Source: an optimization exercise on an open RTL-to-GDS flow (aim: small area). Production flows keep margins and buffers that such runs may drop.
RTL that was checked went through simulation tests only; none was proved equivalent to the original.
The series may have gaps, and a smaller design here may also do less where the tests do not look.
For runs 2, 3 and 5, only the layout was checked, not whether the RTL still works.

`run.sh`:
```
#!/bin/bash
# synth_recipe.tcl (not shown) runs the flow's synth.tcl, then flattens the netlist and writes it again
# the make line also repeats each setting of config.mk as NAME=value (left out here)
make -C /OpenROAD-flow-scripts/flow DESIGN_CONFIG=/design/flow/config.mk WORK_HOME=/design/flow/orfs CLKGATE_MAP_FILE= SYNTH_SCRIPT=/design/flow/synth_recipe.tcl finish
```
`config.mk`:
```
export PLATFORM = sky130hd
export DESIGN_NAME = uart_eeprom_demo
export DESIGN_NICKNAME = uart_eeprom_demo
export VERILOG_FILES = /design/flow/design.v
export SDC_FILE = /design/flow/constraint.sdc
export NUM_CORES = 4
export LEC_CHECK = 0
export CAP_MARGIN = 40
export CORE_MARGIN = 2
export CORE_UTILIZATION = 40
export SLEW_MARGIN = 40
```
`constraint.sdc`:
```
create_clock -name core_clock -period 20.0 [get_ports {clk}]
set_input_delay 4.0000 -clock core_clock [delete_from_list [all_inputs] [get_ports {clk}]]
set_output_delay 4.0000 -clock core_clock [all_outputs]
set_load 0.01 [all_outputs]
```
`design.v`:
```
module uart_rx #(
	parameter CLK_FRE 	= 50,      	 
	parameter BAUD_RATE = 115200 	 
)(
	input                        clk,               
	input                        rst_n,             
	output reg[7:0]              rx_data,           
	output reg                   rx_data_valid,     
	input                        rx_pin             
);
reg[15:0]       cnt;         
reg[3:0]        bit_cnt;     
localparam BAUD_DIV_CNT = CLK_FRE * 1000000 / BAUD_RATE;
wire cnt_done       = (cnt == BAUD_DIV_CNT - 1);
wire half_cnt_done  = (cnt == BAUD_DIV_CNT/2 - 1);  
localparam S_IDLE = 1'b0;
localparam S_RECV = 1'b1;
reg state;
always@(posedge clk) begin
	if(~rst_n) state <= S_IDLE;
	else case(state)
	S_IDLE: begin
        if(rx_pin==1'b0) state <= S_RECV;
	end
	S_RECV: begin
		if(half_cnt_done && bit_cnt == 10-1) state <= S_IDLE;
	end
	default: state <= S_IDLE;
    endcase
end
always@(posedge clk) begin
	if(~rst_n) cnt <= 0;
    else if(state == S_RECV) begin
        if(cnt_done) cnt <= 0;
	    else cnt <= cnt +  1;	
    end
    else cnt <= 0;
end
always@(posedge clk) begin
	if(~rst_n) bit_cnt <= 0;
    else if(state == S_RECV) begin
		if(half_cnt_done) 
            bit_cnt <= bit_cnt + 1;
		else bit_cnt <= bit_cnt;
    end
    else bit_cnt <= 0;
end
reg [9:0] rx_bits;
always@(posedge clk) begin
	if(~rst_n) rx_bits <= 10'd0;
    else if(state == S_RECV) begin
		if(half_cnt_done) 
            rx_bits[bit_cnt] <= rx_pin;  
		else rx_bits <= rx_bits;
    end
    else rx_bits <= 0;
end
wire recv_done = (half_cnt_done && bit_cnt == 9);
always@(posedge clk) begin
	if(~rst_n) rx_data <= 8'd0;
    else if(recv_done) 
        rx_data <= rx_bits[8:1];  
	else rx_data <= rx_data;
end
always@(posedge clk) begin
	if(~rst_n) rx_data_valid <= 1'b0;
	else if(recv_done)
		rx_data_valid <= 1'b1;
	else rx_data_valid <= 1'b0;
end
endmodule 
module uart_tx #(
	parameter CLK_FRE = 50,       
	parameter BAUD_RATE = 115200  
)
(
	input                        clk,               
	input                        rst_n,             
	input[7:0]                   tx_data,           
	input                        tx_data_req,       
	output reg                   tx_data_ready,     
	output reg                   tx_pin             
);
localparam   BAUD_DIV_CNT = CLK_FRE * 1000000 / BAUD_RATE;
reg[15:0]    cnt;        
reg[3:0]     bit_cnt;    
wire cnt_done = (cnt == BAUD_DIV_CNT-1);
localparam S_IDLE = 1'b0;
localparam S_SEND = 1'b1;
reg state;
always@(posedge clk) begin
	if(~rst_n) state <= S_IDLE;
	else case(state)
	S_IDLE: begin
        if(tx_data_req) state <= S_SEND;
	end
	S_SEND: begin
		if(cnt_done && bit_cnt == 9) state <= S_IDLE;
	end
	default: state <= S_IDLE;
    endcase
end
always@(posedge clk) begin
	if(~rst_n) cnt <= 0;
    else if(state == S_SEND) begin
        if(cnt_done) cnt <= 0;
	    else cnt <= cnt +  1;	
    end
	else cnt <= 0;
end
reg [9:0] tx_bits;  
always@(posedge clk) begin
	if(~rst_n) tx_bits <= 0;
	else if(state == S_IDLE && tx_data_req) tx_bits <= {1'b1, tx_data[7:0],1'b0}; 
    else tx_bits <= tx_bits;
end
always@(posedge clk) begin
	if(~rst_n) bit_cnt <= 3'd0;
	else if(state == S_SEND) begin
        if(cnt_done) bit_cnt <= bit_cnt + 1;
		else bit_cnt <= bit_cnt;
    end
	else bit_cnt <= 0;
end
always@(posedge clk) begin
	if(~rst_n) tx_pin <= 1'b1;
	else if(state == S_SEND) 
		tx_pin <= tx_bits[bit_cnt];
	else tx_pin <= 1'b1;
end
always@(*) begin
	if(state == S_IDLE) tx_data_ready <= 1'b1;
    else tx_data_ready <= 1'b0;
end
endmodule 
`timescale 1ns/1ps
module eeprom_iic_drv #(
	parameter SYS_CLK_FRE   = 50,  
    parameter IIC_CLK_FRE   = 400000,  
    parameter REG_ADDR_SIZE = 2     
)(
	input			clk, 
	input			rst_n,
	output reg		iic_scl, 
	input  wire 	iic_sda_in,   
	output  reg 	iic_sda_out,  
	output  reg 	iic_sda_out_en,  
    input [6:0]                 dev_addr,
	input           	        wr_byte_req,
    input [23:0]                wr_byte_addr,    
    input [5:0] 		        wr_byte_num_sub1,  
	input [7:0] 	            wr_byte_data,
	output reg 	                wr_byte_rden,    	
	output reg 	                wr_byte_busy,
	input           	        rd_byte_req,
    input [23:0]                rd_byte_addr,
    input [5:0] 		        rd_byte_num_sub1,  
	output reg [8-1:0]          rd_byte_data,	
	output reg 	                rd_byte_valid,
    output reg	                rd_byte_busy
);
localparam IIC_CLK_CNT = (SYS_CLK_FRE*1000000) / (IIC_CLK_FRE);
reg [31:0] clk_cnt;
reg iic_clk;
always@(posedge clk) begin
	if(~rst_n) clk_cnt <= 0;
    else if(clk_cnt == IIC_CLK_CNT-1) clk_cnt <= 0;
	else clk_cnt <= clk_cnt + 1'd1;
end
wire iic_clk_start  = (clk_cnt == 0);
wire iic_clk_mid    = (clk_cnt == IIC_CLK_CNT/2-1);
wire iic_clk_done   = (clk_cnt == IIC_CLK_CNT-1);
wire iic_clk_4_1    = (clk_cnt == IIC_CLK_CNT/4-1);
wire iic_clk_4_3    = (clk_cnt == IIC_CLK_CNT*3/4-1);
always@(posedge clk) begin
	if(~rst_n) iic_clk <= 1'b0;
	else if(iic_clk_4_1) iic_clk <= 1'b1;
    else if(iic_clk_4_3) iic_clk <= 1'b0;
    else iic_clk <= iic_clk;
end
reg [3:0] bit_cnt;
reg [7:0] byte_cnt;
reg op_reading;
wire iic_byte_done          = (iic_clk_done && bit_cnt == (9-1)); 
wire iic_wr_addr_done       = (iic_byte_done && byte_cnt == (REG_ADDR_SIZE-1)); 
wire iic_rd_bytes_done      = (iic_byte_done && byte_cnt == rd_byte_num_sub1); 
wire iic_wr_bytes_done      = (iic_byte_done && byte_cnt == wr_byte_num_sub1); 
localparam	S_IDLE		        = 0;
localparam	S_START		        = 1;
localparam	S_DEV_WADDR		    = 2;
localparam	S_REG_ADDR		    = 3;
localparam	S_WRITE_BYTE		= 4;
localparam	S_RESTART		    = 5;
localparam	S_DEV_RADDR		    = 6;
localparam	S_READ_BYTE		    = 7;
localparam	S_STOP              = 8;
reg [3:0] c_state; 
reg [3:0] n_state; 
always @(posedge clk) begin
    if(~rst_n) c_state <= S_IDLE;
    else c_state <= n_state;
end
always @(*) begin
    if(!rst_n) n_state = S_IDLE;
    else begin
        case(c_state)
        S_IDLE: begin
            if(iic_clk_done) begin
                if(wr_byte_req) n_state = S_START;       
                else if(rd_byte_req) n_state = S_START;  
                else n_state = S_IDLE;
            end
            else n_state = S_IDLE;
        end
        S_START: 
            if(iic_clk_done) n_state = S_DEV_WADDR;
            else n_state = S_START;
        S_DEV_WADDR:    
            if(iic_byte_done) n_state = S_REG_ADDR;  
            else n_state = S_DEV_WADDR;
        S_REG_ADDR:
            if(iic_wr_addr_done) begin
                if(op_reading == 1'b1) n_state = S_RESTART;  
                else n_state = S_WRITE_BYTE; 
            end
            else n_state = S_REG_ADDR;
        S_WRITE_BYTE: 
            if(iic_wr_bytes_done) n_state = S_STOP;
            else n_state = S_WRITE_BYTE;
        S_RESTART: 
            if(iic_clk_done) n_state = S_DEV_RADDR;
            else n_state = S_RESTART;
        S_DEV_RADDR: 
            if(iic_byte_done) n_state = S_READ_BYTE;
            else n_state = S_DEV_RADDR;
        S_READ_BYTE: 
            if(iic_rd_bytes_done) n_state = S_STOP;
            else n_state = S_READ_BYTE;
        S_STOP: 
            if(iic_clk_done) n_state = S_IDLE;
            else n_state = S_STOP;
        default: n_state = S_IDLE;
        endcase
    end
end
always @(posedge clk) begin
    if(c_state == S_IDLE && iic_clk_done) begin
        if(wr_byte_req) op_reading <= 1'b0;
        else if(rd_byte_req) op_reading <= 1'b1;
    end
    else op_reading <= op_reading;
end
always @(posedge clk) begin
    if(!rst_n) bit_cnt <= 0;
    else if(c_state != n_state) bit_cnt <= 0;  
    else if(iic_clk_done) begin
        if(bit_cnt == 8) bit_cnt <= 0;
        else bit_cnt <= bit_cnt + 1;
    end
    else bit_cnt <= bit_cnt;
end
always @(posedge clk) begin
    if(!rst_n) byte_cnt <= 0;
    else if(c_state != n_state) byte_cnt <= 0;
    else if(iic_byte_done)
        byte_cnt <= byte_cnt + 1;
    else byte_cnt <= byte_cnt;
end
wire [8:0] dev_wr_addr_z = {dev_addr[6:0],1'b0,1'b0};  
wire [8:0] dev_rd_addr_z = {dev_addr[6:0],1'b1,1'b0};  
wire [8:0] reg_addr_arr_z[0:2];
assign reg_addr_arr_z[2] = op_reading ? {rd_byte_addr[23:16],1'b0} : {wr_byte_addr[23:16],1'b0}; 
assign reg_addr_arr_z[1] = op_reading ? {rd_byte_addr[15:8],1'b0} :  {wr_byte_addr[15:8],1'b0};  
assign reg_addr_arr_z[0] = op_reading ? {rd_byte_addr[7:0],1'b0} :   {wr_byte_addr[7:0],1'b0};
wire [9-1:0] rd_byte_z      =  {8'h00,1'b0};  
wire [9-1:0] rd_last_byte_z =  {8'h00,1'b1};  
wire [9-1:0] wr_byte_z      =  {wr_byte_data[7:0],1'b0};
always@(posedge clk) begin
    if(~rst_n)  
        iic_scl <= 1'b1;
    else 
    case(c_state) 
    S_IDLE:   
        iic_scl <= 1'b1;
    S_START:   
        if(iic_clk_start) iic_scl <= 1'b1;
        else if(iic_clk_4_3) iic_scl <= 1'b0;
        else iic_scl <= iic_scl;
    S_STOP: 
        if(iic_clk_start) iic_scl <= 1'b0;
        else if(iic_clk_4_1) iic_scl <= 1'b1;
        else iic_scl <= iic_scl;
    default: iic_scl <= iic_clk;
    endcase
end
always@(posedge clk) begin
    if(~rst_n) iic_sda_out <= 1'b1;
    else 
    case(c_state) 
    S_IDLE: iic_sda_out <= 1'b1;
    S_START:  
        if(iic_clk_start) iic_sda_out <= 1'b1;
        else if(iic_clk_4_1) iic_sda_out <= 1'b0;
        else iic_sda_out <= iic_sda_out;
    S_DEV_WADDR:        
        iic_sda_out <= dev_wr_addr_z[(9-1)-bit_cnt];  
    S_REG_ADDR:         
        iic_sda_out <= reg_addr_arr_z[byte_cnt][(9-1)-bit_cnt];
    S_WRITE_BYTE:       
        iic_sda_out <= wr_byte_z[(9-1)-bit_cnt];
    S_RESTART: 
        if(iic_clk_start) iic_sda_out <= 1'b1;
        else if(iic_clk_mid) iic_sda_out <= 1'b0;
        else iic_sda_out <= iic_sda_out;
    S_DEV_RADDR:        
        iic_sda_out <= dev_rd_addr_z[(9-1)-bit_cnt];  
    S_READ_BYTE:   
        if(byte_cnt == rd_byte_num_sub1) iic_sda_out <= rd_last_byte_z[(9-1)-bit_cnt];  
        else iic_sda_out <= rd_byte_z[(9-1)-bit_cnt];  
    S_STOP:      
        if(iic_clk_start) iic_sda_out <= 1'b0;
        else if(iic_clk_4_3) iic_sda_out <= 1'b1;
    default: iic_sda_out <= 1'b1;
    endcase
end
always @(*) begin
    if(c_state == S_READ_BYTE) begin
        if(bit_cnt == 8) iic_sda_out_en = 1'b1;
        else iic_sda_out_en = 1'b0;
    end
    else begin
        if(bit_cnt == 8) iic_sda_out_en = 1'b0;
        else iic_sda_out_en = 1'b1;
    end
end
always @(posedge clk) begin
    if(c_state == S_WRITE_BYTE && iic_clk_mid && (bit_cnt == 8)) 
        wr_byte_rden <= 1'b1;
    else wr_byte_rden <= 1'b0;
end
reg [8:0] rd_bits_shift;
always @(posedge clk) begin
    if(!rst_n) rd_bits_shift <= 0;
    else if(c_state == S_READ_BYTE && iic_clk_mid)
        rd_bits_shift <= {rd_bits_shift[6:0],iic_sda_in};
    else rd_bits_shift <= rd_bits_shift;
end
always @(posedge clk) begin
    if(!rst_n) rd_byte_data <= 8'h00;
    else if(c_state == S_READ_BYTE && iic_clk_mid && (bit_cnt == 8)) 
        rd_byte_data <= rd_bits_shift[7:0];
    else rd_byte_data <= rd_byte_data;
end
always @(posedge clk) begin
    if(!rst_n) rd_byte_valid <= 1'b0;
    else if(c_state == S_READ_BYTE && iic_clk_mid && (bit_cnt == 8)) 
        rd_byte_valid <= 1'b1;
    else rd_byte_valid <= 1'b0;
end
wire ee_busy = (c_state != S_IDLE);
always@(*) rd_byte_busy = (ee_busy & op_reading);
always@(*) wr_byte_busy = (ee_busy & ~op_reading);
endmodule
`timescale 1ns/1ps
module uart2eeprom_control  #(
    parameter MAX_BYTE_NUM = 64
)(
	input			clk, 
	input			rst_n,
    input [7:0]    rx_data,           
    input          rx_data_valid,     
    output reg          				wr_byte_req,
    output reg [7:0] 					wr_byte_num_sub1,
    output reg [23:0]   				wr_byte_addr,    
    output reg [7:0] 					wr_byte_data,	
    input  wire        					wr_byte_rden,
    input  wire      					wr_byte_busy
);
localparam ARRAY_SIZE = MAX_BYTE_NUM+6;
reg [7:0] rx_data_shift[0:ARRAY_SIZE-1];  
always @(posedge clk) begin
    if(!rst_n)
        rx_data_shift[0] <= 8'h00;	
	else if(rx_data_valid) 
        rx_data_shift[0] <= rx_data;
	else rx_data_shift[0] <= rx_data_shift[0];	
end
genvar i;  
generate for(i=1;i<ARRAY_SIZE;i=i+1) begin 
	always @(posedge clk) begin
		if(!rst_n) 
			rx_data_shift[i] <= 8'h00;	
		else if(rx_data_valid) 
			rx_data_shift[i] <= rx_data_shift[i-1]; 
		else rx_data_shift[i] <= rx_data_shift[i];			
	end
end
endgenerate
localparam EE_WR_HEADER = 16'hEEC0;
localparam EE_RD_HEADER = 16'hEEC1;
wire ee_wr_header_found = ({rx_data_shift[5],rx_data_shift[4]} == EE_WR_HEADER);
always @(posedge clk) 
	if(ee_wr_header_found) wr_byte_addr <= {rx_data_shift[3],rx_data_shift[2],rx_data_shift[1]};
always @(posedge clk) 
	if(ee_wr_header_found) wr_byte_num_sub1 <= rx_data_shift[0]-1;  
wire [8:0] ee_wr_hi_idx = 9'd6 + wr_byte_num_sub1;
wire ee_wr_req = (ee_wr_hi_idx < ARRAY_SIZE) &&
                 ({rx_data_shift[ee_wr_hi_idx],rx_data_shift[ee_wr_hi_idx-9'd1]} == EE_WR_HEADER);
reg ee_wr_req_d0;
reg ee_wr_req_d1;
always @(posedge clk) ee_wr_req_d0 <= ee_wr_req;
always @(posedge clk) ee_wr_req_d1 <= ee_wr_req_d0;
wire ee_wr_req_rise = ~ee_wr_req_d1 & ee_wr_req_d0;
reg wr_byte_busy_d0;
reg wr_byte_busy_d1;
always @(posedge clk) wr_byte_busy_d0 <= wr_byte_busy;
always @(posedge clk) wr_byte_busy_d1 <= wr_byte_busy_d0;
wire wr_byte_busy_rise = ~wr_byte_busy_d1 & wr_byte_busy_d0;
wire wr_byte_busy_fall = wr_byte_busy_d1 & ~wr_byte_busy_d0;
localparam S_IDLE  		= 0;
localparam S_WRITE_REQ  = 1;
localparam S_WRITE_WAIT = 2;
reg [1:0] state;
always @(posedge clk) begin
	if(~rst_n) state <= S_IDLE;
	else begin
	case(state)
	S_IDLE: begin
		if(ee_wr_req_rise) state <= S_WRITE_REQ;	
		else state <= S_IDLE;
	end
	S_WRITE_REQ: begin
        if(wr_byte_busy_rise) state <= S_WRITE_WAIT;
		else state <= S_WRITE_REQ;
	end
	S_WRITE_WAIT: begin
		if(wr_byte_busy_fall) state <= S_IDLE;
		else state <= S_WRITE_WAIT;
	end
	default: state <= S_IDLE;
	endcase
	end
end
always @(*) wr_byte_req = (state == S_WRITE_REQ);
reg [7:0] wr_byte_cnt;
always @(posedge clk) begin
	if(~rst_n) wr_byte_cnt <= 0;
	else if(state == S_IDLE) wr_byte_cnt <= 0;
	else if(wr_byte_rden) wr_byte_cnt <= wr_byte_cnt + 1;
	else wr_byte_cnt <= wr_byte_cnt;
end
wire [7:0] wr_byte_idx = wr_byte_num_sub1-wr_byte_cnt;
always @(posedge clk) wr_byte_data <= (wr_byte_idx < ARRAY_SIZE) ? rx_data_shift[wr_byte_idx] : 8'h00;
endmodule
`timescale 1ns/1ps
module eeprom2uart_control #(
    parameter MAX_BYTE_NUM = 64
)(
	input			clk, 
	input			rst_n,
    input [7:0]             rx_data,           
    input                   rx_data_valid,     
    output reg              rd_byte_req,
    output reg [5:0] 	    rd_byte_num_sub1,
    output reg [23:0]       rd_byte_addr,
    input [7:0] 	        rd_byte_data,	
    input 	                rd_byte_valid,
    input                   rd_byte_busy,
    input                   tx_data_ready,
    output reg [7:0] 		tx_data,
    output reg 				tx_data_req
);
localparam ARRAY_SIZE = 6;
reg [7:0] rx_data_shift[0:ARRAY_SIZE-1];  
always @(posedge clk) begin
    if(!rst_n)
        rx_data_shift[0] <= 8'h00;	
	else if(rx_data_valid) 
        rx_data_shift[0] <= rx_data;
	else rx_data_shift[0] <= rx_data_shift[0];	
end
genvar i;
generate for(i=1;i<ARRAY_SIZE;i=i+1) begin: loop_rx_arr
	always @(posedge clk) begin
		if(!rst_n) 
			rx_data_shift[i] <= 8'h00;	
		else if(rx_data_valid) 
			rx_data_shift[i] <= rx_data_shift[i-1]; 
		else rx_data_shift[i] <= rx_data_shift[i];			
	end
end
endgenerate
localparam EE_WR_HEADER = 16'hEEC0;
localparam EE_RD_HEADER = 16'hEEC1;
wire ee_rd_req = ({rx_data_shift[5],rx_data_shift[4]} == EE_RD_HEADER);
always @(posedge clk) 
	if(ee_rd_req) rd_byte_addr <= {rx_data_shift[3],rx_data_shift[2],rx_data_shift[1]};
always @(posedge clk) 
	if(ee_rd_req) rd_byte_num_sub1 <= rx_data_shift[0]-1;  
reg ee_rd_req_d0;
reg ee_rd_req_d1;
always @(posedge clk) ee_rd_req_d0 <= ee_rd_req;
always @(posedge clk) ee_rd_req_d1 <= ee_rd_req_d0;
wire ee_rd_req_rise = ~ee_rd_req_d1 & ee_rd_req_d0;
reg rd_byte_busy_d0;
reg rd_byte_busy_d1;
always @(posedge clk) rd_byte_busy_d0 <= rd_byte_busy;
always @(posedge clk) rd_byte_busy_d1 <= rd_byte_busy_d0;
wire rd_byte_busy_rise = ~rd_byte_busy_d1 & rd_byte_busy_d0;
wire rd_byte_busy_fall = rd_byte_busy_d1 & ~rd_byte_busy_d0;
reg tx_data_ready_d0;
reg tx_data_ready_d1;
always @(posedge clk) tx_data_ready_d0 <= tx_data_ready;
always @(posedge clk) tx_data_ready_d1 <= tx_data_ready_d0;
wire tx_data_ready_rise = ~tx_data_ready_d1 & tx_data_ready_d0;
wire tx_data_ready_fall = tx_data_ready_d1 & ~tx_data_ready_d0;
wire tx_bytes_done;
localparam S_IDLE  		= 0;
localparam S_READ_REQ   = 1;
localparam S_READ_WAIT  = 2;
localparam S_TX_REQ     = 3;
localparam S_TX_WAIT    = 4;
localparam S_TX_DONE    = 5;
reg [2:0] state;
always @(posedge clk) begin
	if(~rst_n) state <= S_IDLE;
	else begin
	case(state)
	S_IDLE: begin
		if(ee_rd_req_rise) state <= S_READ_REQ;	
		else state <= S_IDLE;
	end
	S_READ_REQ: begin
		if(rd_byte_busy_rise) state <= S_READ_WAIT;
		else state <= S_READ_REQ;
	end
	S_READ_WAIT: begin
		if(rd_byte_busy_fall) state <= S_TX_REQ;
		else state <= S_READ_WAIT;
	end
    S_TX_REQ: begin
        if(tx_data_ready_fall) state <= S_TX_WAIT;
        else state <= S_TX_REQ;
    end
    S_TX_WAIT: begin
        if(tx_data_ready_rise) state <= S_TX_DONE;
        else state <= S_TX_WAIT;
    end
    S_TX_DONE: begin
        if(tx_bytes_done) state <= S_IDLE;
        else state <= S_TX_REQ;
    end
	default: state <= S_IDLE;
	endcase
	end
end
always @(*) rd_byte_req = (state == S_READ_REQ);
reg [7:0] tx_data_shift[0:MAX_BYTE_NUM-1];  
always @(posedge clk) begin
    if(!rst_n) 
        tx_data_shift[0] <= 8'h00;	
	else if(rd_byte_valid) 
        tx_data_shift[0] <= rd_byte_data;	
end
generate for(i=1;i<MAX_BYTE_NUM;i=i+1) begin: loop_tx_arr
	always @(posedge clk) begin
		if(!rst_n) 
			tx_data_shift[i] <= 8'h00;	
		else if(rd_byte_valid) 
			tx_data_shift[i] <= tx_data_shift[i-1]; 
	end
end
endgenerate
reg [7:0] tx_byte_cnt;
always @(posedge clk) begin
	if(~rst_n) tx_byte_cnt <= 0;
	else if(state == S_IDLE) tx_byte_cnt <= 0;
	else if(state == S_TX_DONE) tx_byte_cnt <= tx_byte_cnt + 1;
	else tx_byte_cnt <= tx_byte_cnt;
end
assign tx_bytes_done = (tx_byte_cnt == rd_byte_num_sub1);
always @(*) tx_data_req <= (state == S_TX_REQ);
wire [7:0] tx_byte_idx = rd_byte_num_sub1-tx_byte_cnt;
always @(*) tx_data <= (tx_byte_idx < MAX_BYTE_NUM) ? tx_data_shift[tx_byte_idx] : 8'h00;  
endmodule
`timescale 1ns/1ps
module uart_eeprom_demo #(
	parameter SYS_CLK_FRE = 50,  
    parameter IIC_CLK_FRE = 400000,  
	parameter BAUD_RATE	= 115200,
	parameter MAX_BYTE_NUM = 64,
    parameter [6:0] DEV_ADDR= {4'b1010, 3'b000},
    parameter REG_ADDR_SIZE = 2
)(
	input			clk, 
	input			rst_n,
	output			ee_scl, 
	input			ee_sda_i,
	output			ee_sda_o,
	output			ee_sda_oe,
    output wire 	uart_txd,
    input wire 		uart_rxd	
);
wire [7:0]    			rx_data;           
wire          			rx_data_valid;     
wire [7:0] 				tx_data;
wire 					tx_data_req;
wire					tx_data_ready;
wire           	        wr_byte_req;
wire [7:0] 		        wr_byte_num_sub1;
wire [23:0]            	wr_byte_addr;    
wire [7:0] 	            wr_byte_data;	
wire 	                wr_byte_rden;
wire                    wr_byte_busy;
wire 					wr_byte_error;
wire           	        rd_byte_req;
wire [7:0] 		        rd_byte_num_sub1;
wire [23:0]             rd_byte_addr;
wire [7:0] 	            rd_byte_data;	
wire 	                rd_byte_valid;
wire                    rd_byte_busy;
uart_rx #(
	.BAUD_RATE(BAUD_RATE),
	.CLK_FRE(SYS_CLK_FRE)
)u0_uart_rx(		
	.clk(clk),	
	.rst_n(rst_n),
	.rx_pin(uart_rxd),
	.rx_data(rx_data),
	.rx_data_valid(rx_data_valid)
);
uart2eeprom_control #(
	.MAX_BYTE_NUM(MAX_BYTE_NUM)
)u_uart2eeprom_control(
	.clk        (clk   ), 
	.rst_n      (rst_n ),
	.rx_data(rx_data),
	.rx_data_valid(rx_data_valid),
	.wr_byte_req    	(wr_byte_req ),
	.wr_byte_num_sub1  	(wr_byte_num_sub1 ),
	.wr_byte_addr   	(wr_byte_addr),  
	.wr_byte_data   	(wr_byte_data),	
	.wr_byte_rden   	(wr_byte_rden),
	.wr_byte_busy   	(wr_byte_busy)
);
wire 	iic_sda_in = ee_sda_i;   
wire 	iic_sda_out;  
wire 	iic_sda_out_en;  
assign ee_sda_o  = iic_sda_out;
assign ee_sda_oe = iic_sda_out_en;
eeprom_iic_drv #(
	.SYS_CLK_FRE(SYS_CLK_FRE),
    .IIC_CLK_FRE(IIC_CLK_FRE),
    .REG_ADDR_SIZE(REG_ADDR_SIZE)
)u_eeprom_iic_drv(
	.clk        (clk   ), 
	.rst_n      (rst_n ),
	.iic_scl       		(ee_scl   		), 
	.iic_sda_in     	(iic_sda_in  	),       
	.iic_sda_out     	(iic_sda_out  	),  
	.iic_sda_out_en   	(iic_sda_out_en ),  
	.dev_addr		(DEV_ADDR),
	.wr_byte_req    	(wr_byte_req ),
	.wr_byte_num_sub1 	(wr_byte_num_sub1 ),
	.wr_byte_addr   	(wr_byte_addr),  
	.wr_byte_data   	(wr_byte_data),	
	.wr_byte_rden   	(wr_byte_rden),
	.wr_byte_busy   	(wr_byte_busy),
	.rd_byte_req    	(rd_byte_req  ),
	.rd_byte_num_sub1  	(rd_byte_num_sub1  ),
	.rd_byte_addr   	(rd_byte_addr ),   
	.rd_byte_data   	(rd_byte_data ),	
	.rd_byte_valid  	(rd_byte_valid),
    .rd_byte_busy   	(rd_byte_busy )	
);
eeprom2uart_control #(
	.MAX_BYTE_NUM(MAX_BYTE_NUM)
)u_eeprom2uart_control(
	.clk        (clk   ), 
	.rst_n      (rst_n ),
	.rx_data(rx_data),
	.rx_data_valid(rx_data_valid),
	.rd_byte_req    	(rd_byte_req  ),
	.rd_byte_num_sub1 	(rd_byte_num_sub1  ),
	.rd_byte_addr   	(rd_byte_addr ),   
	.rd_byte_data   	(rd_byte_data ),	
	.rd_byte_valid  	(rd_byte_valid),
    .rd_byte_busy   	(rd_byte_busy ),
	.tx_data		(tx_data),  
	.tx_data_req	(tx_data_req), 
	.tx_data_ready	(tx_data_ready)		
);
uart_tx #(
	.BAUD_RATE(BAUD_RATE),
	.CLK_FRE(SYS_CLK_FRE)
)u1_uart_tx(		
	.clk(clk),	
	.rst_n(rst_n),
	.tx_data		(tx_data),  
	.tx_data_req	(tx_data_req), 
	.tx_data_ready	(tx_data_ready),
	.tx_pin			(uart_txd)
);
endmodule
```
**Run 1: cell sizes after repair**

Bar = 100 µm.
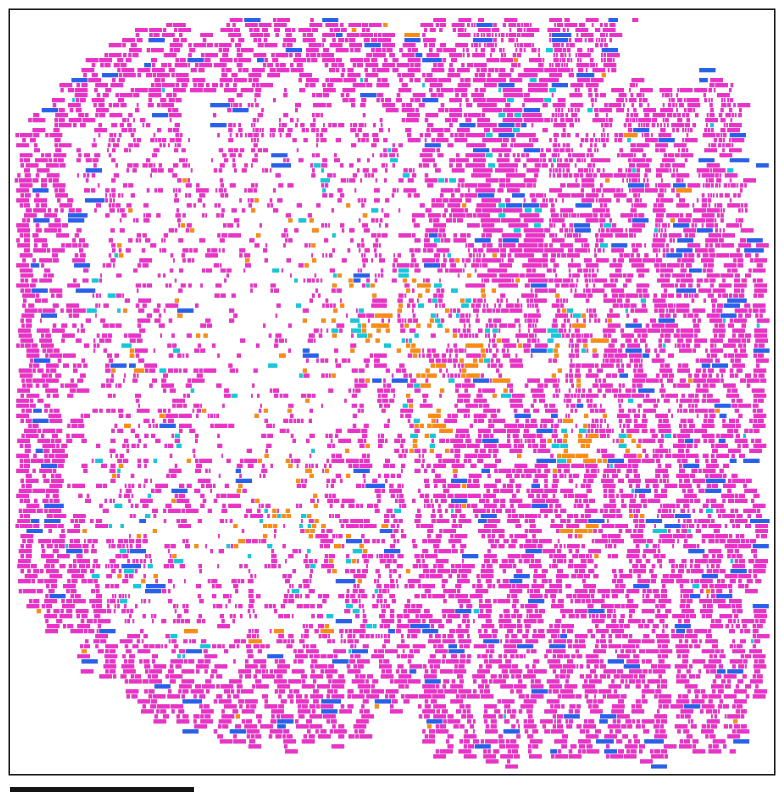
orange -> _3 and _4 cells  # cells 262
blue -> _6 and larger  # cells 224
cyan -> _2 cells  # cells 174
magenta -> _0 and _1 cells  # cells 6514

**Run 1: the worst timing path**

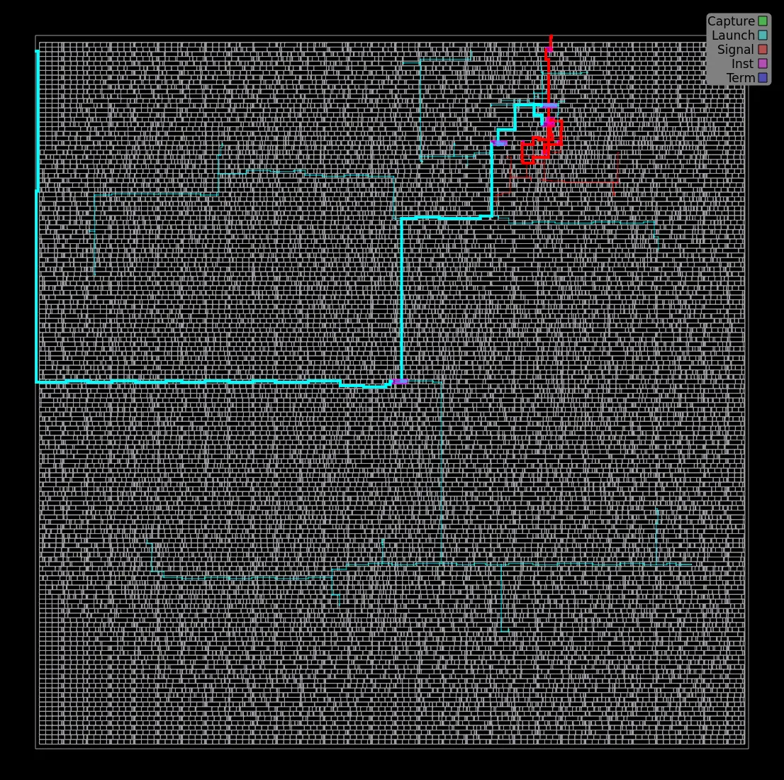
number of standard cells in the final layout excluding fillers: 9397
Core Util, Final: 0.455
Final Worst Setup Slack: 12.69 ns

==> Flow_metrics.wiki, run 1 <==
{| class="wikitable"
! Metric !! Value
|-
| Share of the yosys chip area belonging to registers || 0.398
|-
| Synth cell types || slightly above 90
|-
| Initial cell density of the core || 0.403
|-
| Number of fillers in the final layout || approximately 16000
|-
| Result of the run || finished clean
|-
| Final-layout setup total negative slack || 0 ns
|-
| Post-Synthesis Cells || 7237
|-
| Number of buffers on the longest clock path || 3
|-
| Worst Setup SP || u_eeprom_iic_drv.bit_cnt[0]
|-
| Wirelength per Cell || 34.4 µm
|-
| Area share of the largest cell type after synthesis || 0.370
|-
| Crit start category || flip-flop
|-
| Cell with the biggest individual delay on the critical path || sky130_fd_sc_hd__dfxtp_1
|-
| Detailed placement HPWL || ~220000 µm
|-
| Largest cells by area after synthesis || sky130_fd_sc_hd__dfxtp_1 37%, sky130_fd_sc_hd__mux2i_1 17%, sky130_fd_sc_hd__nor2b_1 10%, sky130_fd_sc_hd__a22oi_1 3.5%, sky130_fd_sc_hd__edfxtp_1 2.8%
|-
| CTS root buffer || sky130_fd_sc_hd__clkbuf_16
|-
| CTS hold repair buffers || 0
|-
| Dominant synthesized flop cell || sky130_fd_sc_hd__dfxtp_1
|-
| Total setup buffers inserted after CTS || 0
|-
| H-tree level count || 4
|-
| Total length of routed met3 wires || 30400 µm
|-
| Worst endpoint data arrival time || around 3.3 ns
|-
| Clock tree from TritonCTS || built
|-
| Cell chain of the critical path || inv_1 > ha_1 > nand3b_1 > xnor2_1 > clkdlybuf4s50_1
|-
| Vias || ~61000
|}
**Run 1: gate-type map**

Bar = 100 µm.
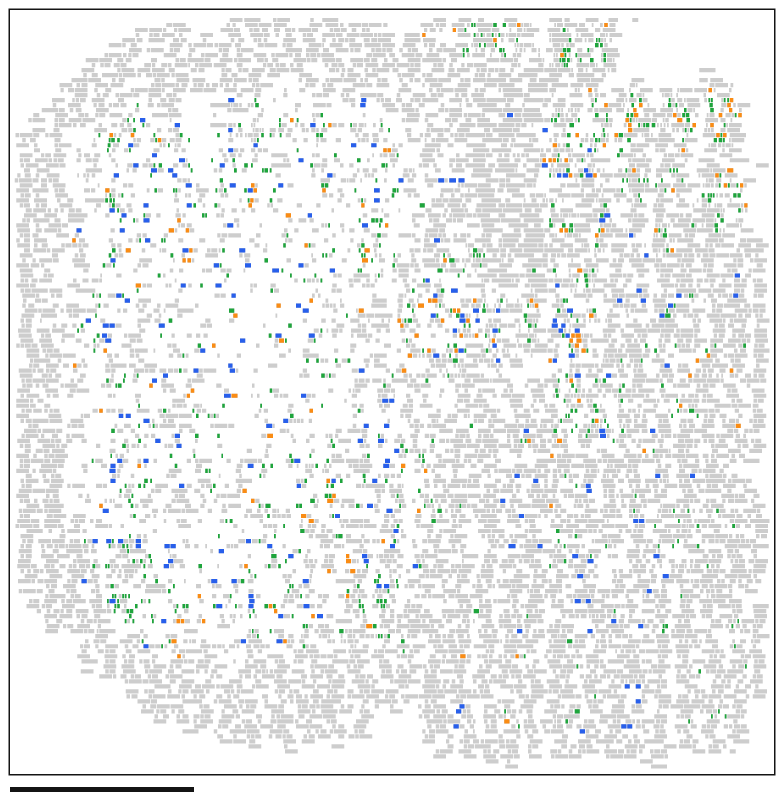
blue -> non-inverting ao/oa cells  # cells 230, most used a22o_1
green -> nand cells  # cells 673, most used nand2_1, where widely spread
orange -> and/or cells  # cells 170, most used and3_1

-- run 1: Yosys cell counts, drive strengths merged (111+ instances only) --
cell type,count
clkbuf,416
nand2,381
nand3,179
buf,151
a22oi,318
dfxtp,1249
a21oi,215
nor2b,1110
a221oi,111
nor2,269
o21ai,169
mux2i,1154
-- run 1: cell type report --
cell class              count  share of cell area
flip-flops and latches   1312               0.353
repair buffers            241              0.0260
well taps                2204              0.0362
diodes                     19            0.000625
clock buffers             193              0.0538
clock inverters            70              0.0141
multi-input cells        5287               0.512
inverters                  71             0.00350
-- run 1: how the worst max path moves through the flow --
| stage | end | slack, ns |
|---|---|---|
| after floorplan | u1_uart_tx.tx_bits[4] | 14.66 |
| after global placement | u1_uart_tx.tx_bits[3] | 12.80 |
| after detailed placement | u1_uart_tx.tx_bits[1] | 13.01 |
| after CTS | ee_sda_oe | 12.62 |
| after global routing | ee_sda_oe | 12.50 |
| final | ee_sda_oe | 12.69 |
-- run 1: per-layer routing --
| layer | global-route usage | vias to the layer above |
|---|---|---|
| met2 | 0.553 | 3749 |
| li1 | - | 26339 |
| met1 | 0.434 | 29890 |
| met4 | 0.264 | 14 |
| met3 | 0.101 | 1425 |
| met5 | 0 | - |
-- run 1: cell usage in the layout (no fill, tap or decap), types with 110 or more instances in the layout --
cell type                      n
sky130_fd_sc_hd__buf_4       210
sky130_fd_sc_hd__a221oi_1    110
sky130_fd_sc_hd__dfxtp_1    1247
sky130_fd_sc_hd__nor2_1      236
sky130_fd_sc_hd__nand2_1     378
sky130_fd_sc_hd__clkbuf_16   151
sky130_fd_sc_hd__a22oi_1     318
sky130_fd_sc_hd__a21oi_1     206
sky130_fd_sc_hd__o21ai_0     163
sky130_fd_sc_hd__mux2i_1    1154
sky130_fd_sc_hd__nand3_1     179
sky130_fd_sc_hd__nor2b_1    1106
-- run 1: sequential cells by signal (all words and copies together), names as in the netlist, 9 cells and up --
register / flops
u_uart2eeprom_control.wr_byte_addr: 24
u_uart2eeprom_control.rx_data_shift: 512
u1_uart_tx.cnt: 16
u_eeprom2uart_control.rx_data_shift: 48
u1_uart_tx.tx_bits: 9
u_eeprom2uart_control.tx_data_shift: 512
u_eeprom2uart_control.rd_byte_addr: 24
u0_uart_rx.cnt: 16
u_eeprom_iic_drv.clk_cnt: 32
-- run 1: worst register-to-register path: cells and delay by family, from the launching register on --
kind | cells | cell delay, ns
buf+inv | 6 | 2.41
fa+ha+maj | 1 | 0.67
flops | 1 | 0.37
compound gates | 5 | 1.82
simple gates | 4 | 1.67
xor+xnor | 1 | 0.19
-- run 1: per-stage QoR --
stage / cell area [µm²] / cells / worst slack, ns / utilization / hold slack [ns]
floorplan: 67500 / 7237 / 14.66 / - / 0.324
global placement: 70500 / 9108 / 12.80 / 0.421 / 0.349
detailed placement: 70800 / 9113 / 13.01 / 0.423 / 0.355
CTS: 76000 / 9376 / 12.62 / 0.454 / 0.363
global route: 76100 / 9379 / 12.50 / 0.454 / 0.363
finish: 76100 / 9397 / 12.69 / 0.455 / 0.360
-- run 1: cell families after synthesis --
family,count (synthesis),synth area share
simple gates,2393,0.195
compound gates,1541,0.168
flops,1312,0.398
mux,1187,0.177
buf+inv,638,0.0361
xor+xnor,123,0.0168
fa+ha+maj,43,0.00819
**Run 1: placed cells, one color a class**

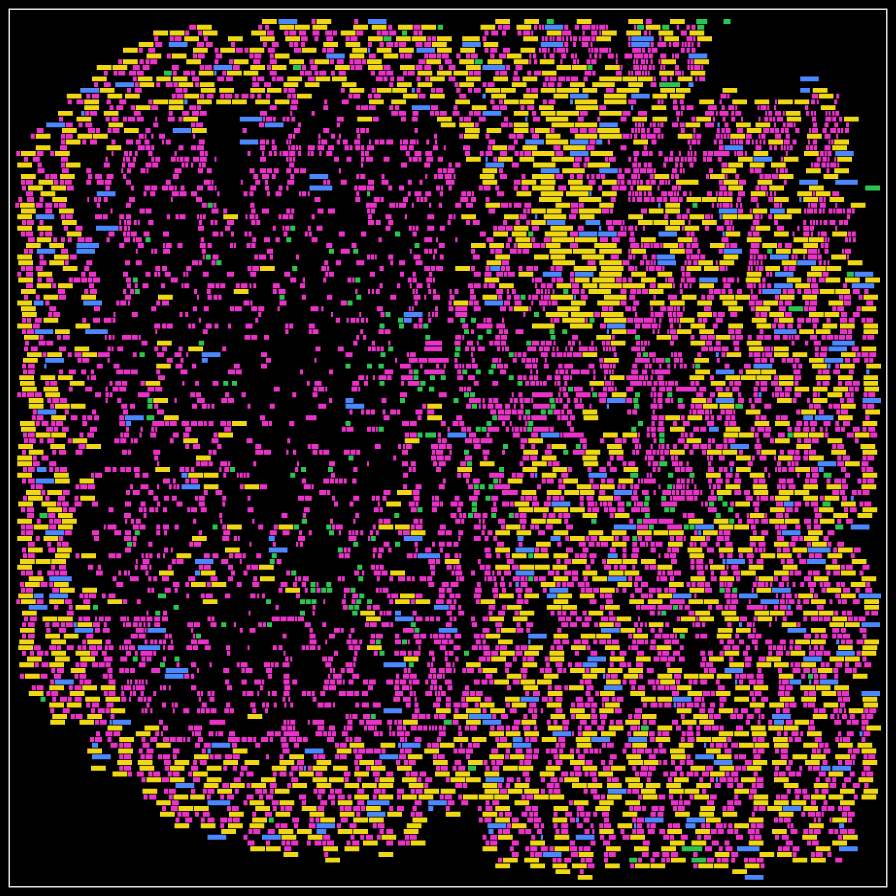

--- run 2 (changed files replaced; the others as in run 1) ---
==> design.v <==
`timescale 1ns/1ps
module uart_eeprom_demo #(
	parameter SYS_CLK_FRE = 50,
	parameter IIC_CLK_FRE = 400000,
	parameter BAUD_RATE	= 115200,
	parameter MAX_BYTE_NUM = 64,
	parameter [6:0] DEV_ADDR= {4'b1010, 3'b000},
	parameter REG_ADDR_SIZE = 2
)(
	input			clk,
	input			rst_n,
	output reg		ee_scl,
	input			ee_sda_i,
	output reg		ee_sda_o,
	output reg		ee_sda_oe,
	output reg	 	uart_txd,
	input wire 		uart_rxd
);
integer j;
reg [5:0] ph;
always @(posedge clk) ph <= ph + 6'd1;
reg        rx_state;
reg [8:0]  rx_cnt;
reg [3:0]  rx_bit;
reg [7:0]  rx_sh;
reg        rx_vld;
wire rx_half = (rx_cnt == 9'd216);
wire rx_full = (rx_cnt == 9'd433);
wire rx_done = rx_half && (rx_bit == 4'd9);
always @(posedge clk) begin
	if (!rst_n) rx_state <= 1'b0;
	else if (!rx_state) begin
		if (!uart_rxd) rx_state <= 1'b1;
	end
	else if (rx_done) rx_state <= 1'b0;
end
always @(posedge clk) begin
	if (!rst_n) rx_cnt <= 9'd0;
	else if (rx_state) rx_cnt <= rx_full ? 9'd0 : rx_cnt + 9'd1;
	else rx_cnt <= 9'd0;
end
always @(posedge clk) begin
	if (!rst_n) rx_bit <= 4'd0;
	else if (rx_state) begin
		if (rx_half) rx_bit <= rx_bit + 4'd1;
	end
	else rx_bit <= 4'd0;
end
always @(posedge clk)
	if (rx_state && rx_half && rx_bit != 4'd9) rx_sh <= {uart_rxd, rx_sh[7:1]};
always @(posedge clk) begin
	if (!rst_n) rx_vld <= 1'b0;
	else rx_vld <= rx_done;
end
reg [7:0] S [0:6];
always @(posedge clk) if (rx_vld) begin
	S[0] <= rx_sh;
	for (j = 1; j < 7; j = j + 1) S[j] <= S[j-1];
end
reg [6:0] rxc;
always @(posedge clk) begin
	if (!rst_n) rxc <= 7'd0;
	else if (rx_vld && rxc != 7'd70) rxc <= rxc + 7'd1;
end
wire s5_ee   = (S[5] == 8'hEE);
wire s4_c0   = (S[4][7:1] == 7'b1100000);
wire hdr_any = (rxc >= 7'd6) && s5_ee && s4_c0;
wire hdr_wr  = hdr_any && !S[4][0];
wire hdr_rd  = hdr_any &&  S[4][0];
reg hf6;
always @(posedge clk) if (rx_vld) hf6 <= s5_ee && s4_c0 && !S[4][0];
reg [7:0] RR [0:63];
reg [5:0] rhead;                         
wire [7:0] rtap = (ph == rhead + 6'd1) ? S[6] : RR[0];    
always @(posedge clk) begin
	for (j = 0; j < 63; j = j + 1) RR[j] <= RR[j+1];
	RR[63] <= rtap;
end
always @(posedge clk) if (rx_vld) rhead <= rhead + 6'd1;
reg  tap_ee;
always @(posedge clk) tap_ee <= (rtap == 8'hEE);
wire tap_pair = tap_ee && (rtap == 8'hC0);
reg [7:0]  wns;
reg [15:0] waddr;
always @(posedge clk) if (hdr_wr) begin
	waddr <= {S[2], S[1]};
	wns   <= S[0] - 8'd1;
end
wire [6:0] rxc_nx = (rxc == 7'd70) ? rxc : rxc + 7'd1;
reg fA;
always @(posedge clk) if (ph == rhead + 6'd3 - wns[5:0]) fA <= tap_pair;
wire pA = (wns[5:0] == 6'd0) ? (s5_ee && s4_c0 && !S[4][0]) :
          (wns[5:0] == 6'd1) ? hf6 : fA;
wire v1 = (wns[7:6] == 2'd0) && ({1'b0, wns[5:0]} + 7'd6 < rxc_nx) && pA;
reg fB;
always @(posedge clk) if (ph == rhead + 6'd4 - rx_sh[5:0]) fB <= tap_pair;
wire [7:0] bm1 = rx_sh - 8'd1;
wire pB = (rx_sh == 8'd1) ? (s5_ee && s4_c0 && !S[4][0]) :
          (rx_sh == 8'd2) ? hf6 : fB;
wire v2 = (bm1[7:6] == 2'd0) && ({1'b0, bm1[5:0]} + 7'd6 < rxc_nx) && pB;
reg v2r, rx_vld_d, ee_wr_req;
always @(posedge clk) begin
	rx_vld_d <= rx_vld;
	if (rx_vld) v2r <= v2;
end
always @(posedge clk) begin
	if (!rst_n) ee_wr_req <= 1'b0;
	else if (rx_vld) ee_wr_req <= v1;
	else if (rx_vld_d && hdr_wr) ee_wr_req <= v2r;
end
reg wreq_d0, wreq_d1, wbusy_d0, wbusy_d1;
wire wr_byte_busy;
always @(posedge clk) begin
	wreq_d0  <= ee_wr_req;
	wreq_d1  <= wreq_d0;
	wbusy_d0 <= wr_byte_busy;
	wbusy_d1 <= wbusy_d0;
end
localparam W_IDLE = 2'd0, W_REQ = 2'd1, W_WAIT = 2'd2;
reg [1:0] wstate;
always @(posedge clk) begin
	if (!rst_n) wstate <= W_IDLE;
	else case (wstate)
	W_IDLE: if (~wreq_d1 & wreq_d0) wstate <= W_REQ;
	W_REQ:  if (~wbusy_d1 & wbusy_d0) wstate <= W_WAIT;
	W_WAIT: if (wbusy_d1 & ~wbusy_d0) wstate <= W_IDLE;
	default: wstate <= W_IDLE;
	endcase
end
wire wr_byte_req = (wstate == W_REQ);
reg  wr_byte_rden;
reg [7:0] wcnt;
always @(posedge clk) begin
	if (!rst_n) wcnt <= 8'd0;
	else if (wstate == W_IDLE) wcnt <= 8'd0;
	else if (wr_byte_rden) wcnt <= wcnt + 8'd1;
end
wire [7:0] widx = wns - wcnt;
wire [5:0] wpos = rhead + 6'd7 - widx[5:0] - ph;
reg  [7:0] wdat;
always @(*) begin
	if (widx >= {1'b0, rxc}) wdat = 8'h00;
	else if (widx < 8'd7) wdat = S[widx[2:0]];
	else wdat = RR[wpos];
end
reg [7:0] wr_byte_data;
always @(posedge clk) wr_byte_data <= wdat;
reg [5:0]  rns;
reg [15:0] raddr;
always @(posedge clk) if (hdr_rd) begin
	raddr <= {S[2], S[1]};
	rns   <= S[0][5:0] - 6'd1;
end
reg rreq_d0, rreq_d1, rbusy_d0, rbusy_d1, txr_d0, txr_d1;
wire rd_byte_busy;
wire tx_ready;
always @(posedge clk) begin
	rreq_d0  <= hdr_rd;
	rreq_d1  <= rreq_d0;
	rbusy_d0 <= rd_byte_busy;
	rbusy_d1 <= rbusy_d0;
	txr_d0   <= tx_ready;
	txr_d1   <= txr_d0;
end
localparam E_IDLE = 3'd0, E_RREQ = 3'd1, E_RWAIT = 3'd2, E_TREQ = 3'd3, E_TWAIT = 3'd4, E_TDONE = 3'd5;
reg [2:0] estate;
reg [7:0] tbc;
wire tx_bytes_done = (tbc == {2'b00, rns});
always @(posedge clk) begin
	if (!rst_n) estate <= E_IDLE;
	else case (estate)
	E_IDLE:  if (~rreq_d1 & rreq_d0) estate <= E_RREQ;
	E_RREQ:  if (~rbusy_d1 & rbusy_d0) estate <= E_RWAIT;
	E_RWAIT: if (rbusy_d1 & ~rbusy_d0) estate <= E_TREQ;
	E_TREQ:  if (txr_d1 & ~txr_d0) estate <= E_TWAIT;
	E_TWAIT: if (~txr_d1 & txr_d0) estate <= E_TDONE;
	E_TDONE: estate <= tx_bytes_done ? E_IDLE : E_TREQ;
	default: estate <= E_IDLE;
	endcase
end
wire rd_byte_req = (estate == E_RREQ);
wire tx_req      = (estate == E_TREQ);
always @(posedge clk) begin
	if (!rst_n) tbc <= 8'd0;
	else if (estate == E_IDLE) tbc <= 8'd0;
	else if (estate == E_TDONE) tbc <= tbc + 8'd1;
end
reg [7:0] TR [0:63];
reg [5:0] thead;                         
reg       tpend;                         
reg [6:0] tcnt;                          
reg [7:0] rd_bits;
reg       rd_vld;
wire tcommit = tpend && (ph == thead + 6'd1);
always @(posedge clk) begin
	for (j = 0; j < 63; j = j + 1) TR[j] <= TR[j+1];
	TR[63] <= tcommit ? rd_bits : TR[0];
end
always @(posedge clk) begin
	if (rd_vld) tpend <= 1'b1;
	else if (tcommit) tpend <= 1'b0;
	if (tcommit) thead <= thead + 6'd1;
end
always @(posedge clk) begin
	if (!rst_n) tcnt <= 7'd0;
	else if (rd_vld && tcnt != 7'd64) tcnt <= tcnt + 7'd1;
end
reg       tx_state;
reg [8:0] tx_cnt;
reg [3:0] tx_bit;
reg [7:0] tx_d;
reg       tx_fetch;
reg [5:0] tx_tgt;
wire tx_cdone = (tx_cnt == 9'd433);
assign tx_ready = !tx_state;
wire tx_load = !tx_state && tx_req;
wire [7:0] tidx = {2'b00, rns} - tbc;
always @(posedge clk) begin
	if (!rst_n) tx_state <= 1'b0;
	else if (!tx_state) begin
		if (tx_req) tx_state <= 1'b1;
	end
	else if (tx_cdone && tx_bit == 4'd9) tx_state <= 1'b0;
end
always @(posedge clk) begin
	if (!rst_n) tx_cnt <= 9'd0;
	else if (tx_state) tx_cnt <= tx_cdone ? 9'd0 : tx_cnt + 9'd1;
	else tx_cnt <= 9'd0;
end
always @(posedge clk) begin
	if (!rst_n) tx_bit <= 4'd0;
	else if (tx_state) begin
		if (tx_cdone) tx_bit <= tx_bit + 4'd1;
	end
	else tx_bit <= 4'd0;
end
always @(posedge clk) begin
	if (tx_load) begin
		tx_d     <= 8'h00;
		tx_fetch <= (tidx < {1'b0, tcnt});
		tx_tgt   <= thead - tidx[5:0];
	end
	else if (tx_fetch && ph == tx_tgt) begin
		tx_d     <= TR[0];
		tx_fetch <= 1'b0;
	end
end
always @(posedge clk) begin
	if (!rst_n) uart_txd <= 1'b1;
	else if (tx_state) begin
		case (tx_bit)
		4'd0: uart_txd <= 1'b0;
		4'd1: uart_txd <= tx_d[0];
		4'd2: uart_txd <= tx_d[1];
		4'd3: uart_txd <= tx_d[2];
		4'd4: uart_txd <= tx_d[3];
		4'd5: uart_txd <= tx_d[4];
		4'd6: uart_txd <= tx_d[5];
		4'd7: uart_txd <= tx_d[6];
		4'd8: uart_txd <= tx_d[7];
		default: uart_txd <= 1'b1;
		endcase
	end
	else uart_txd <= 1'b1;
end
reg [6:0] clk_cnt;
always @(posedge clk) begin
	if (!rst_n) clk_cnt <= 7'd0;
	else if (clk_cnt == 7'd124) clk_cnt <= 7'd0;
	else clk_cnt <= clk_cnt + 7'd1;
end
wire iic_clk_start = (clk_cnt == 7'd0);
wire iic_clk_mid   = (clk_cnt == 7'd61);
wire iic_clk_done  = (clk_cnt == 7'd124);
wire iic_clk_4_1   = (clk_cnt == 7'd30);
wire iic_clk_4_3   = (clk_cnt == 7'd92);
reg iic_clk;
always @(posedge clk) begin
	if (!rst_n) iic_clk <= 1'b0;
	else if (iic_clk_4_1) iic_clk <= 1'b1;
	else if (iic_clk_4_3) iic_clk <= 1'b0;
end
reg [3:0] bit_cnt;
reg [7:0] byte_cnt;
reg op_reading;
wire iic_byte_done     = iic_clk_done && (bit_cnt == 4'd8);
wire iic_wr_addr_done  = iic_byte_done && (byte_cnt == 8'd1);
wire iic_rd_bytes_done = iic_byte_done && (byte_cnt == {2'b00, rns});
wire iic_wr_bytes_done = iic_byte_done && (byte_cnt == {2'b00, wns[5:0]});
localparam S_IDLE = 4'd0, S_START = 4'd1, S_DEV_WADDR = 4'd2, S_REG_ADDR = 4'd3,
           S_WRITE_BYTE = 4'd4, S_RESTART = 4'd5, S_DEV_RADDR = 4'd6,
           S_READ_BYTE = 4'd7, S_STOP = 4'd8;
reg [3:0] c_state, n_state;
always @(posedge clk) begin
	if (!rst_n) c_state <= S_IDLE;
	else c_state <= n_state;
end
always @(*) begin
	if (!rst_n) n_state = S_IDLE;
	else begin
		case (c_state)
		S_IDLE:       n_state = (iic_clk_done && (wr_byte_req || rd_byte_req)) ? S_START : S_IDLE;
		S_START:      n_state = iic_clk_done ? S_DEV_WADDR : S_START;
		S_DEV_WADDR:  n_state = iic_byte_done ? S_REG_ADDR : S_DEV_WADDR;
		S_REG_ADDR:   n_state = iic_wr_addr_done ? (op_reading ? S_RESTART : S_WRITE_BYTE) : S_REG_ADDR;
		S_WRITE_BYTE: n_state = iic_wr_bytes_done ? S_STOP : S_WRITE_BYTE;
		S_RESTART:    n_state = iic_clk_done ? S_DEV_RADDR : S_RESTART;
		S_DEV_RADDR:  n_state = iic_byte_done ? S_READ_BYTE : S_DEV_RADDR;
		S_READ_BYTE:  n_state = iic_rd_bytes_done ? S_STOP : S_READ_BYTE;
		S_STOP:       n_state = iic_clk_done ? S_IDLE : S_STOP;
		default:      n_state = S_IDLE;
		endcase
	end
end
always @(posedge clk) begin
	if (c_state == S_IDLE && iic_clk_done) begin
		if (wr_byte_req) op_reading <= 1'b0;
		else if (rd_byte_req) op_reading <= 1'b1;
	end
end
always @(posedge clk) begin
	if (!rst_n) bit_cnt <= 4'd0;
	else if (c_state != n_state) bit_cnt <= 4'd0;
	else if (iic_clk_done) bit_cnt <= (bit_cnt == 4'd8) ? 4'd0 : bit_cnt + 4'd1;
end
always @(posedge clk) begin
	if (!rst_n) byte_cnt <= 8'd0;
	else if (c_state != n_state) byte_cnt <= 8'd0;
	else if (iic_byte_done) byte_cnt <= byte_cnt + 8'd1;
end
wire [8:0] dev_wr_addr_z = {DEV_ADDR, 1'b0, 1'b0};
wire [8:0] dev_rd_addr_z = {DEV_ADDR, 1'b1, 1'b0};
wire [7:0] reg_addr_byte = op_reading ? (byte_cnt[0] ? raddr[15:8] : raddr[7:0])
                                      : (byte_cnt[0] ? waddr[15:8] : waddr[7:0]);
wire [8:0] reg_addr_z = {reg_addr_byte, 1'b0};
wire [8:0] wr_byte_z  = {wr_byte_data, 1'b0};
wire [3:0] sel = 4'd8 - bit_cnt;
always @(posedge clk) begin
	if (!rst_n) ee_scl <= 1'b1;
	else case (c_state)
	S_IDLE:  ee_scl <= 1'b1;
	S_START: if (iic_clk_start) ee_scl <= 1'b1; else if (iic_clk_4_3) ee_scl <= 1'b0;
	S_STOP:  if (iic_clk_start) ee_scl <= 1'b0; else if (iic_clk_4_1) ee_scl <= 1'b1;
	default: ee_scl <= iic_clk;
	endcase
end
always @(posedge clk) begin
	if (!rst_n) ee_sda_o <= 1'b1;
	else case (c_state)
	S_IDLE:       ee_sda_o <= 1'b1;
	S_START:      if (iic_clk_start) ee_sda_o <= 1'b1; else if (iic_clk_4_1) ee_sda_o <= 1'b0;
	S_DEV_WADDR:  ee_sda_o <= dev_wr_addr_z[sel];
	S_REG_ADDR:   ee_sda_o <= reg_addr_z[sel];
	S_WRITE_BYTE: ee_sda_o <= wr_byte_z[sel];
	S_RESTART:    if (iic_clk_start) ee_sda_o <= 1'b1; else if (iic_clk_mid) ee_sda_o <= 1'b0;
	S_DEV_RADDR:  ee_sda_o <= dev_rd_addr_z[sel];
	S_READ_BYTE:  ee_sda_o <= (bit_cnt == 4'd8) && (byte_cnt == {2'b00, rns});
	S_STOP:       if (iic_clk_start) ee_sda_o <= 1'b0; else if (iic_clk_4_3) ee_sda_o <= 1'b1;
	default:      ee_sda_o <= 1'b1;
	endcase
end
always @(*) begin
	if (c_state == S_READ_BYTE) ee_sda_oe = (bit_cnt == 4'd8);
	else ee_sda_oe = (bit_cnt != 4'd8);
end
always @(posedge clk)
	wr_byte_rden <= (c_state == S_WRITE_BYTE) && iic_clk_mid && (bit_cnt == 4'd8);
always @(posedge clk)
	if (c_state == S_READ_BYTE && iic_clk_mid && bit_cnt != 4'd8)
		rd_bits <= {rd_bits[6:0], ee_sda_i};
always @(posedge clk) begin
	if (!rst_n) rd_vld <= 1'b0;
	else rd_vld <= (c_state == S_READ_BYTE) && iic_clk_mid && (bit_cnt == 4'd8);
end
wire ee_busy = (c_state != S_IDLE);
assign rd_byte_busy = ee_busy & op_reading;
assign wr_byte_busy = ee_busy & ~op_reading;
endmodule
==> config.mk <==
export PLATFORM = sky130hd
export DESIGN_NAME = uart_eeprom_demo
export DESIGN_NICKNAME = uart_eeprom_demo
export VERILOG_FILES = /design/flow/design.v
export SDC_FILE = /design/flow/constraint.sdc
export NUM_CORES = 4
export LEC_CHECK = 0
export CAP_MARGIN = 40
export CORE_MARGIN = 2
export CORE_UTILIZATION = 40
export CTS_BUF_LIST = sky130_fd_sc_hd__clkbuf_4
export SLEW_MARGIN = 40
**Run 2: placed cells, one color a class**

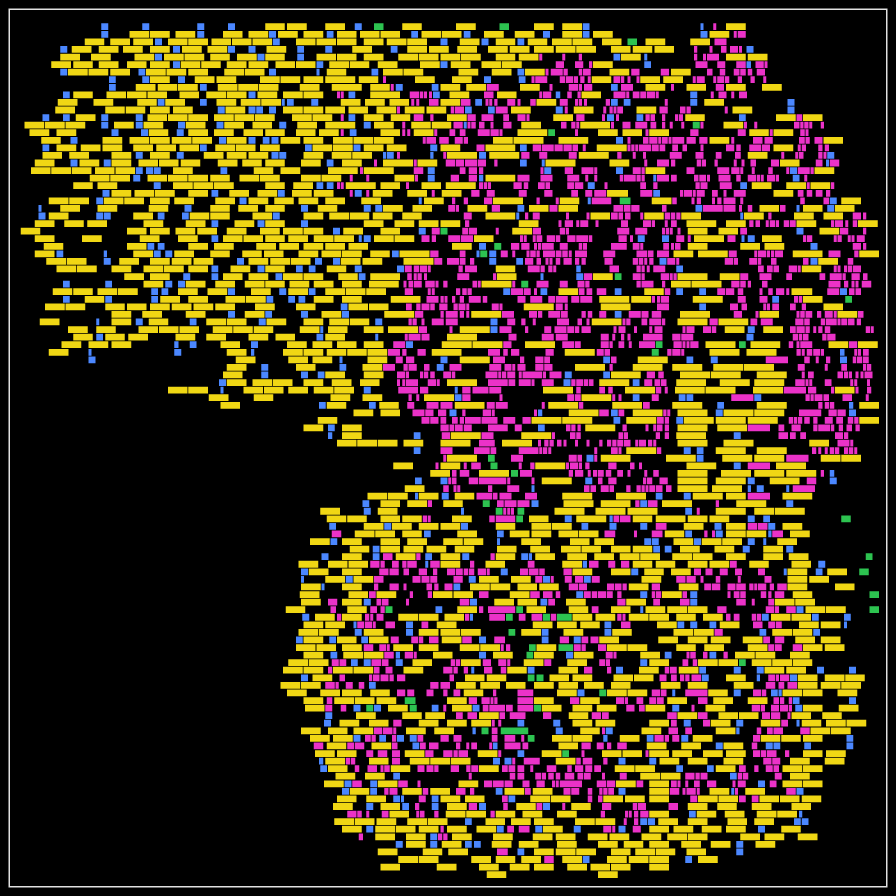
blue -> clock drivers and dummy loads  # cells 533
green -> remaining buffers and delay cells  # cells 48
magenta -> combinational and other logic  # cells 1575
yellow -> sequential cells  # cells 1295

**Run 2: cell sizes after repair**

Bar = 100 µm.
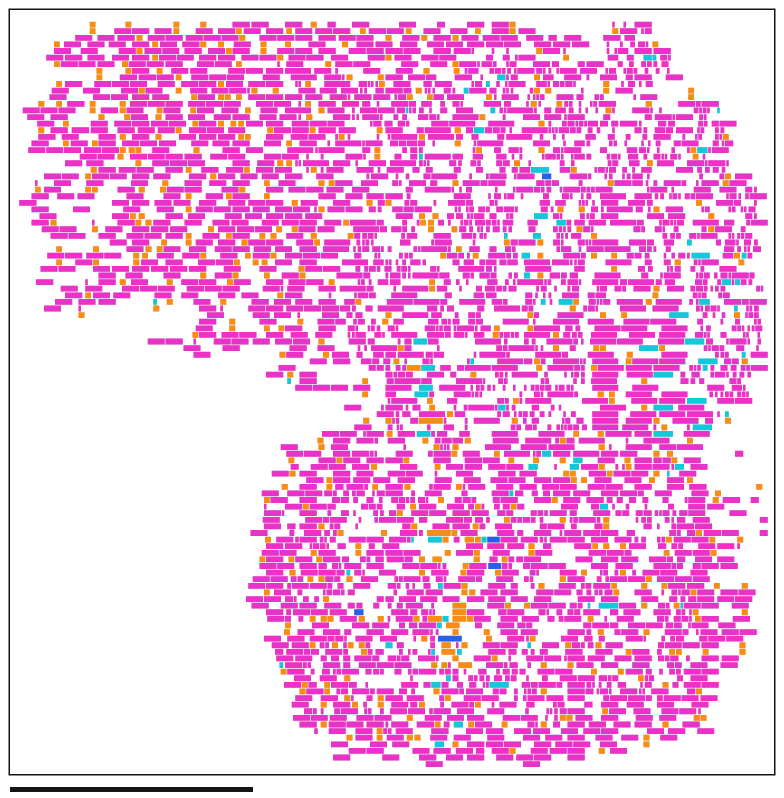
orange -> _3 and _4 cells  # cells 510
blue -> _6 and larger  # cells 5
cyan -> _2 cells  # cells 76
magenta -> _0 and _1 cells  # cells 2860

==> Flow_metrics.wiki, run 2 <==
{| class="wikitable"
! Metric !! Value
|-
| Critical Path Fanout Max || 10
|-
| Most frequent standard cell in the layout excluding fill and tap cells || sky130_fd_sc_hd__dfxtp_1
|-
| Cell chain of the critical path || inv_1 > ha_1 > and3b_1 > xnor2_1 > clkdlybuf4s50_1
|-
| Total non-filler cell area in the finished layout || between 40000 and 50000 µm²
|-
| Crit start category || flip-flop
|-
| Met3 demand-to-capacity share in global routing || 0.0468
|-
| H-tree level count || 5
|-
| Placed Instance Area || 40200 µm²
|-
| Total setup buffers inserted after CTS || 0
|-
| Detailed placement HPWL || 52300 µm
|-
| Most instantiated library cell after synthesis || sky130_fd_sc_hd__dfxtp_1
|-
| Hold Worst Slack || 0.252 ns
|-
| Worst endpoint data arrival time || between 3 and 4 ns
|-
| Met2 track utilization from global routing || 0.255
|-
| Met1 track demand over resource || 0.237
|-
| Vias || 23505
|-
| Gr busiest metal || met2
|-
| Final-layout setup total negative slack || 0 ns
|-
| Most frequent cells after synthesis || 1153 x sky130_fd_sc_hd__dfxtp_1, 172 x sky130_fd_sc_hd__nand2_1, 155 x sky130_fd_sc_hd__nor2_1
|-
| Area share of the largest cell type after synthesis || 0.598
|-
| Initial cell density of the core || 0.405
|-
| Commonest non-fill, non-tap cells in the layout || 1151 x sky130_fd_sc_hd__dfxtp_1, 460 x sky130_fd_sc_hd__clkbuf_4, 172 x sky130_fd_sc_hd__nand2_1
|-
| Depth of the worst register-to-register path || 19
|-
| Number of buffers on the longest clock path || 4
|-
| CTS root buffer || sky130_fd_sc_hd__clkbuf_4
|-
| Time the worst path needs with I/O delays and setup || between 7 and 8 ns
|-
| Post-Synthesis Cells || roughly 3000
|-
| Cell with the biggest individual delay on the critical path || sky130_fd_sc_hd__dfxtp_1
|-
| CTS hold repair buffers || 0
|-
| Largest cells by area after synthesis || sky130_fd_sc_hd__dfxtp_1 60%, sky130_fd_sc_hd__edfxtp_1 11%, sky130_fd_sc_hd__ha_1 3.4%, sky130_fd_sc_hd__xnor2_1 2.0%, sky130_fd_sc_hd__xor2_1 1.7%
|-
| Share of the yosys chip area belonging to registers || 0.708
|-
| Number of fillers in the final layout || between 8000 and 9000
|-
| Top Registers || RR (512), TR (512), S (56)
|-
| Dominant synthesized flop cell || sky130_fd_sc_hd__dfxtp_1
|-
| Result of the run || finished clean
|}
**Run 2: clock network drawn from the DEF**

Bar = 100 µm.
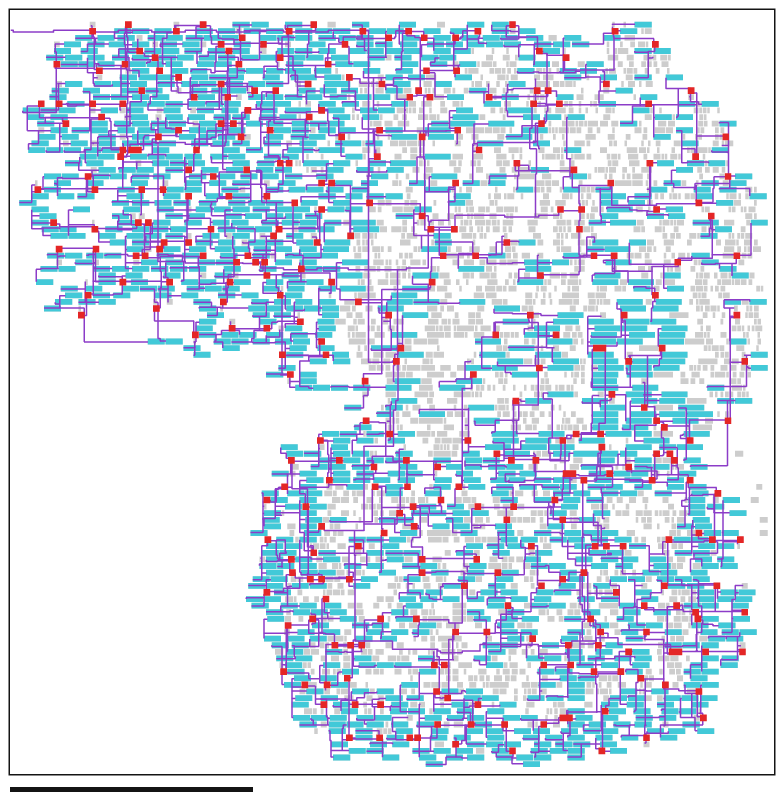
cyan -> flip-flops  # count 1295
purple -> clock wires  # length 15600 µm
red -> clock drivers  # count 325
flops lie = widely spread
routed clock nets = 326

## run 2: final timing paths
path | from | endpoint
worst max-delay path | bit_cnt[0] | ee_sda_oe
worst min-delay path | TR[7][1] | TR[6][1]
worst max register to register | wns[0] | wr_byte_data[0]
worst min register to register | TR[7][1] | TR[6][1]
## run 2: area by class of cell
cell class                 count  area, µm²  share of cell area
timing repair buffer          48        420             0.00954
clock inverter                73        297             0.00673
tap                         1265       1580              0.0359
antenna                        5       12.5            0.000284
inverter                     113        424             0.00963
clock buffer                 460       3450              0.0784
sequential                  1295      27300               0.621
multi-input combinational   1462      10500               0.239
## run 2: through the flow
step	cells	setup WS, ns	util
6_report	4721	12.73	0.462
5_1_grt	4719	12.46	0.462
4_1_cts	4714	12.51	0.462
3_5_place_dp	4181	13.02	0.422
3_3_place_gp	4179	13.17	0.422
2_1_floorplan	2984	14.45	-
## run 2: worst register-to-register path: cells and delay by family, from the launching register on
kind            cells  cell delay (ns)
fa+ha+maj           6             2.77
buf+inv             6             1.55
simple gates        2             0.92
compound gates      3             0.63
mux                 1             0.48
flops               1             0.44
xor+xnor            1             0.20
## run 2: cells by family after synthesis
| family | synth area share |
|---|---|
| flip-flops | 0.708 |
| AND/OR/NAND/NOR | 0.0824 |
| AO/OA/AOI/OAI | 0.0906 |
| buffers and inverters | 0.0237 |
| XOR/XNOR | 0.0390 |
| adder cells (fa/ha/maj) | 0.0390 |
| multiplexers | 0.0171 |
## run 2: routing by layer
layer  share of wire  up-vias
li1                -    11280
met1            0.47    11205
met3           0.073      158
met5               0        -
met2            0.44      862
met4           0.021        0
**Run 2: gate-type map**

Bar = 100 µm.
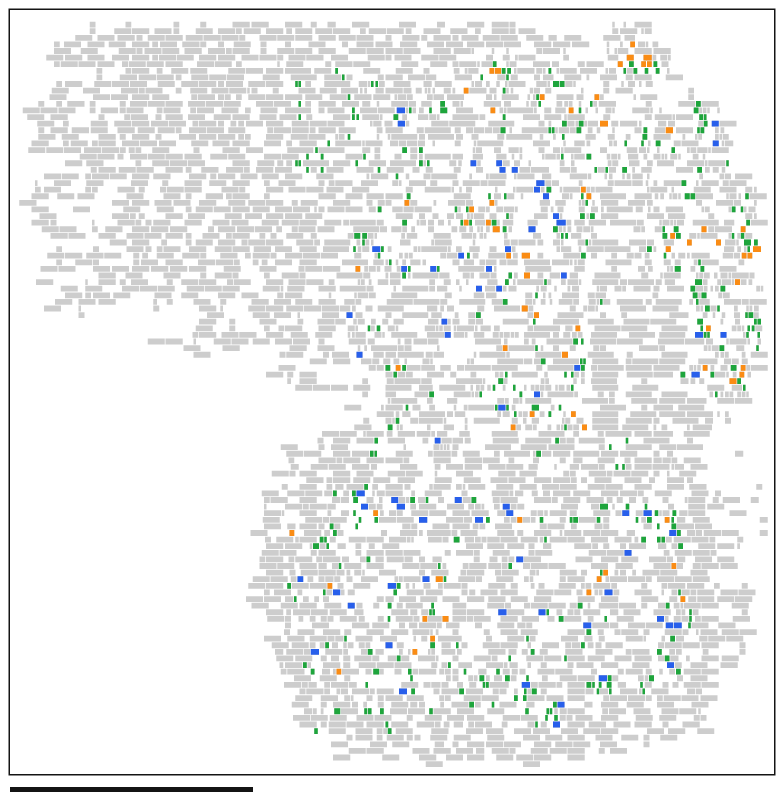

==> inputs of run 3 (changes only) <==
--- a/config.mk
+++ b/config.mk
@@ -10,3 +10,4 @@
 export CORE_UTILIZATION = 40
-export CTS_BUF_LIST = sky130_fd_sc_hd__clkbuf_4
+export CTS_BUF_LIST = sky130_fd_sc_hd__clkbuf_2 sky130_fd_sc_hd__clkbuf_4 sky130_fd_sc_hd__clkbuf_8
+export CTS_CLUSTER_SIZE = 30
 export SLEW_MARGIN = 40
**Run 3: gate-type map**

Bar = 100 µm.
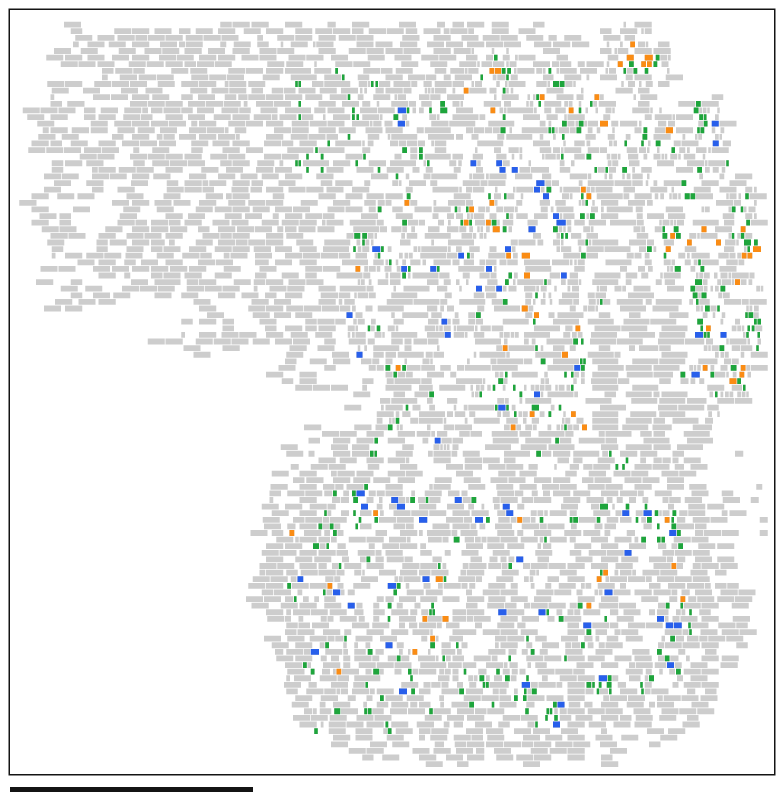
blue -> non-inverting ao/oa cells  # cells 68, most used a22o_1
orange -> and/or cells  # cells 68, most used and3_1
green -> nand cells  # cells 339, most used nand2_1

**Run 3: the worst timing path**

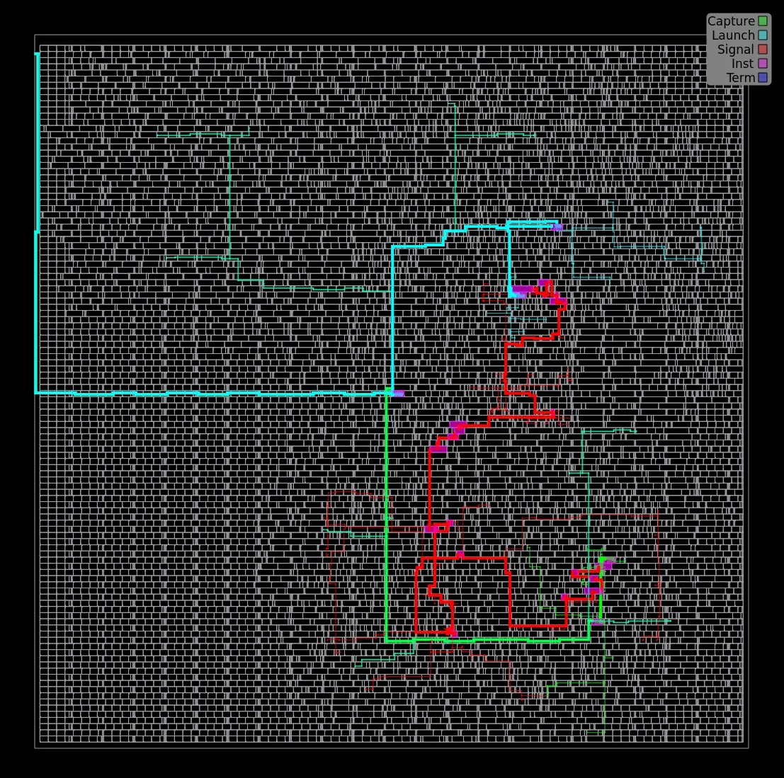
number of standard cells in the final layout excluding fillers: 4542
Final Worst Setup Slack: 12.95 ns
final-layout setup total negative slack: 0 ns
Core Util, Final: 0.469

==> Flow_metrics.wiki, run 3 <==
{| class="wikitable"
! Metric !! Value
|-
| Share of layout cells above drive strength 1 || 0.141
|-
| Post-Synthesis Cells || 2984
|-
| Initial cell density of the core || 0.405
|-
| Clock tree from TritonCTS || built
|-
| Async SR Flop Fraction || 0
|-
| CTS hold repair buffers || 0
|-
| Clock latency on the worst-skew pair || between 0.8 and 0.9 ns
|-
| Top Registers || RR (512), TR (512), S (56)
|-
| Placer Congestion || approximately 0.85
|-
| Detailed placement HPWL || between 50000 and 60000 µm
|-
| Synth cell types || just over 80
|-
| Most instantiated library cell after synthesis || sky130_fd_sc_hd__dfxtp_1
|-
| Result of the run || finished clean
|-
| Number of buffers created by CTS || 193
|-
| Area share of the largest cell type after synthesis || 0.598
|-
| Worst endpoint data arrival time || 7.82 ns
|-
| H-tree level count || 4
|-
| Most frequent cells after synthesis || 1153 x sky130_fd_sc_hd__dfxtp_1, 172 x sky130_fd_sc_hd__nand2_1, 155 x sky130_fd_sc_hd__nor2_1
|-
| Crit start category || flip-flop
|-
| Wirelength per Cell || 18.3 µm
|-
| Total setup buffers inserted after CTS || 0
|-
| Worst Hold Path Cells || 0
|-
| Number of buffers on the longest clock path || 3
|-
| Synthesis-to-layout area growth || 15.7%
|-
| Depth of the worst register-to-register path || 19
|-
| CTS root buffer || sky130_fd_sc_hd__clkbuf_8
|-
| Die area || 99100 µm²
|-
| Dpl ws || about 13 ns
|-
| Dominant synthesized flop cell || sky130_fd_sc_hd__dfxtp_1
|-
| Final period utilization || 0.353
|-
| Critical Path Fanout Max || 25
|-
| Commonest non-fill, non-tap cells in the layout || 1151 x sky130_fd_sc_hd__dfxtp_1, 238 x sky130_fd_sc_hd__clkbuf_8, 172 x sky130_fd_sc_hd__nand2_1
|-
| Largest clock skew in the final design || between 0.04 and 0.05 ns
|-
| Number of enable-type register cells in the synthesized netlist || 142
|-
| Resized cells post-CTS || 0
|-
| Antenna violations before repair || 1
|-
| Share of the yosys chip area belonging to registers || 0.708
|-
| Total clock sinks || 1295
|-
| Mean area per synthesized cell || approximately 13 µm²
|-
| Time the worst path needs with I/O delays and setup || between 7 and 8 ns
|-
| Largest cells by area after synthesis || sky130_fd_sc_hd__dfxtp_1 60%, sky130_fd_sc_hd__edfxtp_1 11%, sky130_fd_sc_hd__ha_1 3.4%, sky130_fd_sc_hd__xnor2_1 2.0%, sky130_fd_sc_hd__xor2_1 1.7%
|-
| Most frequent standard cell in the layout excluding fill and tap cells || sky130_fd_sc_hd__dfxtp_1
|-
| Vias || 22864
|}
**Run 3: clock network drawn from the DEF**

Bar = 100 µm.
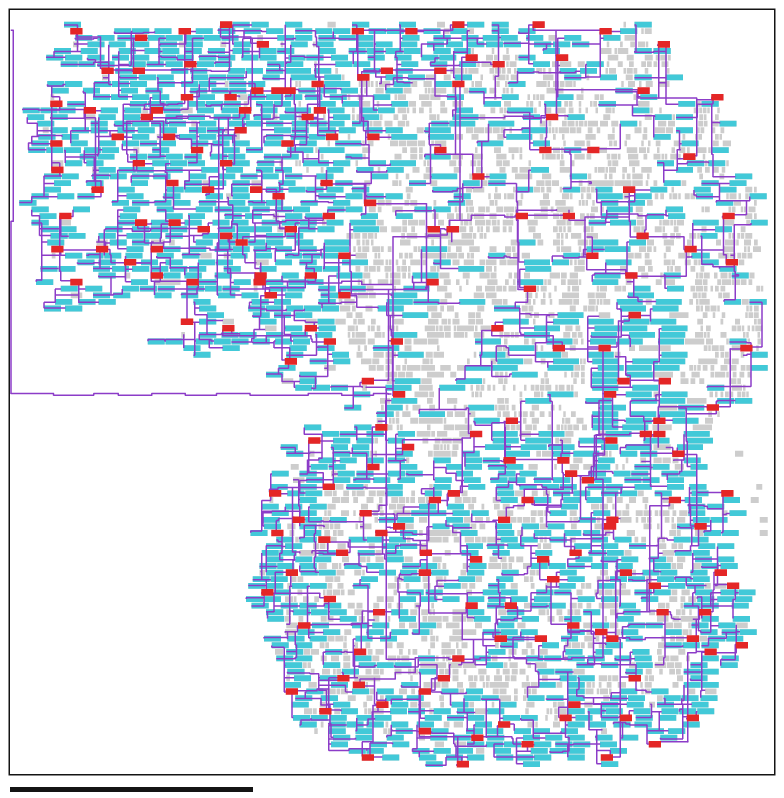
cyan -> flip-flops  # count 1295
red -> clock drivers  # count 193
purple -> clock wires  # length 14800 µm
flops lie = widely spread

[run 3: cell count changes in the layout (fill, tap and decap cells not counted), moves of 2 or more]
cell,change
sky130_fd_sc_hd__clkbuf_4,-389
sky130_fd_sc_hd__clkbuf_8,+238
sky130_fd_sc_hd__clkinv_1,-48
sky130_fd_sc_hd__clkinv_2,+8
sky130_fd_sc_hd__inv_16,+7
sky130_fd_sc_hd__bufinv_16,+5
sky130_fd_sc_hd__inv_2,-5
sky130_fd_sc_hd__diode_2,-3
sky130_fd_sc_hd__inv_12,+3
sky130_fd_sc_hd__clkinv_16,+2
sky130_fd_sc_hd__inv_8,+2
[run 3: metrics by stage]
stage          hold slack (ns)  utilization  instances  area (µm²)
2_1_floorplan            0.310            -       2984       38600
3_3_place_gp             0.310        0.422       4179       40200
3_5_place_dp             0.312        0.422       4181       40200
4_1_cts                  0.276        0.468       4538       44600
5_1_grt                  0.290        0.469       4541       44700
6_report                 0.291        0.469       4542       44700
[run 3: critical path: stages, from the launching register on]
cell and delay, ns:
sky130_fd_sc_hd__edfxtp_1 0.44, sky130_fd_sc_hd__inv_1 0.16, sky130_fd_sc_hd__ha_1 0.19, sky130_fd_sc_hd__inv_1 0.05, sky130_fd_sc_hd__fa_1 1.00, sky130_fd_sc_hd__inv_1 0.48, sky130_fd_sc_hd__fa_1 0.55, sky130_fd_sc_hd__ha_1 0.29
sky130_fd_sc_hd__ha_1 0.16, sky130_fd_sc_hd__inv_1 0.06, sky130_fd_sc_hd__fa_1 0.58, sky130_fd_sc_hd__xnor2_2 0.20, sky130_fd_sc_hd__buf_4 0.41, sky130_fd_sc_hd__nand2_1 0.25, sky130_fd_sc_hd__nor2_2 0.60, sky130_fd_sc_hd__buf_4 0.40
sky130_fd_sc_hd__a22oi_1 0.15, sky130_fd_sc_hd__mux4_2 0.48, sky130_fd_sc_hd__a41o_1 0.23, sky130_fd_sc_hd__a211oi_1 0.25
[run 3: final timing paths]
kind                  start              end  slack [ns]
setup / recovery     wns[0]  wr_byte_data[0]       12.95
hold / removal    TR[20][6]        TR[19][6]        0.29
setup reg to reg     wns[0]  wr_byte_data[0]       12.95
hold reg to reg   TR[20][6]        TR[19][6]        0.29
[run 3: area by class of cell]
cell class | instances | area, µm²
clock buffer | 309 | 3810
inverter | 113 | 424
sequential | 1295 | 27300
tap | 1265 | 1580
timing repair buffer | 48 | 420
multi-input combinational | 1462 | 10500
clock inverter | 48 | 574
fill | 8523 | 50600
antenna | 2 | 5.00
[run 3: routing by layer]
layer / vias to the layer above / global-route usage / part of all wire
li1: 10890 / - / -
met1: 10968 / 0.237 / 0.47
met2: 843 / 0.252 / 0.43
met3: 163 / 0.0431 / 0.075
met4: 0 / 0.0686 / 0.026
met5: - / 0 / 0
[run 3: cell families (layout without fill, tap and decap cells)]
group,count (synthesis),count (layout),share of synthesized area
mux,51,51,0.0171
other cells,0,2,0
compound gates,483,483,0.0906
simple gates,646,646,0.0824
flops,1295,1295,0.708
xor+xnor,167,167,0.0390
fa+ha+maj,115,115,0.0390
buf+inv,227,518,0.0237
**Run 3: placed cells, one color a class**

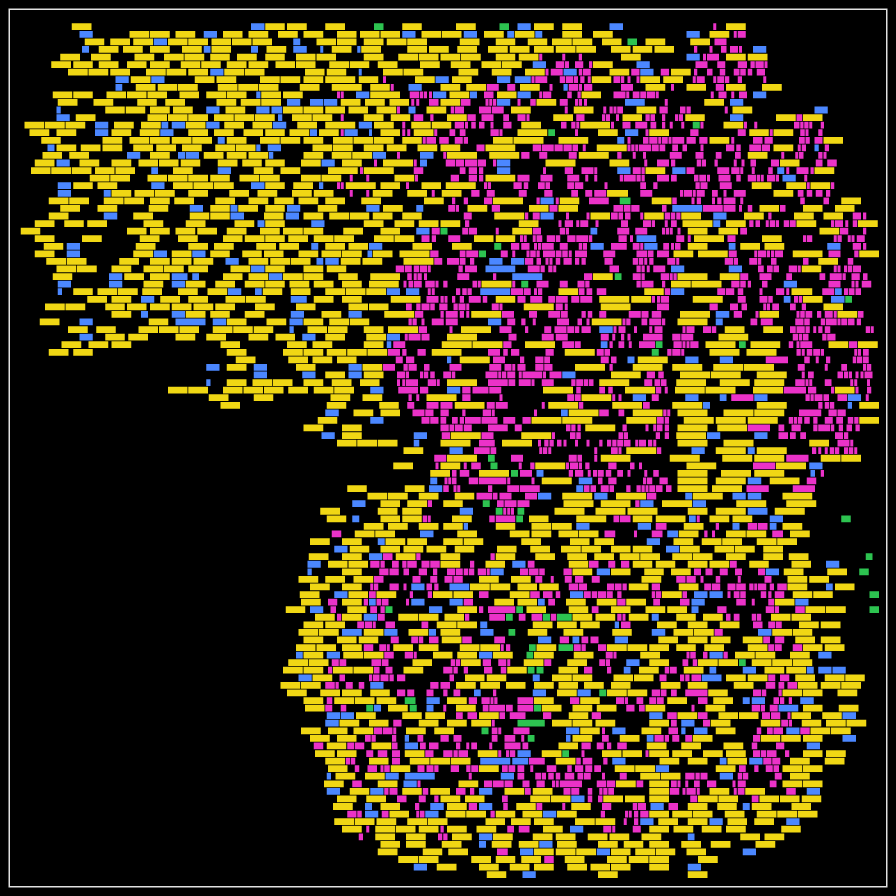

==> inputs of run 4 (changes only) <==
--- a/design.v
+++ b/design.v
@@ -71,13 +71,9 @@
 always @(posedge clk) if (rx_vld) hf6 <= s5_ee && s4_c0 && !S[4][0];
-reg [7:0] RR [0:63];
+reg [8:0] RR [0:63];
 reg [5:0] rhead;                         
-wire [7:0] rtap = (ph == rhead + 6'd1) ? S[6] : RR[0];    
 always @(posedge clk) begin
 	for (j = 0; j < 63; j = j + 1) RR[j] <= RR[j+1];
-	RR[63] <= rtap;
+	RR[63] <= (ph == rhead + 6'd1) ? {hf6, S[6]} : RR[0];
 end
 always @(posedge clk) if (rx_vld) rhead <= rhead + 6'd1;
-reg  tap_ee;
-always @(posedge clk) tap_ee <= (rtap == 8'hEE);
-wire tap_pair = tap_ee && (rtap == 8'hC0);
 reg [7:0]  wns;
@@ -88,24 +84,5 @@
 end
-wire [6:0] rxc_nx = (rxc == 7'd70) ? rxc : rxc + 7'd1;
-reg fA;
-always @(posedge clk) if (ph == rhead + 6'd3 - wns[5:0]) fA <= tap_pair;
-wire pA = (wns[5:0] == 6'd0) ? (s5_ee && s4_c0 && !S[4][0]) :
-          (wns[5:0] == 6'd1) ? hf6 : fA;
-wire v1 = (wns[7:6] == 2'd0) && ({1'b0, wns[5:0]} + 7'd6 < rxc_nx) && pA;
-reg fB;
-always @(posedge clk) if (ph == rhead + 6'd4 - rx_sh[5:0]) fB <= tap_pair;
-wire [7:0] bm1 = rx_sh - 8'd1;
-wire pB = (rx_sh == 8'd1) ? (s5_ee && s4_c0 && !S[4][0]) :
-          (rx_sh == 8'd2) ? hf6 : fB;
-wire v2 = (bm1[7:6] == 2'd0) && ({1'b0, bm1[5:0]} + 7'd6 < rxc_nx) && pB;
-reg v2r, rx_vld_d, ee_wr_req;
-always @(posedge clk) begin
-	rx_vld_d <= rx_vld;
-	if (rx_vld) v2r <= v2;
-end
-always @(posedge clk) begin
-	if (!rst_n) ee_wr_req <= 1'b0;
-	else if (rx_vld) ee_wr_req <= v1;
-	else if (rx_vld_d && hdr_wr) ee_wr_req <= v2r;
-end
+wire [5:0] fpos = rhead + 6'd1 - wns[5:0] - ph;
+wire ee_wr_req = (wns[7:6] == 2'd0) && ({1'b0, wns[5:0]} + 7'd6 < rxc) &&
+                 ((wns[5:0] == 6'd0) ? hf6 : RR[fpos][8]);
 reg wreq_d0, wreq_d1, wbusy_d0, wbusy_d1;
@@ -143,3 +120,3 @@
 	else if (widx < 8'd7) wdat = S[widx[2:0]];
-	else wdat = RR[wpos];
+	else wdat = RR[wpos][7:0];
 end
--- a/config.mk
+++ b/config.mk
@@ -10,4 +10,2 @@
 export CORE_UTILIZATION = 40
-export CTS_BUF_LIST = sky130_fd_sc_hd__clkbuf_2 sky130_fd_sc_hd__clkbuf_4 sky130_fd_sc_hd__clkbuf_8
-export CTS_CLUSTER_SIZE = 30
 export SLEW_MARGIN = 40
**Run 4: placed cells, one color a class**

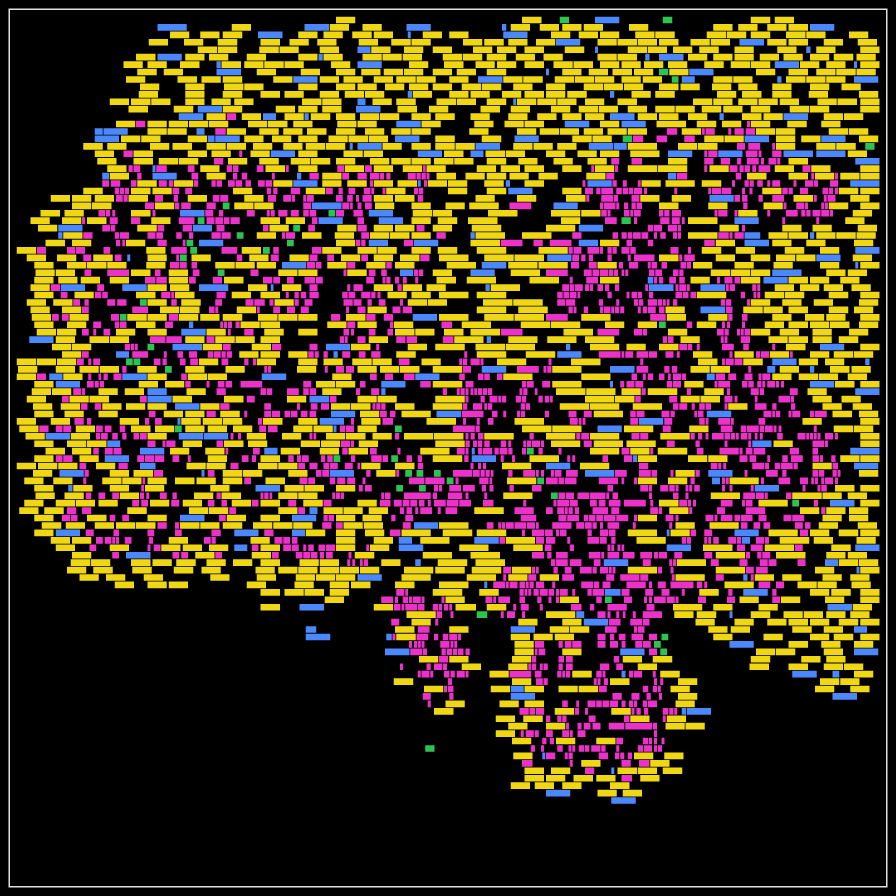
blue -> clock drivers and dummy loads  # cells 237
green -> remaining buffers and delay cells  # cells 45
yellow -> sequential cells  # cells 1353
magenta -> combinational and other logic  # cells 1601

**Run 4: gate-type map**

Bar = 100 µm.
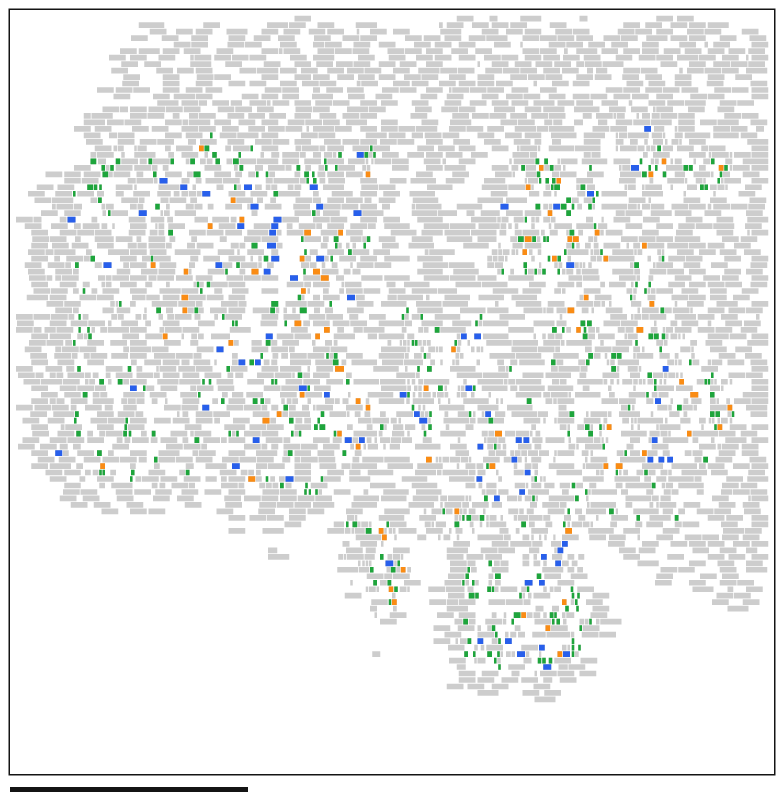
blue -> non-inverting ao/oa cells  # cells 77, most used a21o_1
orange -> and/or cells  # cells 76, most used and3_1
green -> nand cells  # cells 342, most used nand2_1

**Run 4: the worst timing path**

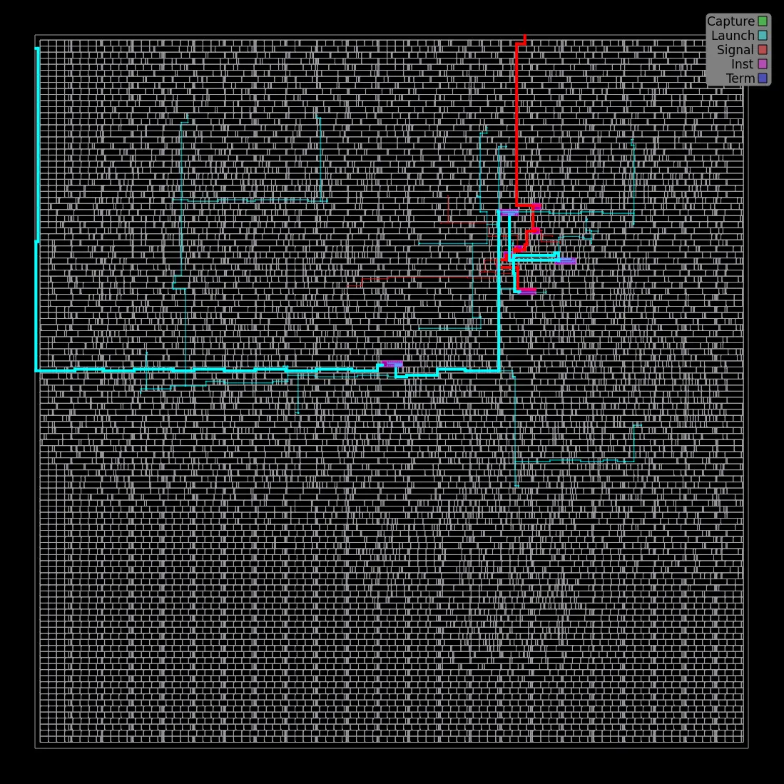
Core Util, Final: 0.463
time the worst path needs with I/O delays and setup: 7.07 ns
Final Worst Setup Slack: 12.93 ns
number of standard cells in the final layout excluding fillers: 4535

==> Flow_metrics.wiki, run 4 <==
{| class="wikitable"
! Metric !! Value
|-
| Flip-flop count of the largest register, all copies and words added || between 500 and 600
|-
| Wirelength per Cell || approximately 19 µm
|-
| Hold Worst Slack || 0.315 ns
|-
| Largest cells by area after synthesis || sky130_fd_sc_hd__dfxtp_1 61%, sky130_fd_sc_hd__edfxtp_1 10%, sky130_fd_sc_hd__ha_1 2.6%, sky130_fd_sc_hd__a22oi_1 2.1%, sky130_fd_sc_hd__xnor2_1 1.7%
|-
| Area share of the largest cell type after synthesis || 0.606
|-
| Total setup buffers inserted after CTS || 0
|-
| Depth of the worst register-to-register path || 20
|-
| Mean area per synthesized cell || roughly 13 µm²
|-
| Share of the yosys chip area belonging to registers || 0.711
|-
| Post-Synthesis Cells || a little over 3000
|-
| Clock tree from TritonCTS || built
|-
| Vias || between 20000 and 25000
|-
| Worst min-delay path endpoint || TR[12][0]
|-
| Total clock sinks || about 1400
|-
| Number of buffers on the longest clock path || 3
|-
| Die area || roughly 100000 µm²
|-
| CTS root buffer || sky130_fd_sc_hd__clkbuf_16
|-
| Number of fillers in the final layout || about 9000
|-
| Resized cells post-CTS || 0
|-
| Placed Cells || ~4300
|-
| Number of enable-type register cells in the synthesized netlist || around 140
|-
| Number of buffers created by CTS || between 100 and 150
|-
| Final period utilization || 0.354
|-
| Initial cell density of the core || 0.402
|-
| Result of the run || finished clean
|}
## run 4: changes by cell type in the layout (fill, tap and decap cells not counted), moves of 18 or more
cell                        previous run  this run
sky130_fd_sc_hd__clkbuf_8            238        16
sky130_fd_sc_hd__clkbuf_16             0       135
sky130_fd_sc_hd__clkbuf_4             71         0
sky130_fd_sc_hd__dfxtp_1            1151      1213
sky130_fd_sc_hd__a22oi_1              66       110
sky130_fd_sc_hd__a222oi_1             60        25
sky130_fd_sc_hd__ha_1                106        81
sky130_fd_sc_hd__mux2i_1              31        53
sky130_fd_sc_hd__clkbuf_1              0        21
sky130_fd_sc_hd__mux2_2                9        27
## run 4: layout make-up
type / count / area share
clock buffers: 174 / 0.0799
repair buffers: 45 / 0.00778
flip-flops and latches: 1353 / 0.617
multi-input cells: 1503 / 0.236
inverters: 98 / 0.00797
diodes: 1 / 0.0000542
well taps: 1298 / 0.0352
clock inverters: 63 / 0.0161
## run 4: worst max-delay path by stage
stage / endpoint / slack, ns / depth (start not counted) / start
after CTS: ee_sda_oe / 12.87 / 5 / bit_cnt[0]
after detailed placement: wr_byte_data[4] / 13.19 / 20 / wns[0]
after floorplan: ee_sda_oe / 14.42 / 6 / bit_cnt[0]
final: ee_sda_oe / 12.93 / 5 / bit_cnt[0]
after global routing: wr_byte_data[1] / 12.71 / 20 / wns[0]
after global placement: wr_byte_data[4] / 13.13 / 20 / wns[0]
## run 4: kinds of logic (layout without fill, tap and decap cells)
logic type	count (synthesis)	in the layout	synth area share
AOI/OAI and AO/OA	503	503	0.0904
xor gates and xnor gates	138	138	0.0309
adders and majority gates	95	95	0.0318
buffers and inverters	227	380	0.0229
DFF	1353	1353	0.711
muxes	94	94	0.0287
other	0	1	0
and+or+nand+nor	673	673	0.0847
## run 4: worst max-delay path: stages (launching register included)
cell and delay (ns):
sky130_fd_sc_hd__dfxtp_1 0.68, sky130_fd_sc_hd__inv_1 0.26, sky130_fd_sc_hd__ha_1 0.30, sky130_fd_sc_hd__and3b_1 0.26, sky130_fd_sc_hd__xnor2_1 0.20, sky130_fd_sc_hd__clkdlybuf4s50_1 0.63
## run 4: metal layers
metal	up-vias	global-route usage	part of all wire
met5	-	0	0
met1	11142	0.232	0.47
li1	11057	-	-
met3	185	0.0377	0.065
met4	0	0.0645	0.028
met2	654	0.254	0.44
## run 4: stage by stage
stage | setup WS [ns] | utilization | area [µm²]
after detailed placement | 13.19 | 0.418 | 41700
final | 12.93 | 0.463 | 46100
after floorplan | 14.42 | - | 40100
after global placement | 13.13 | 0.417 | 41600
after global routing | 12.71 | 0.463 | 46100
after CTS | 12.87 | 0.462 | 46100
**Run 4: cell sizes after repair**

Bar = 100 µm.
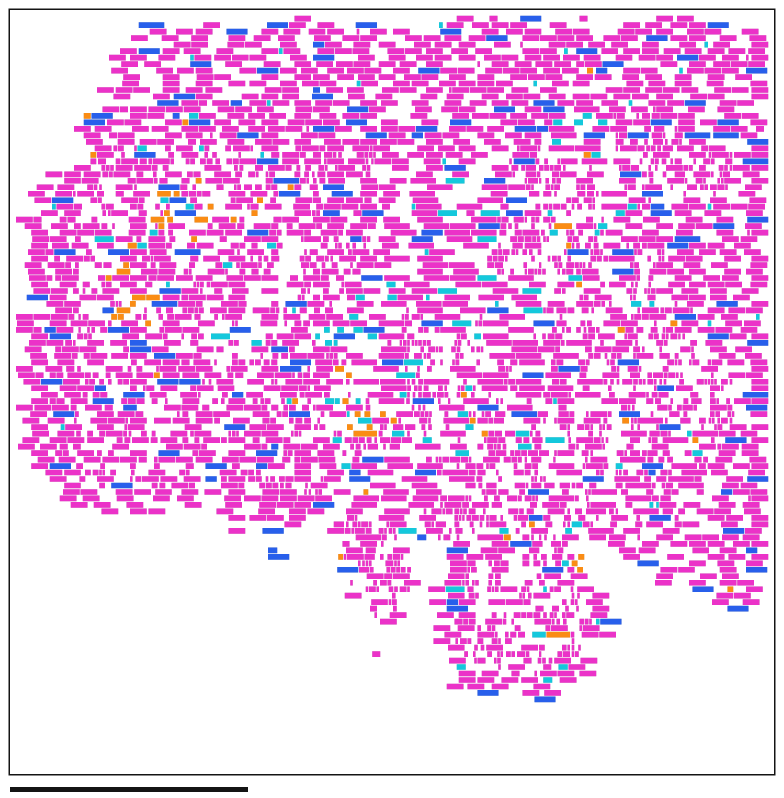

==> inputs of run 5 (changes only) <==
--- a/design.v
+++ b/design.v
@@ -19,4 +19,2 @@
 integer j;
-reg [5:0] ph;
-always @(posedge clk) ph <= ph + 6'd1;
 reg        rx_state;
@@ -54,11 +52,6 @@
 end
-reg [7:0] S [0:6];
-always @(posedge clk) if (rx_vld) begin
-	S[0] <= rx_sh;
-	for (j = 1; j < 7; j = j + 1) S[j] <= S[j-1];
-end
-reg [6:0] rxc;
+reg rclr;
 always @(posedge clk) begin
-	if (!rst_n) rxc <= 7'd0;
-	else if (rx_vld && rxc != 7'd70) rxc <= rxc + 7'd1;
+	if (!rst_n) rclr <= 1'b1;
+	else if (rx_vld) rclr <= 1'b0;
 end
@@ -66,14 +59,23 @@
 wire s4_c0   = (S[4][7:1] == 7'b1100000);
-wire hdr_any = (rxc >= 7'd6) && s5_ee && s4_c0;
+reg  [7:0] S [0:6];
+reg  hf6;                                
+always @(posedge clk) if (rx_vld || rclr) begin
+	S[0] <= rx_vld ? rx_sh : 8'h00;
+	for (j = 1; j < 7; j = j + 1) S[j] <= S[j-1];
+	hf6  <= s5_ee && s4_c0 && !S[4][0];
+end
+wire hdr_any = !rclr && s5_ee && s4_c0;
 wire hdr_wr  = hdr_any && !S[4][0];
 wire hdr_rd  = hdr_any &&  S[4][0];
-reg hf6;
-always @(posedge clk) if (rx_vld) hf6 <= s5_ee && s4_c0 && !S[4][0];
-reg [8:0] RR [0:63];
-reg [5:0] rhead;                         
+reg [7:0] RR [0:63];
+reg [5:0] q;
+always @(posedge clk) if (!rx_vld) q <= q - 6'd1;
+wire [7:0] rtap = rclr ? 8'h00 : (q == 6'd2) ? S[6] : RR[0];
 always @(posedge clk) begin
 	for (j = 0; j < 63; j = j + 1) RR[j] <= RR[j+1];
-	RR[63] <= (ph == rhead + 6'd1) ? {hf6, S[6]} : RR[0];
+	RR[63] <= rtap;
 end
-always @(posedge clk) if (rx_vld) rhead <= rhead + 6'd1;
+reg  tap_ee;
+always @(posedge clk) tap_ee <= (rtap == 8'hEE);
+wire tap_pair = tap_ee && (rtap == 8'hC0);
 reg [7:0]  wns;
@@ -84,5 +86,24 @@
 end
-wire [5:0] fpos = rhead + 6'd1 - wns[5:0] - ph;
-wire ee_wr_req = (wns[7:6] == 2'd0) && ({1'b0, wns[5:0]} + 7'd6 < rxc) &&
-                 ((wns[5:0] == 6'd0) ? hf6 : RR[fpos][8]);
+reg fA;
+always @(posedge clk) if (q == wns[5:0]) fA <= tap_pair;
+wire pA = (wns[5:0] == 6'd0) ? (s5_ee && s4_c0 && !S[4][0]) :
+          (wns[5:0] == 6'd1) ? hf6 : fA;
+wire v1 = (wns[7:6] == 2'd0) && pA;
+wire [7:0] bm1 = rx_sh - 8'd1;
+reg fB;
+always @(posedge clk) if (q == bm1[5:0]) fB <= tap_pair;
+wire pB = (rx_sh == 8'd1) ? (s5_ee && s4_c0 && !S[4][0]) :
+          (rx_sh == 8'd2) ? hf6 : fB;
+wire v2 = (bm1[7:6] == 2'd0) && pB;
+reg v2r, rx_vld_d, ee_wr_req;
+wire relatch = rx_vld_d && hdr_wr;      
+always @(posedge clk) begin
+	rx_vld_d <= rx_vld;
+	if (rx_vld) v2r <= v2;
+end
+always @(posedge clk) begin
+	if (!rst_n) ee_wr_req <= 1'b0;
+	else if (rx_vld) ee_wr_req <= v1;
+	else if (relatch) ee_wr_req <= v2r;
+end
 reg wreq_d0, wreq_d1, wbusy_d0, wbusy_d1;
@@ -115,8 +136,33 @@
 wire [7:0] widx = wns - wcnt;
-wire [5:0] wpos = rhead + 6'd7 - widx[5:0] - ph;
+wire [7:0] rt16 = RR[16];
+wire [7:0] rt32 = RR[32];
+wire [7:0] rt48 = RR[48];
+wire [5:0] p0 = q + 6'd4 - widx[5:0];
+wire x0_at = (p0[3:0] == 4'd0);
+wire x1_at = (p0[3:0] == 4'd15);
+wire [1:0] xsel = p0[5:4] + {1'b0, x1_at};
+reg  [7:0] xtap;
+always @(*) begin
+	case (xsel)
+	2'd0: xtap = rtap;
+	2'd1: xtap = rt16;
+	2'd2: xtap = rt32;
+	default: xtap = rt48;
+	endcase
+end
+wire [5:0] py = q + 6'd5 - bm1[5:0] + wcnt[5:0];
+wire [7:0] ytap = py[5] ? rt32 : rtap;
+reg  [7:0] X0, X1, Y0;
+always @(posedge clk) begin
+	if (rx_vld || wr_byte_rden) X0 <= X1;
+	else if (relatch) X0 <= Y0;
+	else if (x0_at) X0 <= xtap;
+	if (!rx_vld && !relatch && !wr_byte_rden && x1_at) X1 <= xtap;
+	if (py[4:0] == 5'd0) Y0 <= ytap;
+end
 reg  [7:0] wdat;
 always @(*) begin
-	if (widx >= {1'b0, rxc}) wdat = 8'h00;
+	if (widx >= 8'd70) wdat = 8'h00;
 	else if (widx < 8'd7) wdat = S[widx[2:0]];
-	else wdat = RR[wpos][7:0];
+	else wdat = X0;
 end
@@ -165,11 +211,11 @@
 reg [7:0] TR [0:63];
-reg [5:0] thead;                         
+reg [5:0] tq;                            
 reg       tpend;                         
-reg [6:0] tcnt;                          
+reg       tclr;                          
 reg [7:0] rd_bits;
 reg       rd_vld;
-wire tcommit = tpend && (ph == thead + 6'd1);
+wire tcommit = tpend && (tq == 6'd63);
 always @(posedge clk) begin
 	for (j = 0; j < 63; j = j + 1) TR[j] <= TR[j+1];
-	TR[63] <= tcommit ? rd_bits : TR[0];
+	TR[63] <= tclr ? 8'h00 : tcommit ? rd_bits : TR[0];
 end
@@ -178,7 +224,7 @@
 	else if (tcommit) tpend <= 1'b0;
-	if (tcommit) thead <= thead + 6'd1;
+	if (!tcommit) tq <= tq - 6'd1;
 end
 always @(posedge clk) begin
-	if (!rst_n) tcnt <= 7'd0;
-	else if (rd_vld && tcnt != 7'd64) tcnt <= tcnt + 7'd1;
+	if (!rst_n) tclr <= 1'b1;
+	else if (rd_vld) tclr <= 1'b0;
 end
@@ -187,5 +233,5 @@
 reg [3:0] tx_bit;
-reg [7:0] tx_d;
-reg       tx_fetch;
-reg [5:0] tx_tgt;
+reg       tx_nz;                         
+reg [5:0] tx_tgt;                        
+reg       nb;                            
 wire tx_cdone = (tx_cnt == 9'd433);
@@ -215,10 +261,7 @@
 	if (tx_load) begin
-		tx_d     <= 8'h00;
-		tx_fetch <= (tidx < {1'b0, tcnt});
-		tx_tgt   <= thead - tidx[5:0];
-	end
-	else if (tx_fetch && ph == tx_tgt) begin
-		tx_d     <= TR[0];
-		tx_fetch <= 1'b0;
+		tx_nz  <= (tidx[7:6] == 2'd0);
+		tx_tgt <= tq - tidx[5:0];
 	end
+	else tx_tgt <= tx_tgt - 6'd1;
+	if (tx_tgt == 6'd1) nb <= tx_nz & TR[0][tx_bit[2:0]];
 end
@@ -226,17 +269,5 @@
 	if (!rst_n) uart_txd <= 1'b1;
-	else if (tx_state) begin
-		case (tx_bit)
-		4'd0: uart_txd <= 1'b0;
-		4'd1: uart_txd <= tx_d[0];
-		4'd2: uart_txd <= tx_d[1];
-		4'd3: uart_txd <= tx_d[2];
-		4'd4: uart_txd <= tx_d[3];
-		4'd5: uart_txd <= tx_d[4];
-		4'd6: uart_txd <= tx_d[5];
-		4'd7: uart_txd <= tx_d[6];
-		4'd8: uart_txd <= tx_d[7];
-		default: uart_txd <= 1'b1;
-		endcase
-	end
-	else uart_txd <= 1'b1;
+	else if (!tx_state) uart_txd <= 1'b1;
+	else if (tx_cnt == 9'd0)
+		uart_txd <= (tx_bit == 4'd0) ? 1'b0 : (tx_bit == 4'd9) ? 1'b1 : nb;
 end
==> flow/run.sh (new file) <==
#!/bin/bash
# Standard layout, with clock tree synthesis using small clock buffers,
# larger sink clusters and no dummy loads.
set -euo pipefail
export CTS_ARGS="-sink_clustering_enable -repair_clock_nets -buf_list sky130_fd_sc_hd__clkbuf_4 -sink_clustering_size 10 -sink_clustering_max_diameter 50 -dont_use_dummy_load"
bash standard.sh > standard_flow.log 2>&1
==> standard.sh (new file) <==
#!/bin/bash
# synth_recipe.tcl (not shown) runs the flow's synth.tcl, then flattens the netlist and writes it again
# the make line also repeats each setting of config.mk as NAME=value (left out here)
make -C /OpenROAD-flow-scripts/flow DESIGN_CONFIG=/design/flow/config.mk WORK_HOME=/design/flow/orfs CLKGATE_MAP_FILE= SYNTH_SCRIPT=/design/flow/synth_recipe.tcl "${@:-finish}"
removed: run.sh
**Run 5: cell sizes after repair**

Bar = 100 µm.
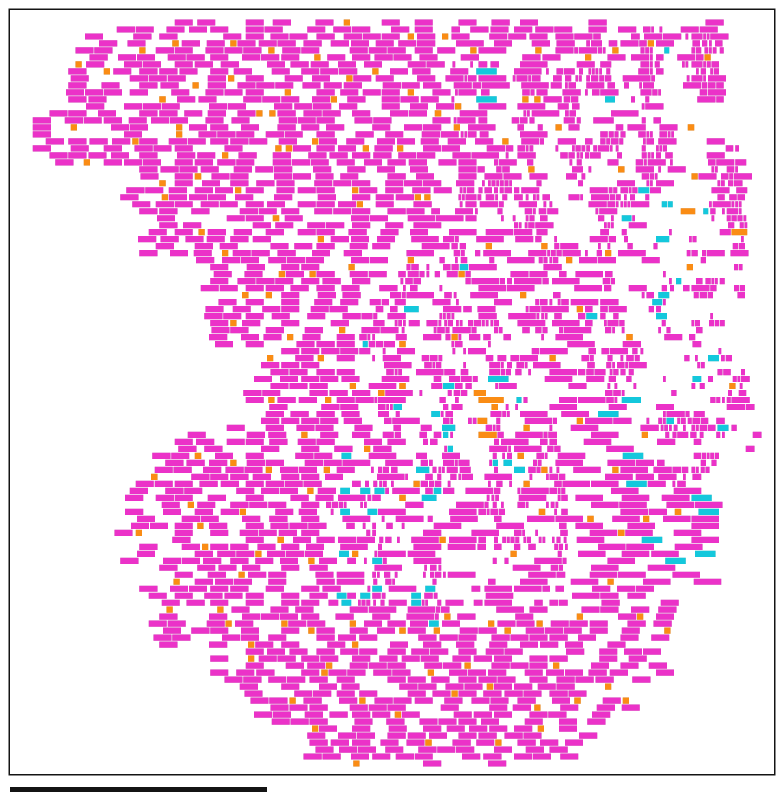
cyan -> _2 cells  # cells 61
orange -> _3 and _4 cells  # cells 169
magenta -> _0 and _1 cells  # cells 2185

**Run 5: placed cells, one color a class**

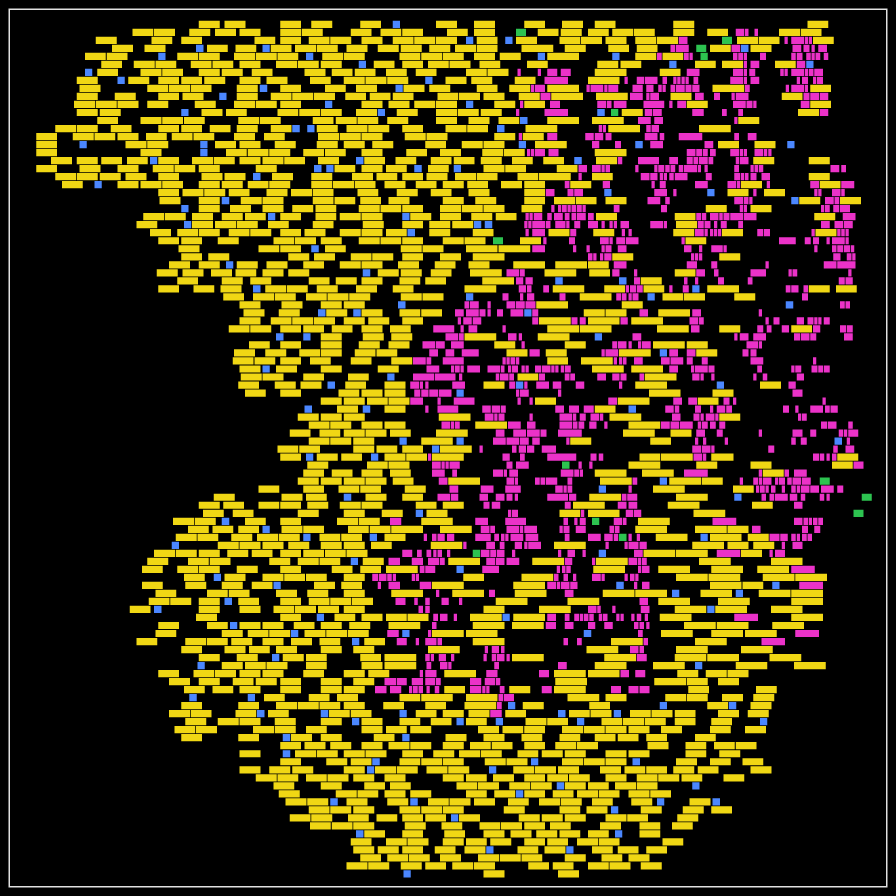
magenta -> combinational and other logic  # cells 951
blue -> clock drivers  # cells 157
yellow -> sequential cells  # cells 1294
green -> remaining buffers and delay cells  # cells 13

**Run 5: gate-type map**

Bar = 100 µm.
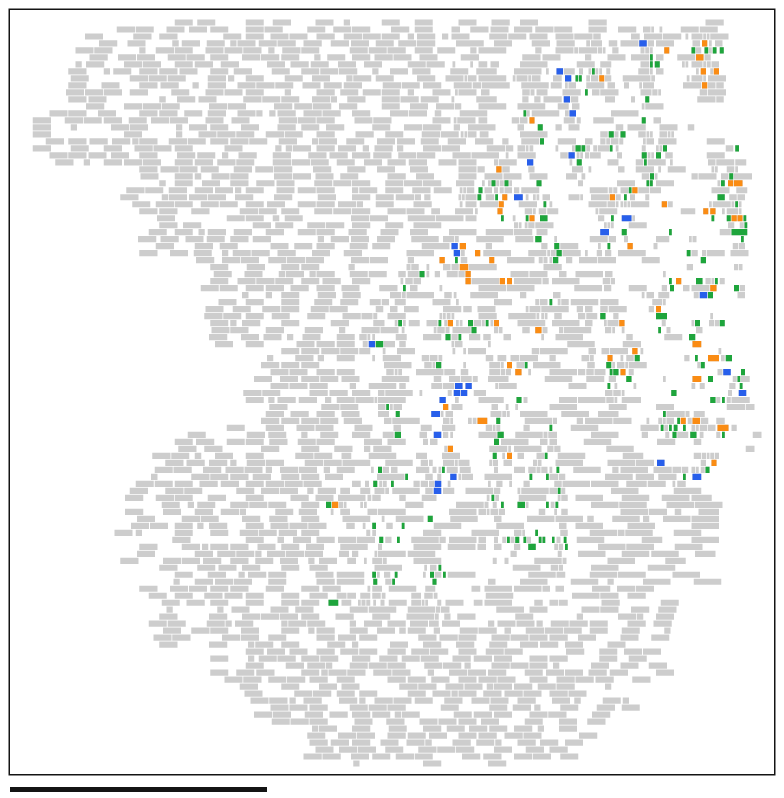
green -> nand cells  # cells 164, most used nand2_1
blue -> non-inverting ao/oa cells  # cells 28, most used a21o_1
orange -> and/or cells  # cells 56, most used and3_1

==> Flow_metrics.wiki, run 5 <==
{| class="wikitable"
! Metric !! Value
|-
| Result of the run || finished clean
|-
| Most instantiated library cell after synthesis || sky130_fd_sc_hd__dfxtp_1
|-
| Initial cell density of the core || 0.404
|-
| Dominant synthesized flop cell || sky130_fd_sc_hd__dfxtp_1
|-
| Number of fillers in the final layout || 7690
|-
| Detailed placement HPWL || ~34000 µm
|-
| Critical Path Fanout Max || 14
|-
| Share of the yosys chip area belonging to registers || 0.800
|-
| Top Registers || RR (512), TR (512), S (56)
|-
| Total setup buffers inserted after CTS || 0
|-
| Largest cells by area after synthesis || sky130_fd_sc_hd__dfxtp_1 66%, sky130_fd_sc_hd__edfxtp_1 14%, sky130_fd_sc_hd__ha_1 2.5%, sky130_fd_sc_hd__nor2_1 1.4%, sky130_fd_sc_hd__xor2_1 1.3%
|-
| Synth cell types || 86
|-
| CTS hold repair buffers || 0
|-
| Worst endpoint data arrival time || ~3 ns
|-
| Commonest non-fill, non-tap cells in the layout || 1132 x sky130_fd_sc_hd__dfxtp_1, 161 x sky130_fd_sc_hd__edfxtp_1, 157 x sky130_fd_sc_hd__clkbuf_4
|-
| Clock latency on the worst-skew pair || between 0.9 and 1 ns
|-
| Final-layout setup total negative slack || 0 ns
|-
| Area share of the largest cell type after synthesis || 0.659
|-
| Row count || 107
|-
| Share of layout cells above drive strength 1 || 0.0952
|-
| CTS root buffer || sky130_fd_sc_hd__clkbuf_4
|-
| Worst-path clk slew || 0.10 ns
|-
| Number of register bits inferred by synthesis || about 1300
|-
| Number of buffers on the longest clock path || 3
|-
| Most frequent cells after synthesis || 1133 x sky130_fd_sc_hd__dfxtp_1, 161 x sky130_fd_sc_hd__edfxtp_1, 125 x sky130_fd_sc_hd__nor2_1
|-
| Placer Congestion || roughly 0.80
|-
| Wirelength per Cell || 14.9 µm
|-
| Cell with the biggest individual delay on the critical path || sky130_fd_sc_hd__dfxtp_1
|-
| Async SR Flop Fraction || 0
|-
| Largest clock skew in the final design || around 0.11 ns
|-
| Placed Cells || ~3400
|-
| Resized cells post-CTS || 0
|-
| Number of buffers created by CTS || 157
|-
| Start point of the worst min-delay path || RR[47][0]
|-
| Critical R2R Launch || wns[0]
|-
| Most frequent standard cell in the layout excluding fill and tap cells || sky130_fd_sc_hd__dfxtp_1
|-
| Die area || between 80000 and 90000 µm²
|-
| Worst Setup SP || bit_cnt[0]
|-
| Cell chain of the critical path || inv_1 > ha_1 > and3b_1 > xnor2_1 > clkdlybuf4s50_1
|-
| H-tree level count || 4
|-
| Total clock sinks || around 1300
|-
| Antenna violations before repair || 1
|-
| Synthesis-to-layout area growth || 7.31%
|-
| Post-Synthesis Cells || 2302
|-
| Number of standard cells in the final layout excluding fillers || 3561
|-
| Slowest cell delay on critical path || approximately 0.64 ns
|-
| Vias || between 15000 and 20000
|-
| Time the worst path needs with I/O delays and setup || between 7 and 8 ns
|-
| Area used by multi-input combinational logic || 6340 µm²
|-
| Final period utilization || 0.351
|-
| Clock tree from TritonCTS || built
|-
| Crit start category || flip-flop
|}
[run 5: cell types whose count changed after synthesis, sizes merged, moves of 22 or more]
cell / before / now
dfxtp: 1214 / 1133
a222oi: 25 / 0
nand4: 53 / 20
edfxtp: 139 / 161
a22oi: 110 / 0
nand3: 87 / 39
buf: 51 / 24
clkbuf: 78 / 33
a21oi: 90 / 63
nand2: 168 / 77
xnor2: 78 / 53
o21ai: 63 / 28
[run 5: layer usage]
layer	wire length [µm]	up-vias	track usage
met5	0	-	0
met4	1640	0	0.0552
met3	2480	120	0.0336
met2	23300	316	0.190
met1	25500	7654	0.164
li1	-	7927	-
[run 5: stage by stage]
stage                     hold WS, ns  area, µm²  worst slack [ns]  utilization
final                           0.256      36900             12.99        0.434
after global routing            0.249      36900             12.69        0.434
after CTS                       0.242      36900             12.77        0.433
after detailed placement        0.312      35700             13.68        0.419
after global placement          0.310      35700             13.71        0.419
after floorplan                 0.310      34400             14.60            -
[run 5: critical path: cells and delay by family (launching register included)]
kind                       cells  cell delay, ns
xor gates and xnor gates       1            0.16
adders and majority gates      1            0.28
buffers and inverters          2            0.75
DFF                            1            0.64
and+or+nand+nor                1            0.22
[run 5: layout make-up]
| type | count | area share |
|---|---|---|
| well taps | 1144 | 0.0388 |
| inverters | 88 | 0.00895 |
| multi-input cells | 863 | 0.172 |
| clock buffers | 157 | 0.0319 |
| repair buffers | 13 | 0.00312 |
| flip-flops and latches | 1294 | 0.745 |
| diodes | 2 | 0.000136 |
[run 5: logic make-up (layout without fill, tap and decap cells)]
logic type | count (synthesis) | in the layout | synth area share
AO/OA/AOI/OAI | 186 | 186 | 0.0364
adder cells (fa/ha/maj) | 79 | 79 | 0.0309
AND/OR/NAND/NOR | 426 | 426 | 0.0642
multiplexers | 64 | 64 | 0.0229
other | 0 | 2 | 0
flip-flops | 1294 | 1294 | 0.800
buffers and inverters | 145 | 258 | 0.0171
XOR/XNOR | 108 | 108 | 0.0286
[run 5: worst paths after layout]
check / end / slack [ns] / depth (start not counted)
max: ee_sda_oe / 12.99 / 5
min: RR[46][0] / 0.26 / 0
max reg2reg: X0[0] / 15.00 / 16
min reg2reg: RR[46][0] / 0.26 / 0

afterwards: timing with drivers on the ports:
The flow's constraints put no driver on any port. The routed layouts listed below were extracted and timed again, unchanged, in two steps. Step 1 assumes that a clkbuf_16 drives the clock port and a buf_2 every other input. Step 2 also shifts input and output timing later by t, the mid clock arrival at the registers, as if the neighbouring blocks saw the same clock. Three values: no drivers, after step 1, after step 2; two values: the first two.
run | shift t [ns] | setup WS [ns] | cell pins on the clock port's net
run 1 | 0.923 | 12.690 / 12.601 / 12.705 | 1
run 2 | 1.157 | 12.735 / 12.670 / 12.948 | 1
run 3 | 0.915 | 12.949 / 12.927 / 12.949 | 1
run 4 | 0.790 | 12.926 / 12.859 / 13.003 | 1
run 5 | 0.984 | 12.990 / 12.935 / 13.660 | 1
After both steps every run listed still meets setup and hold.
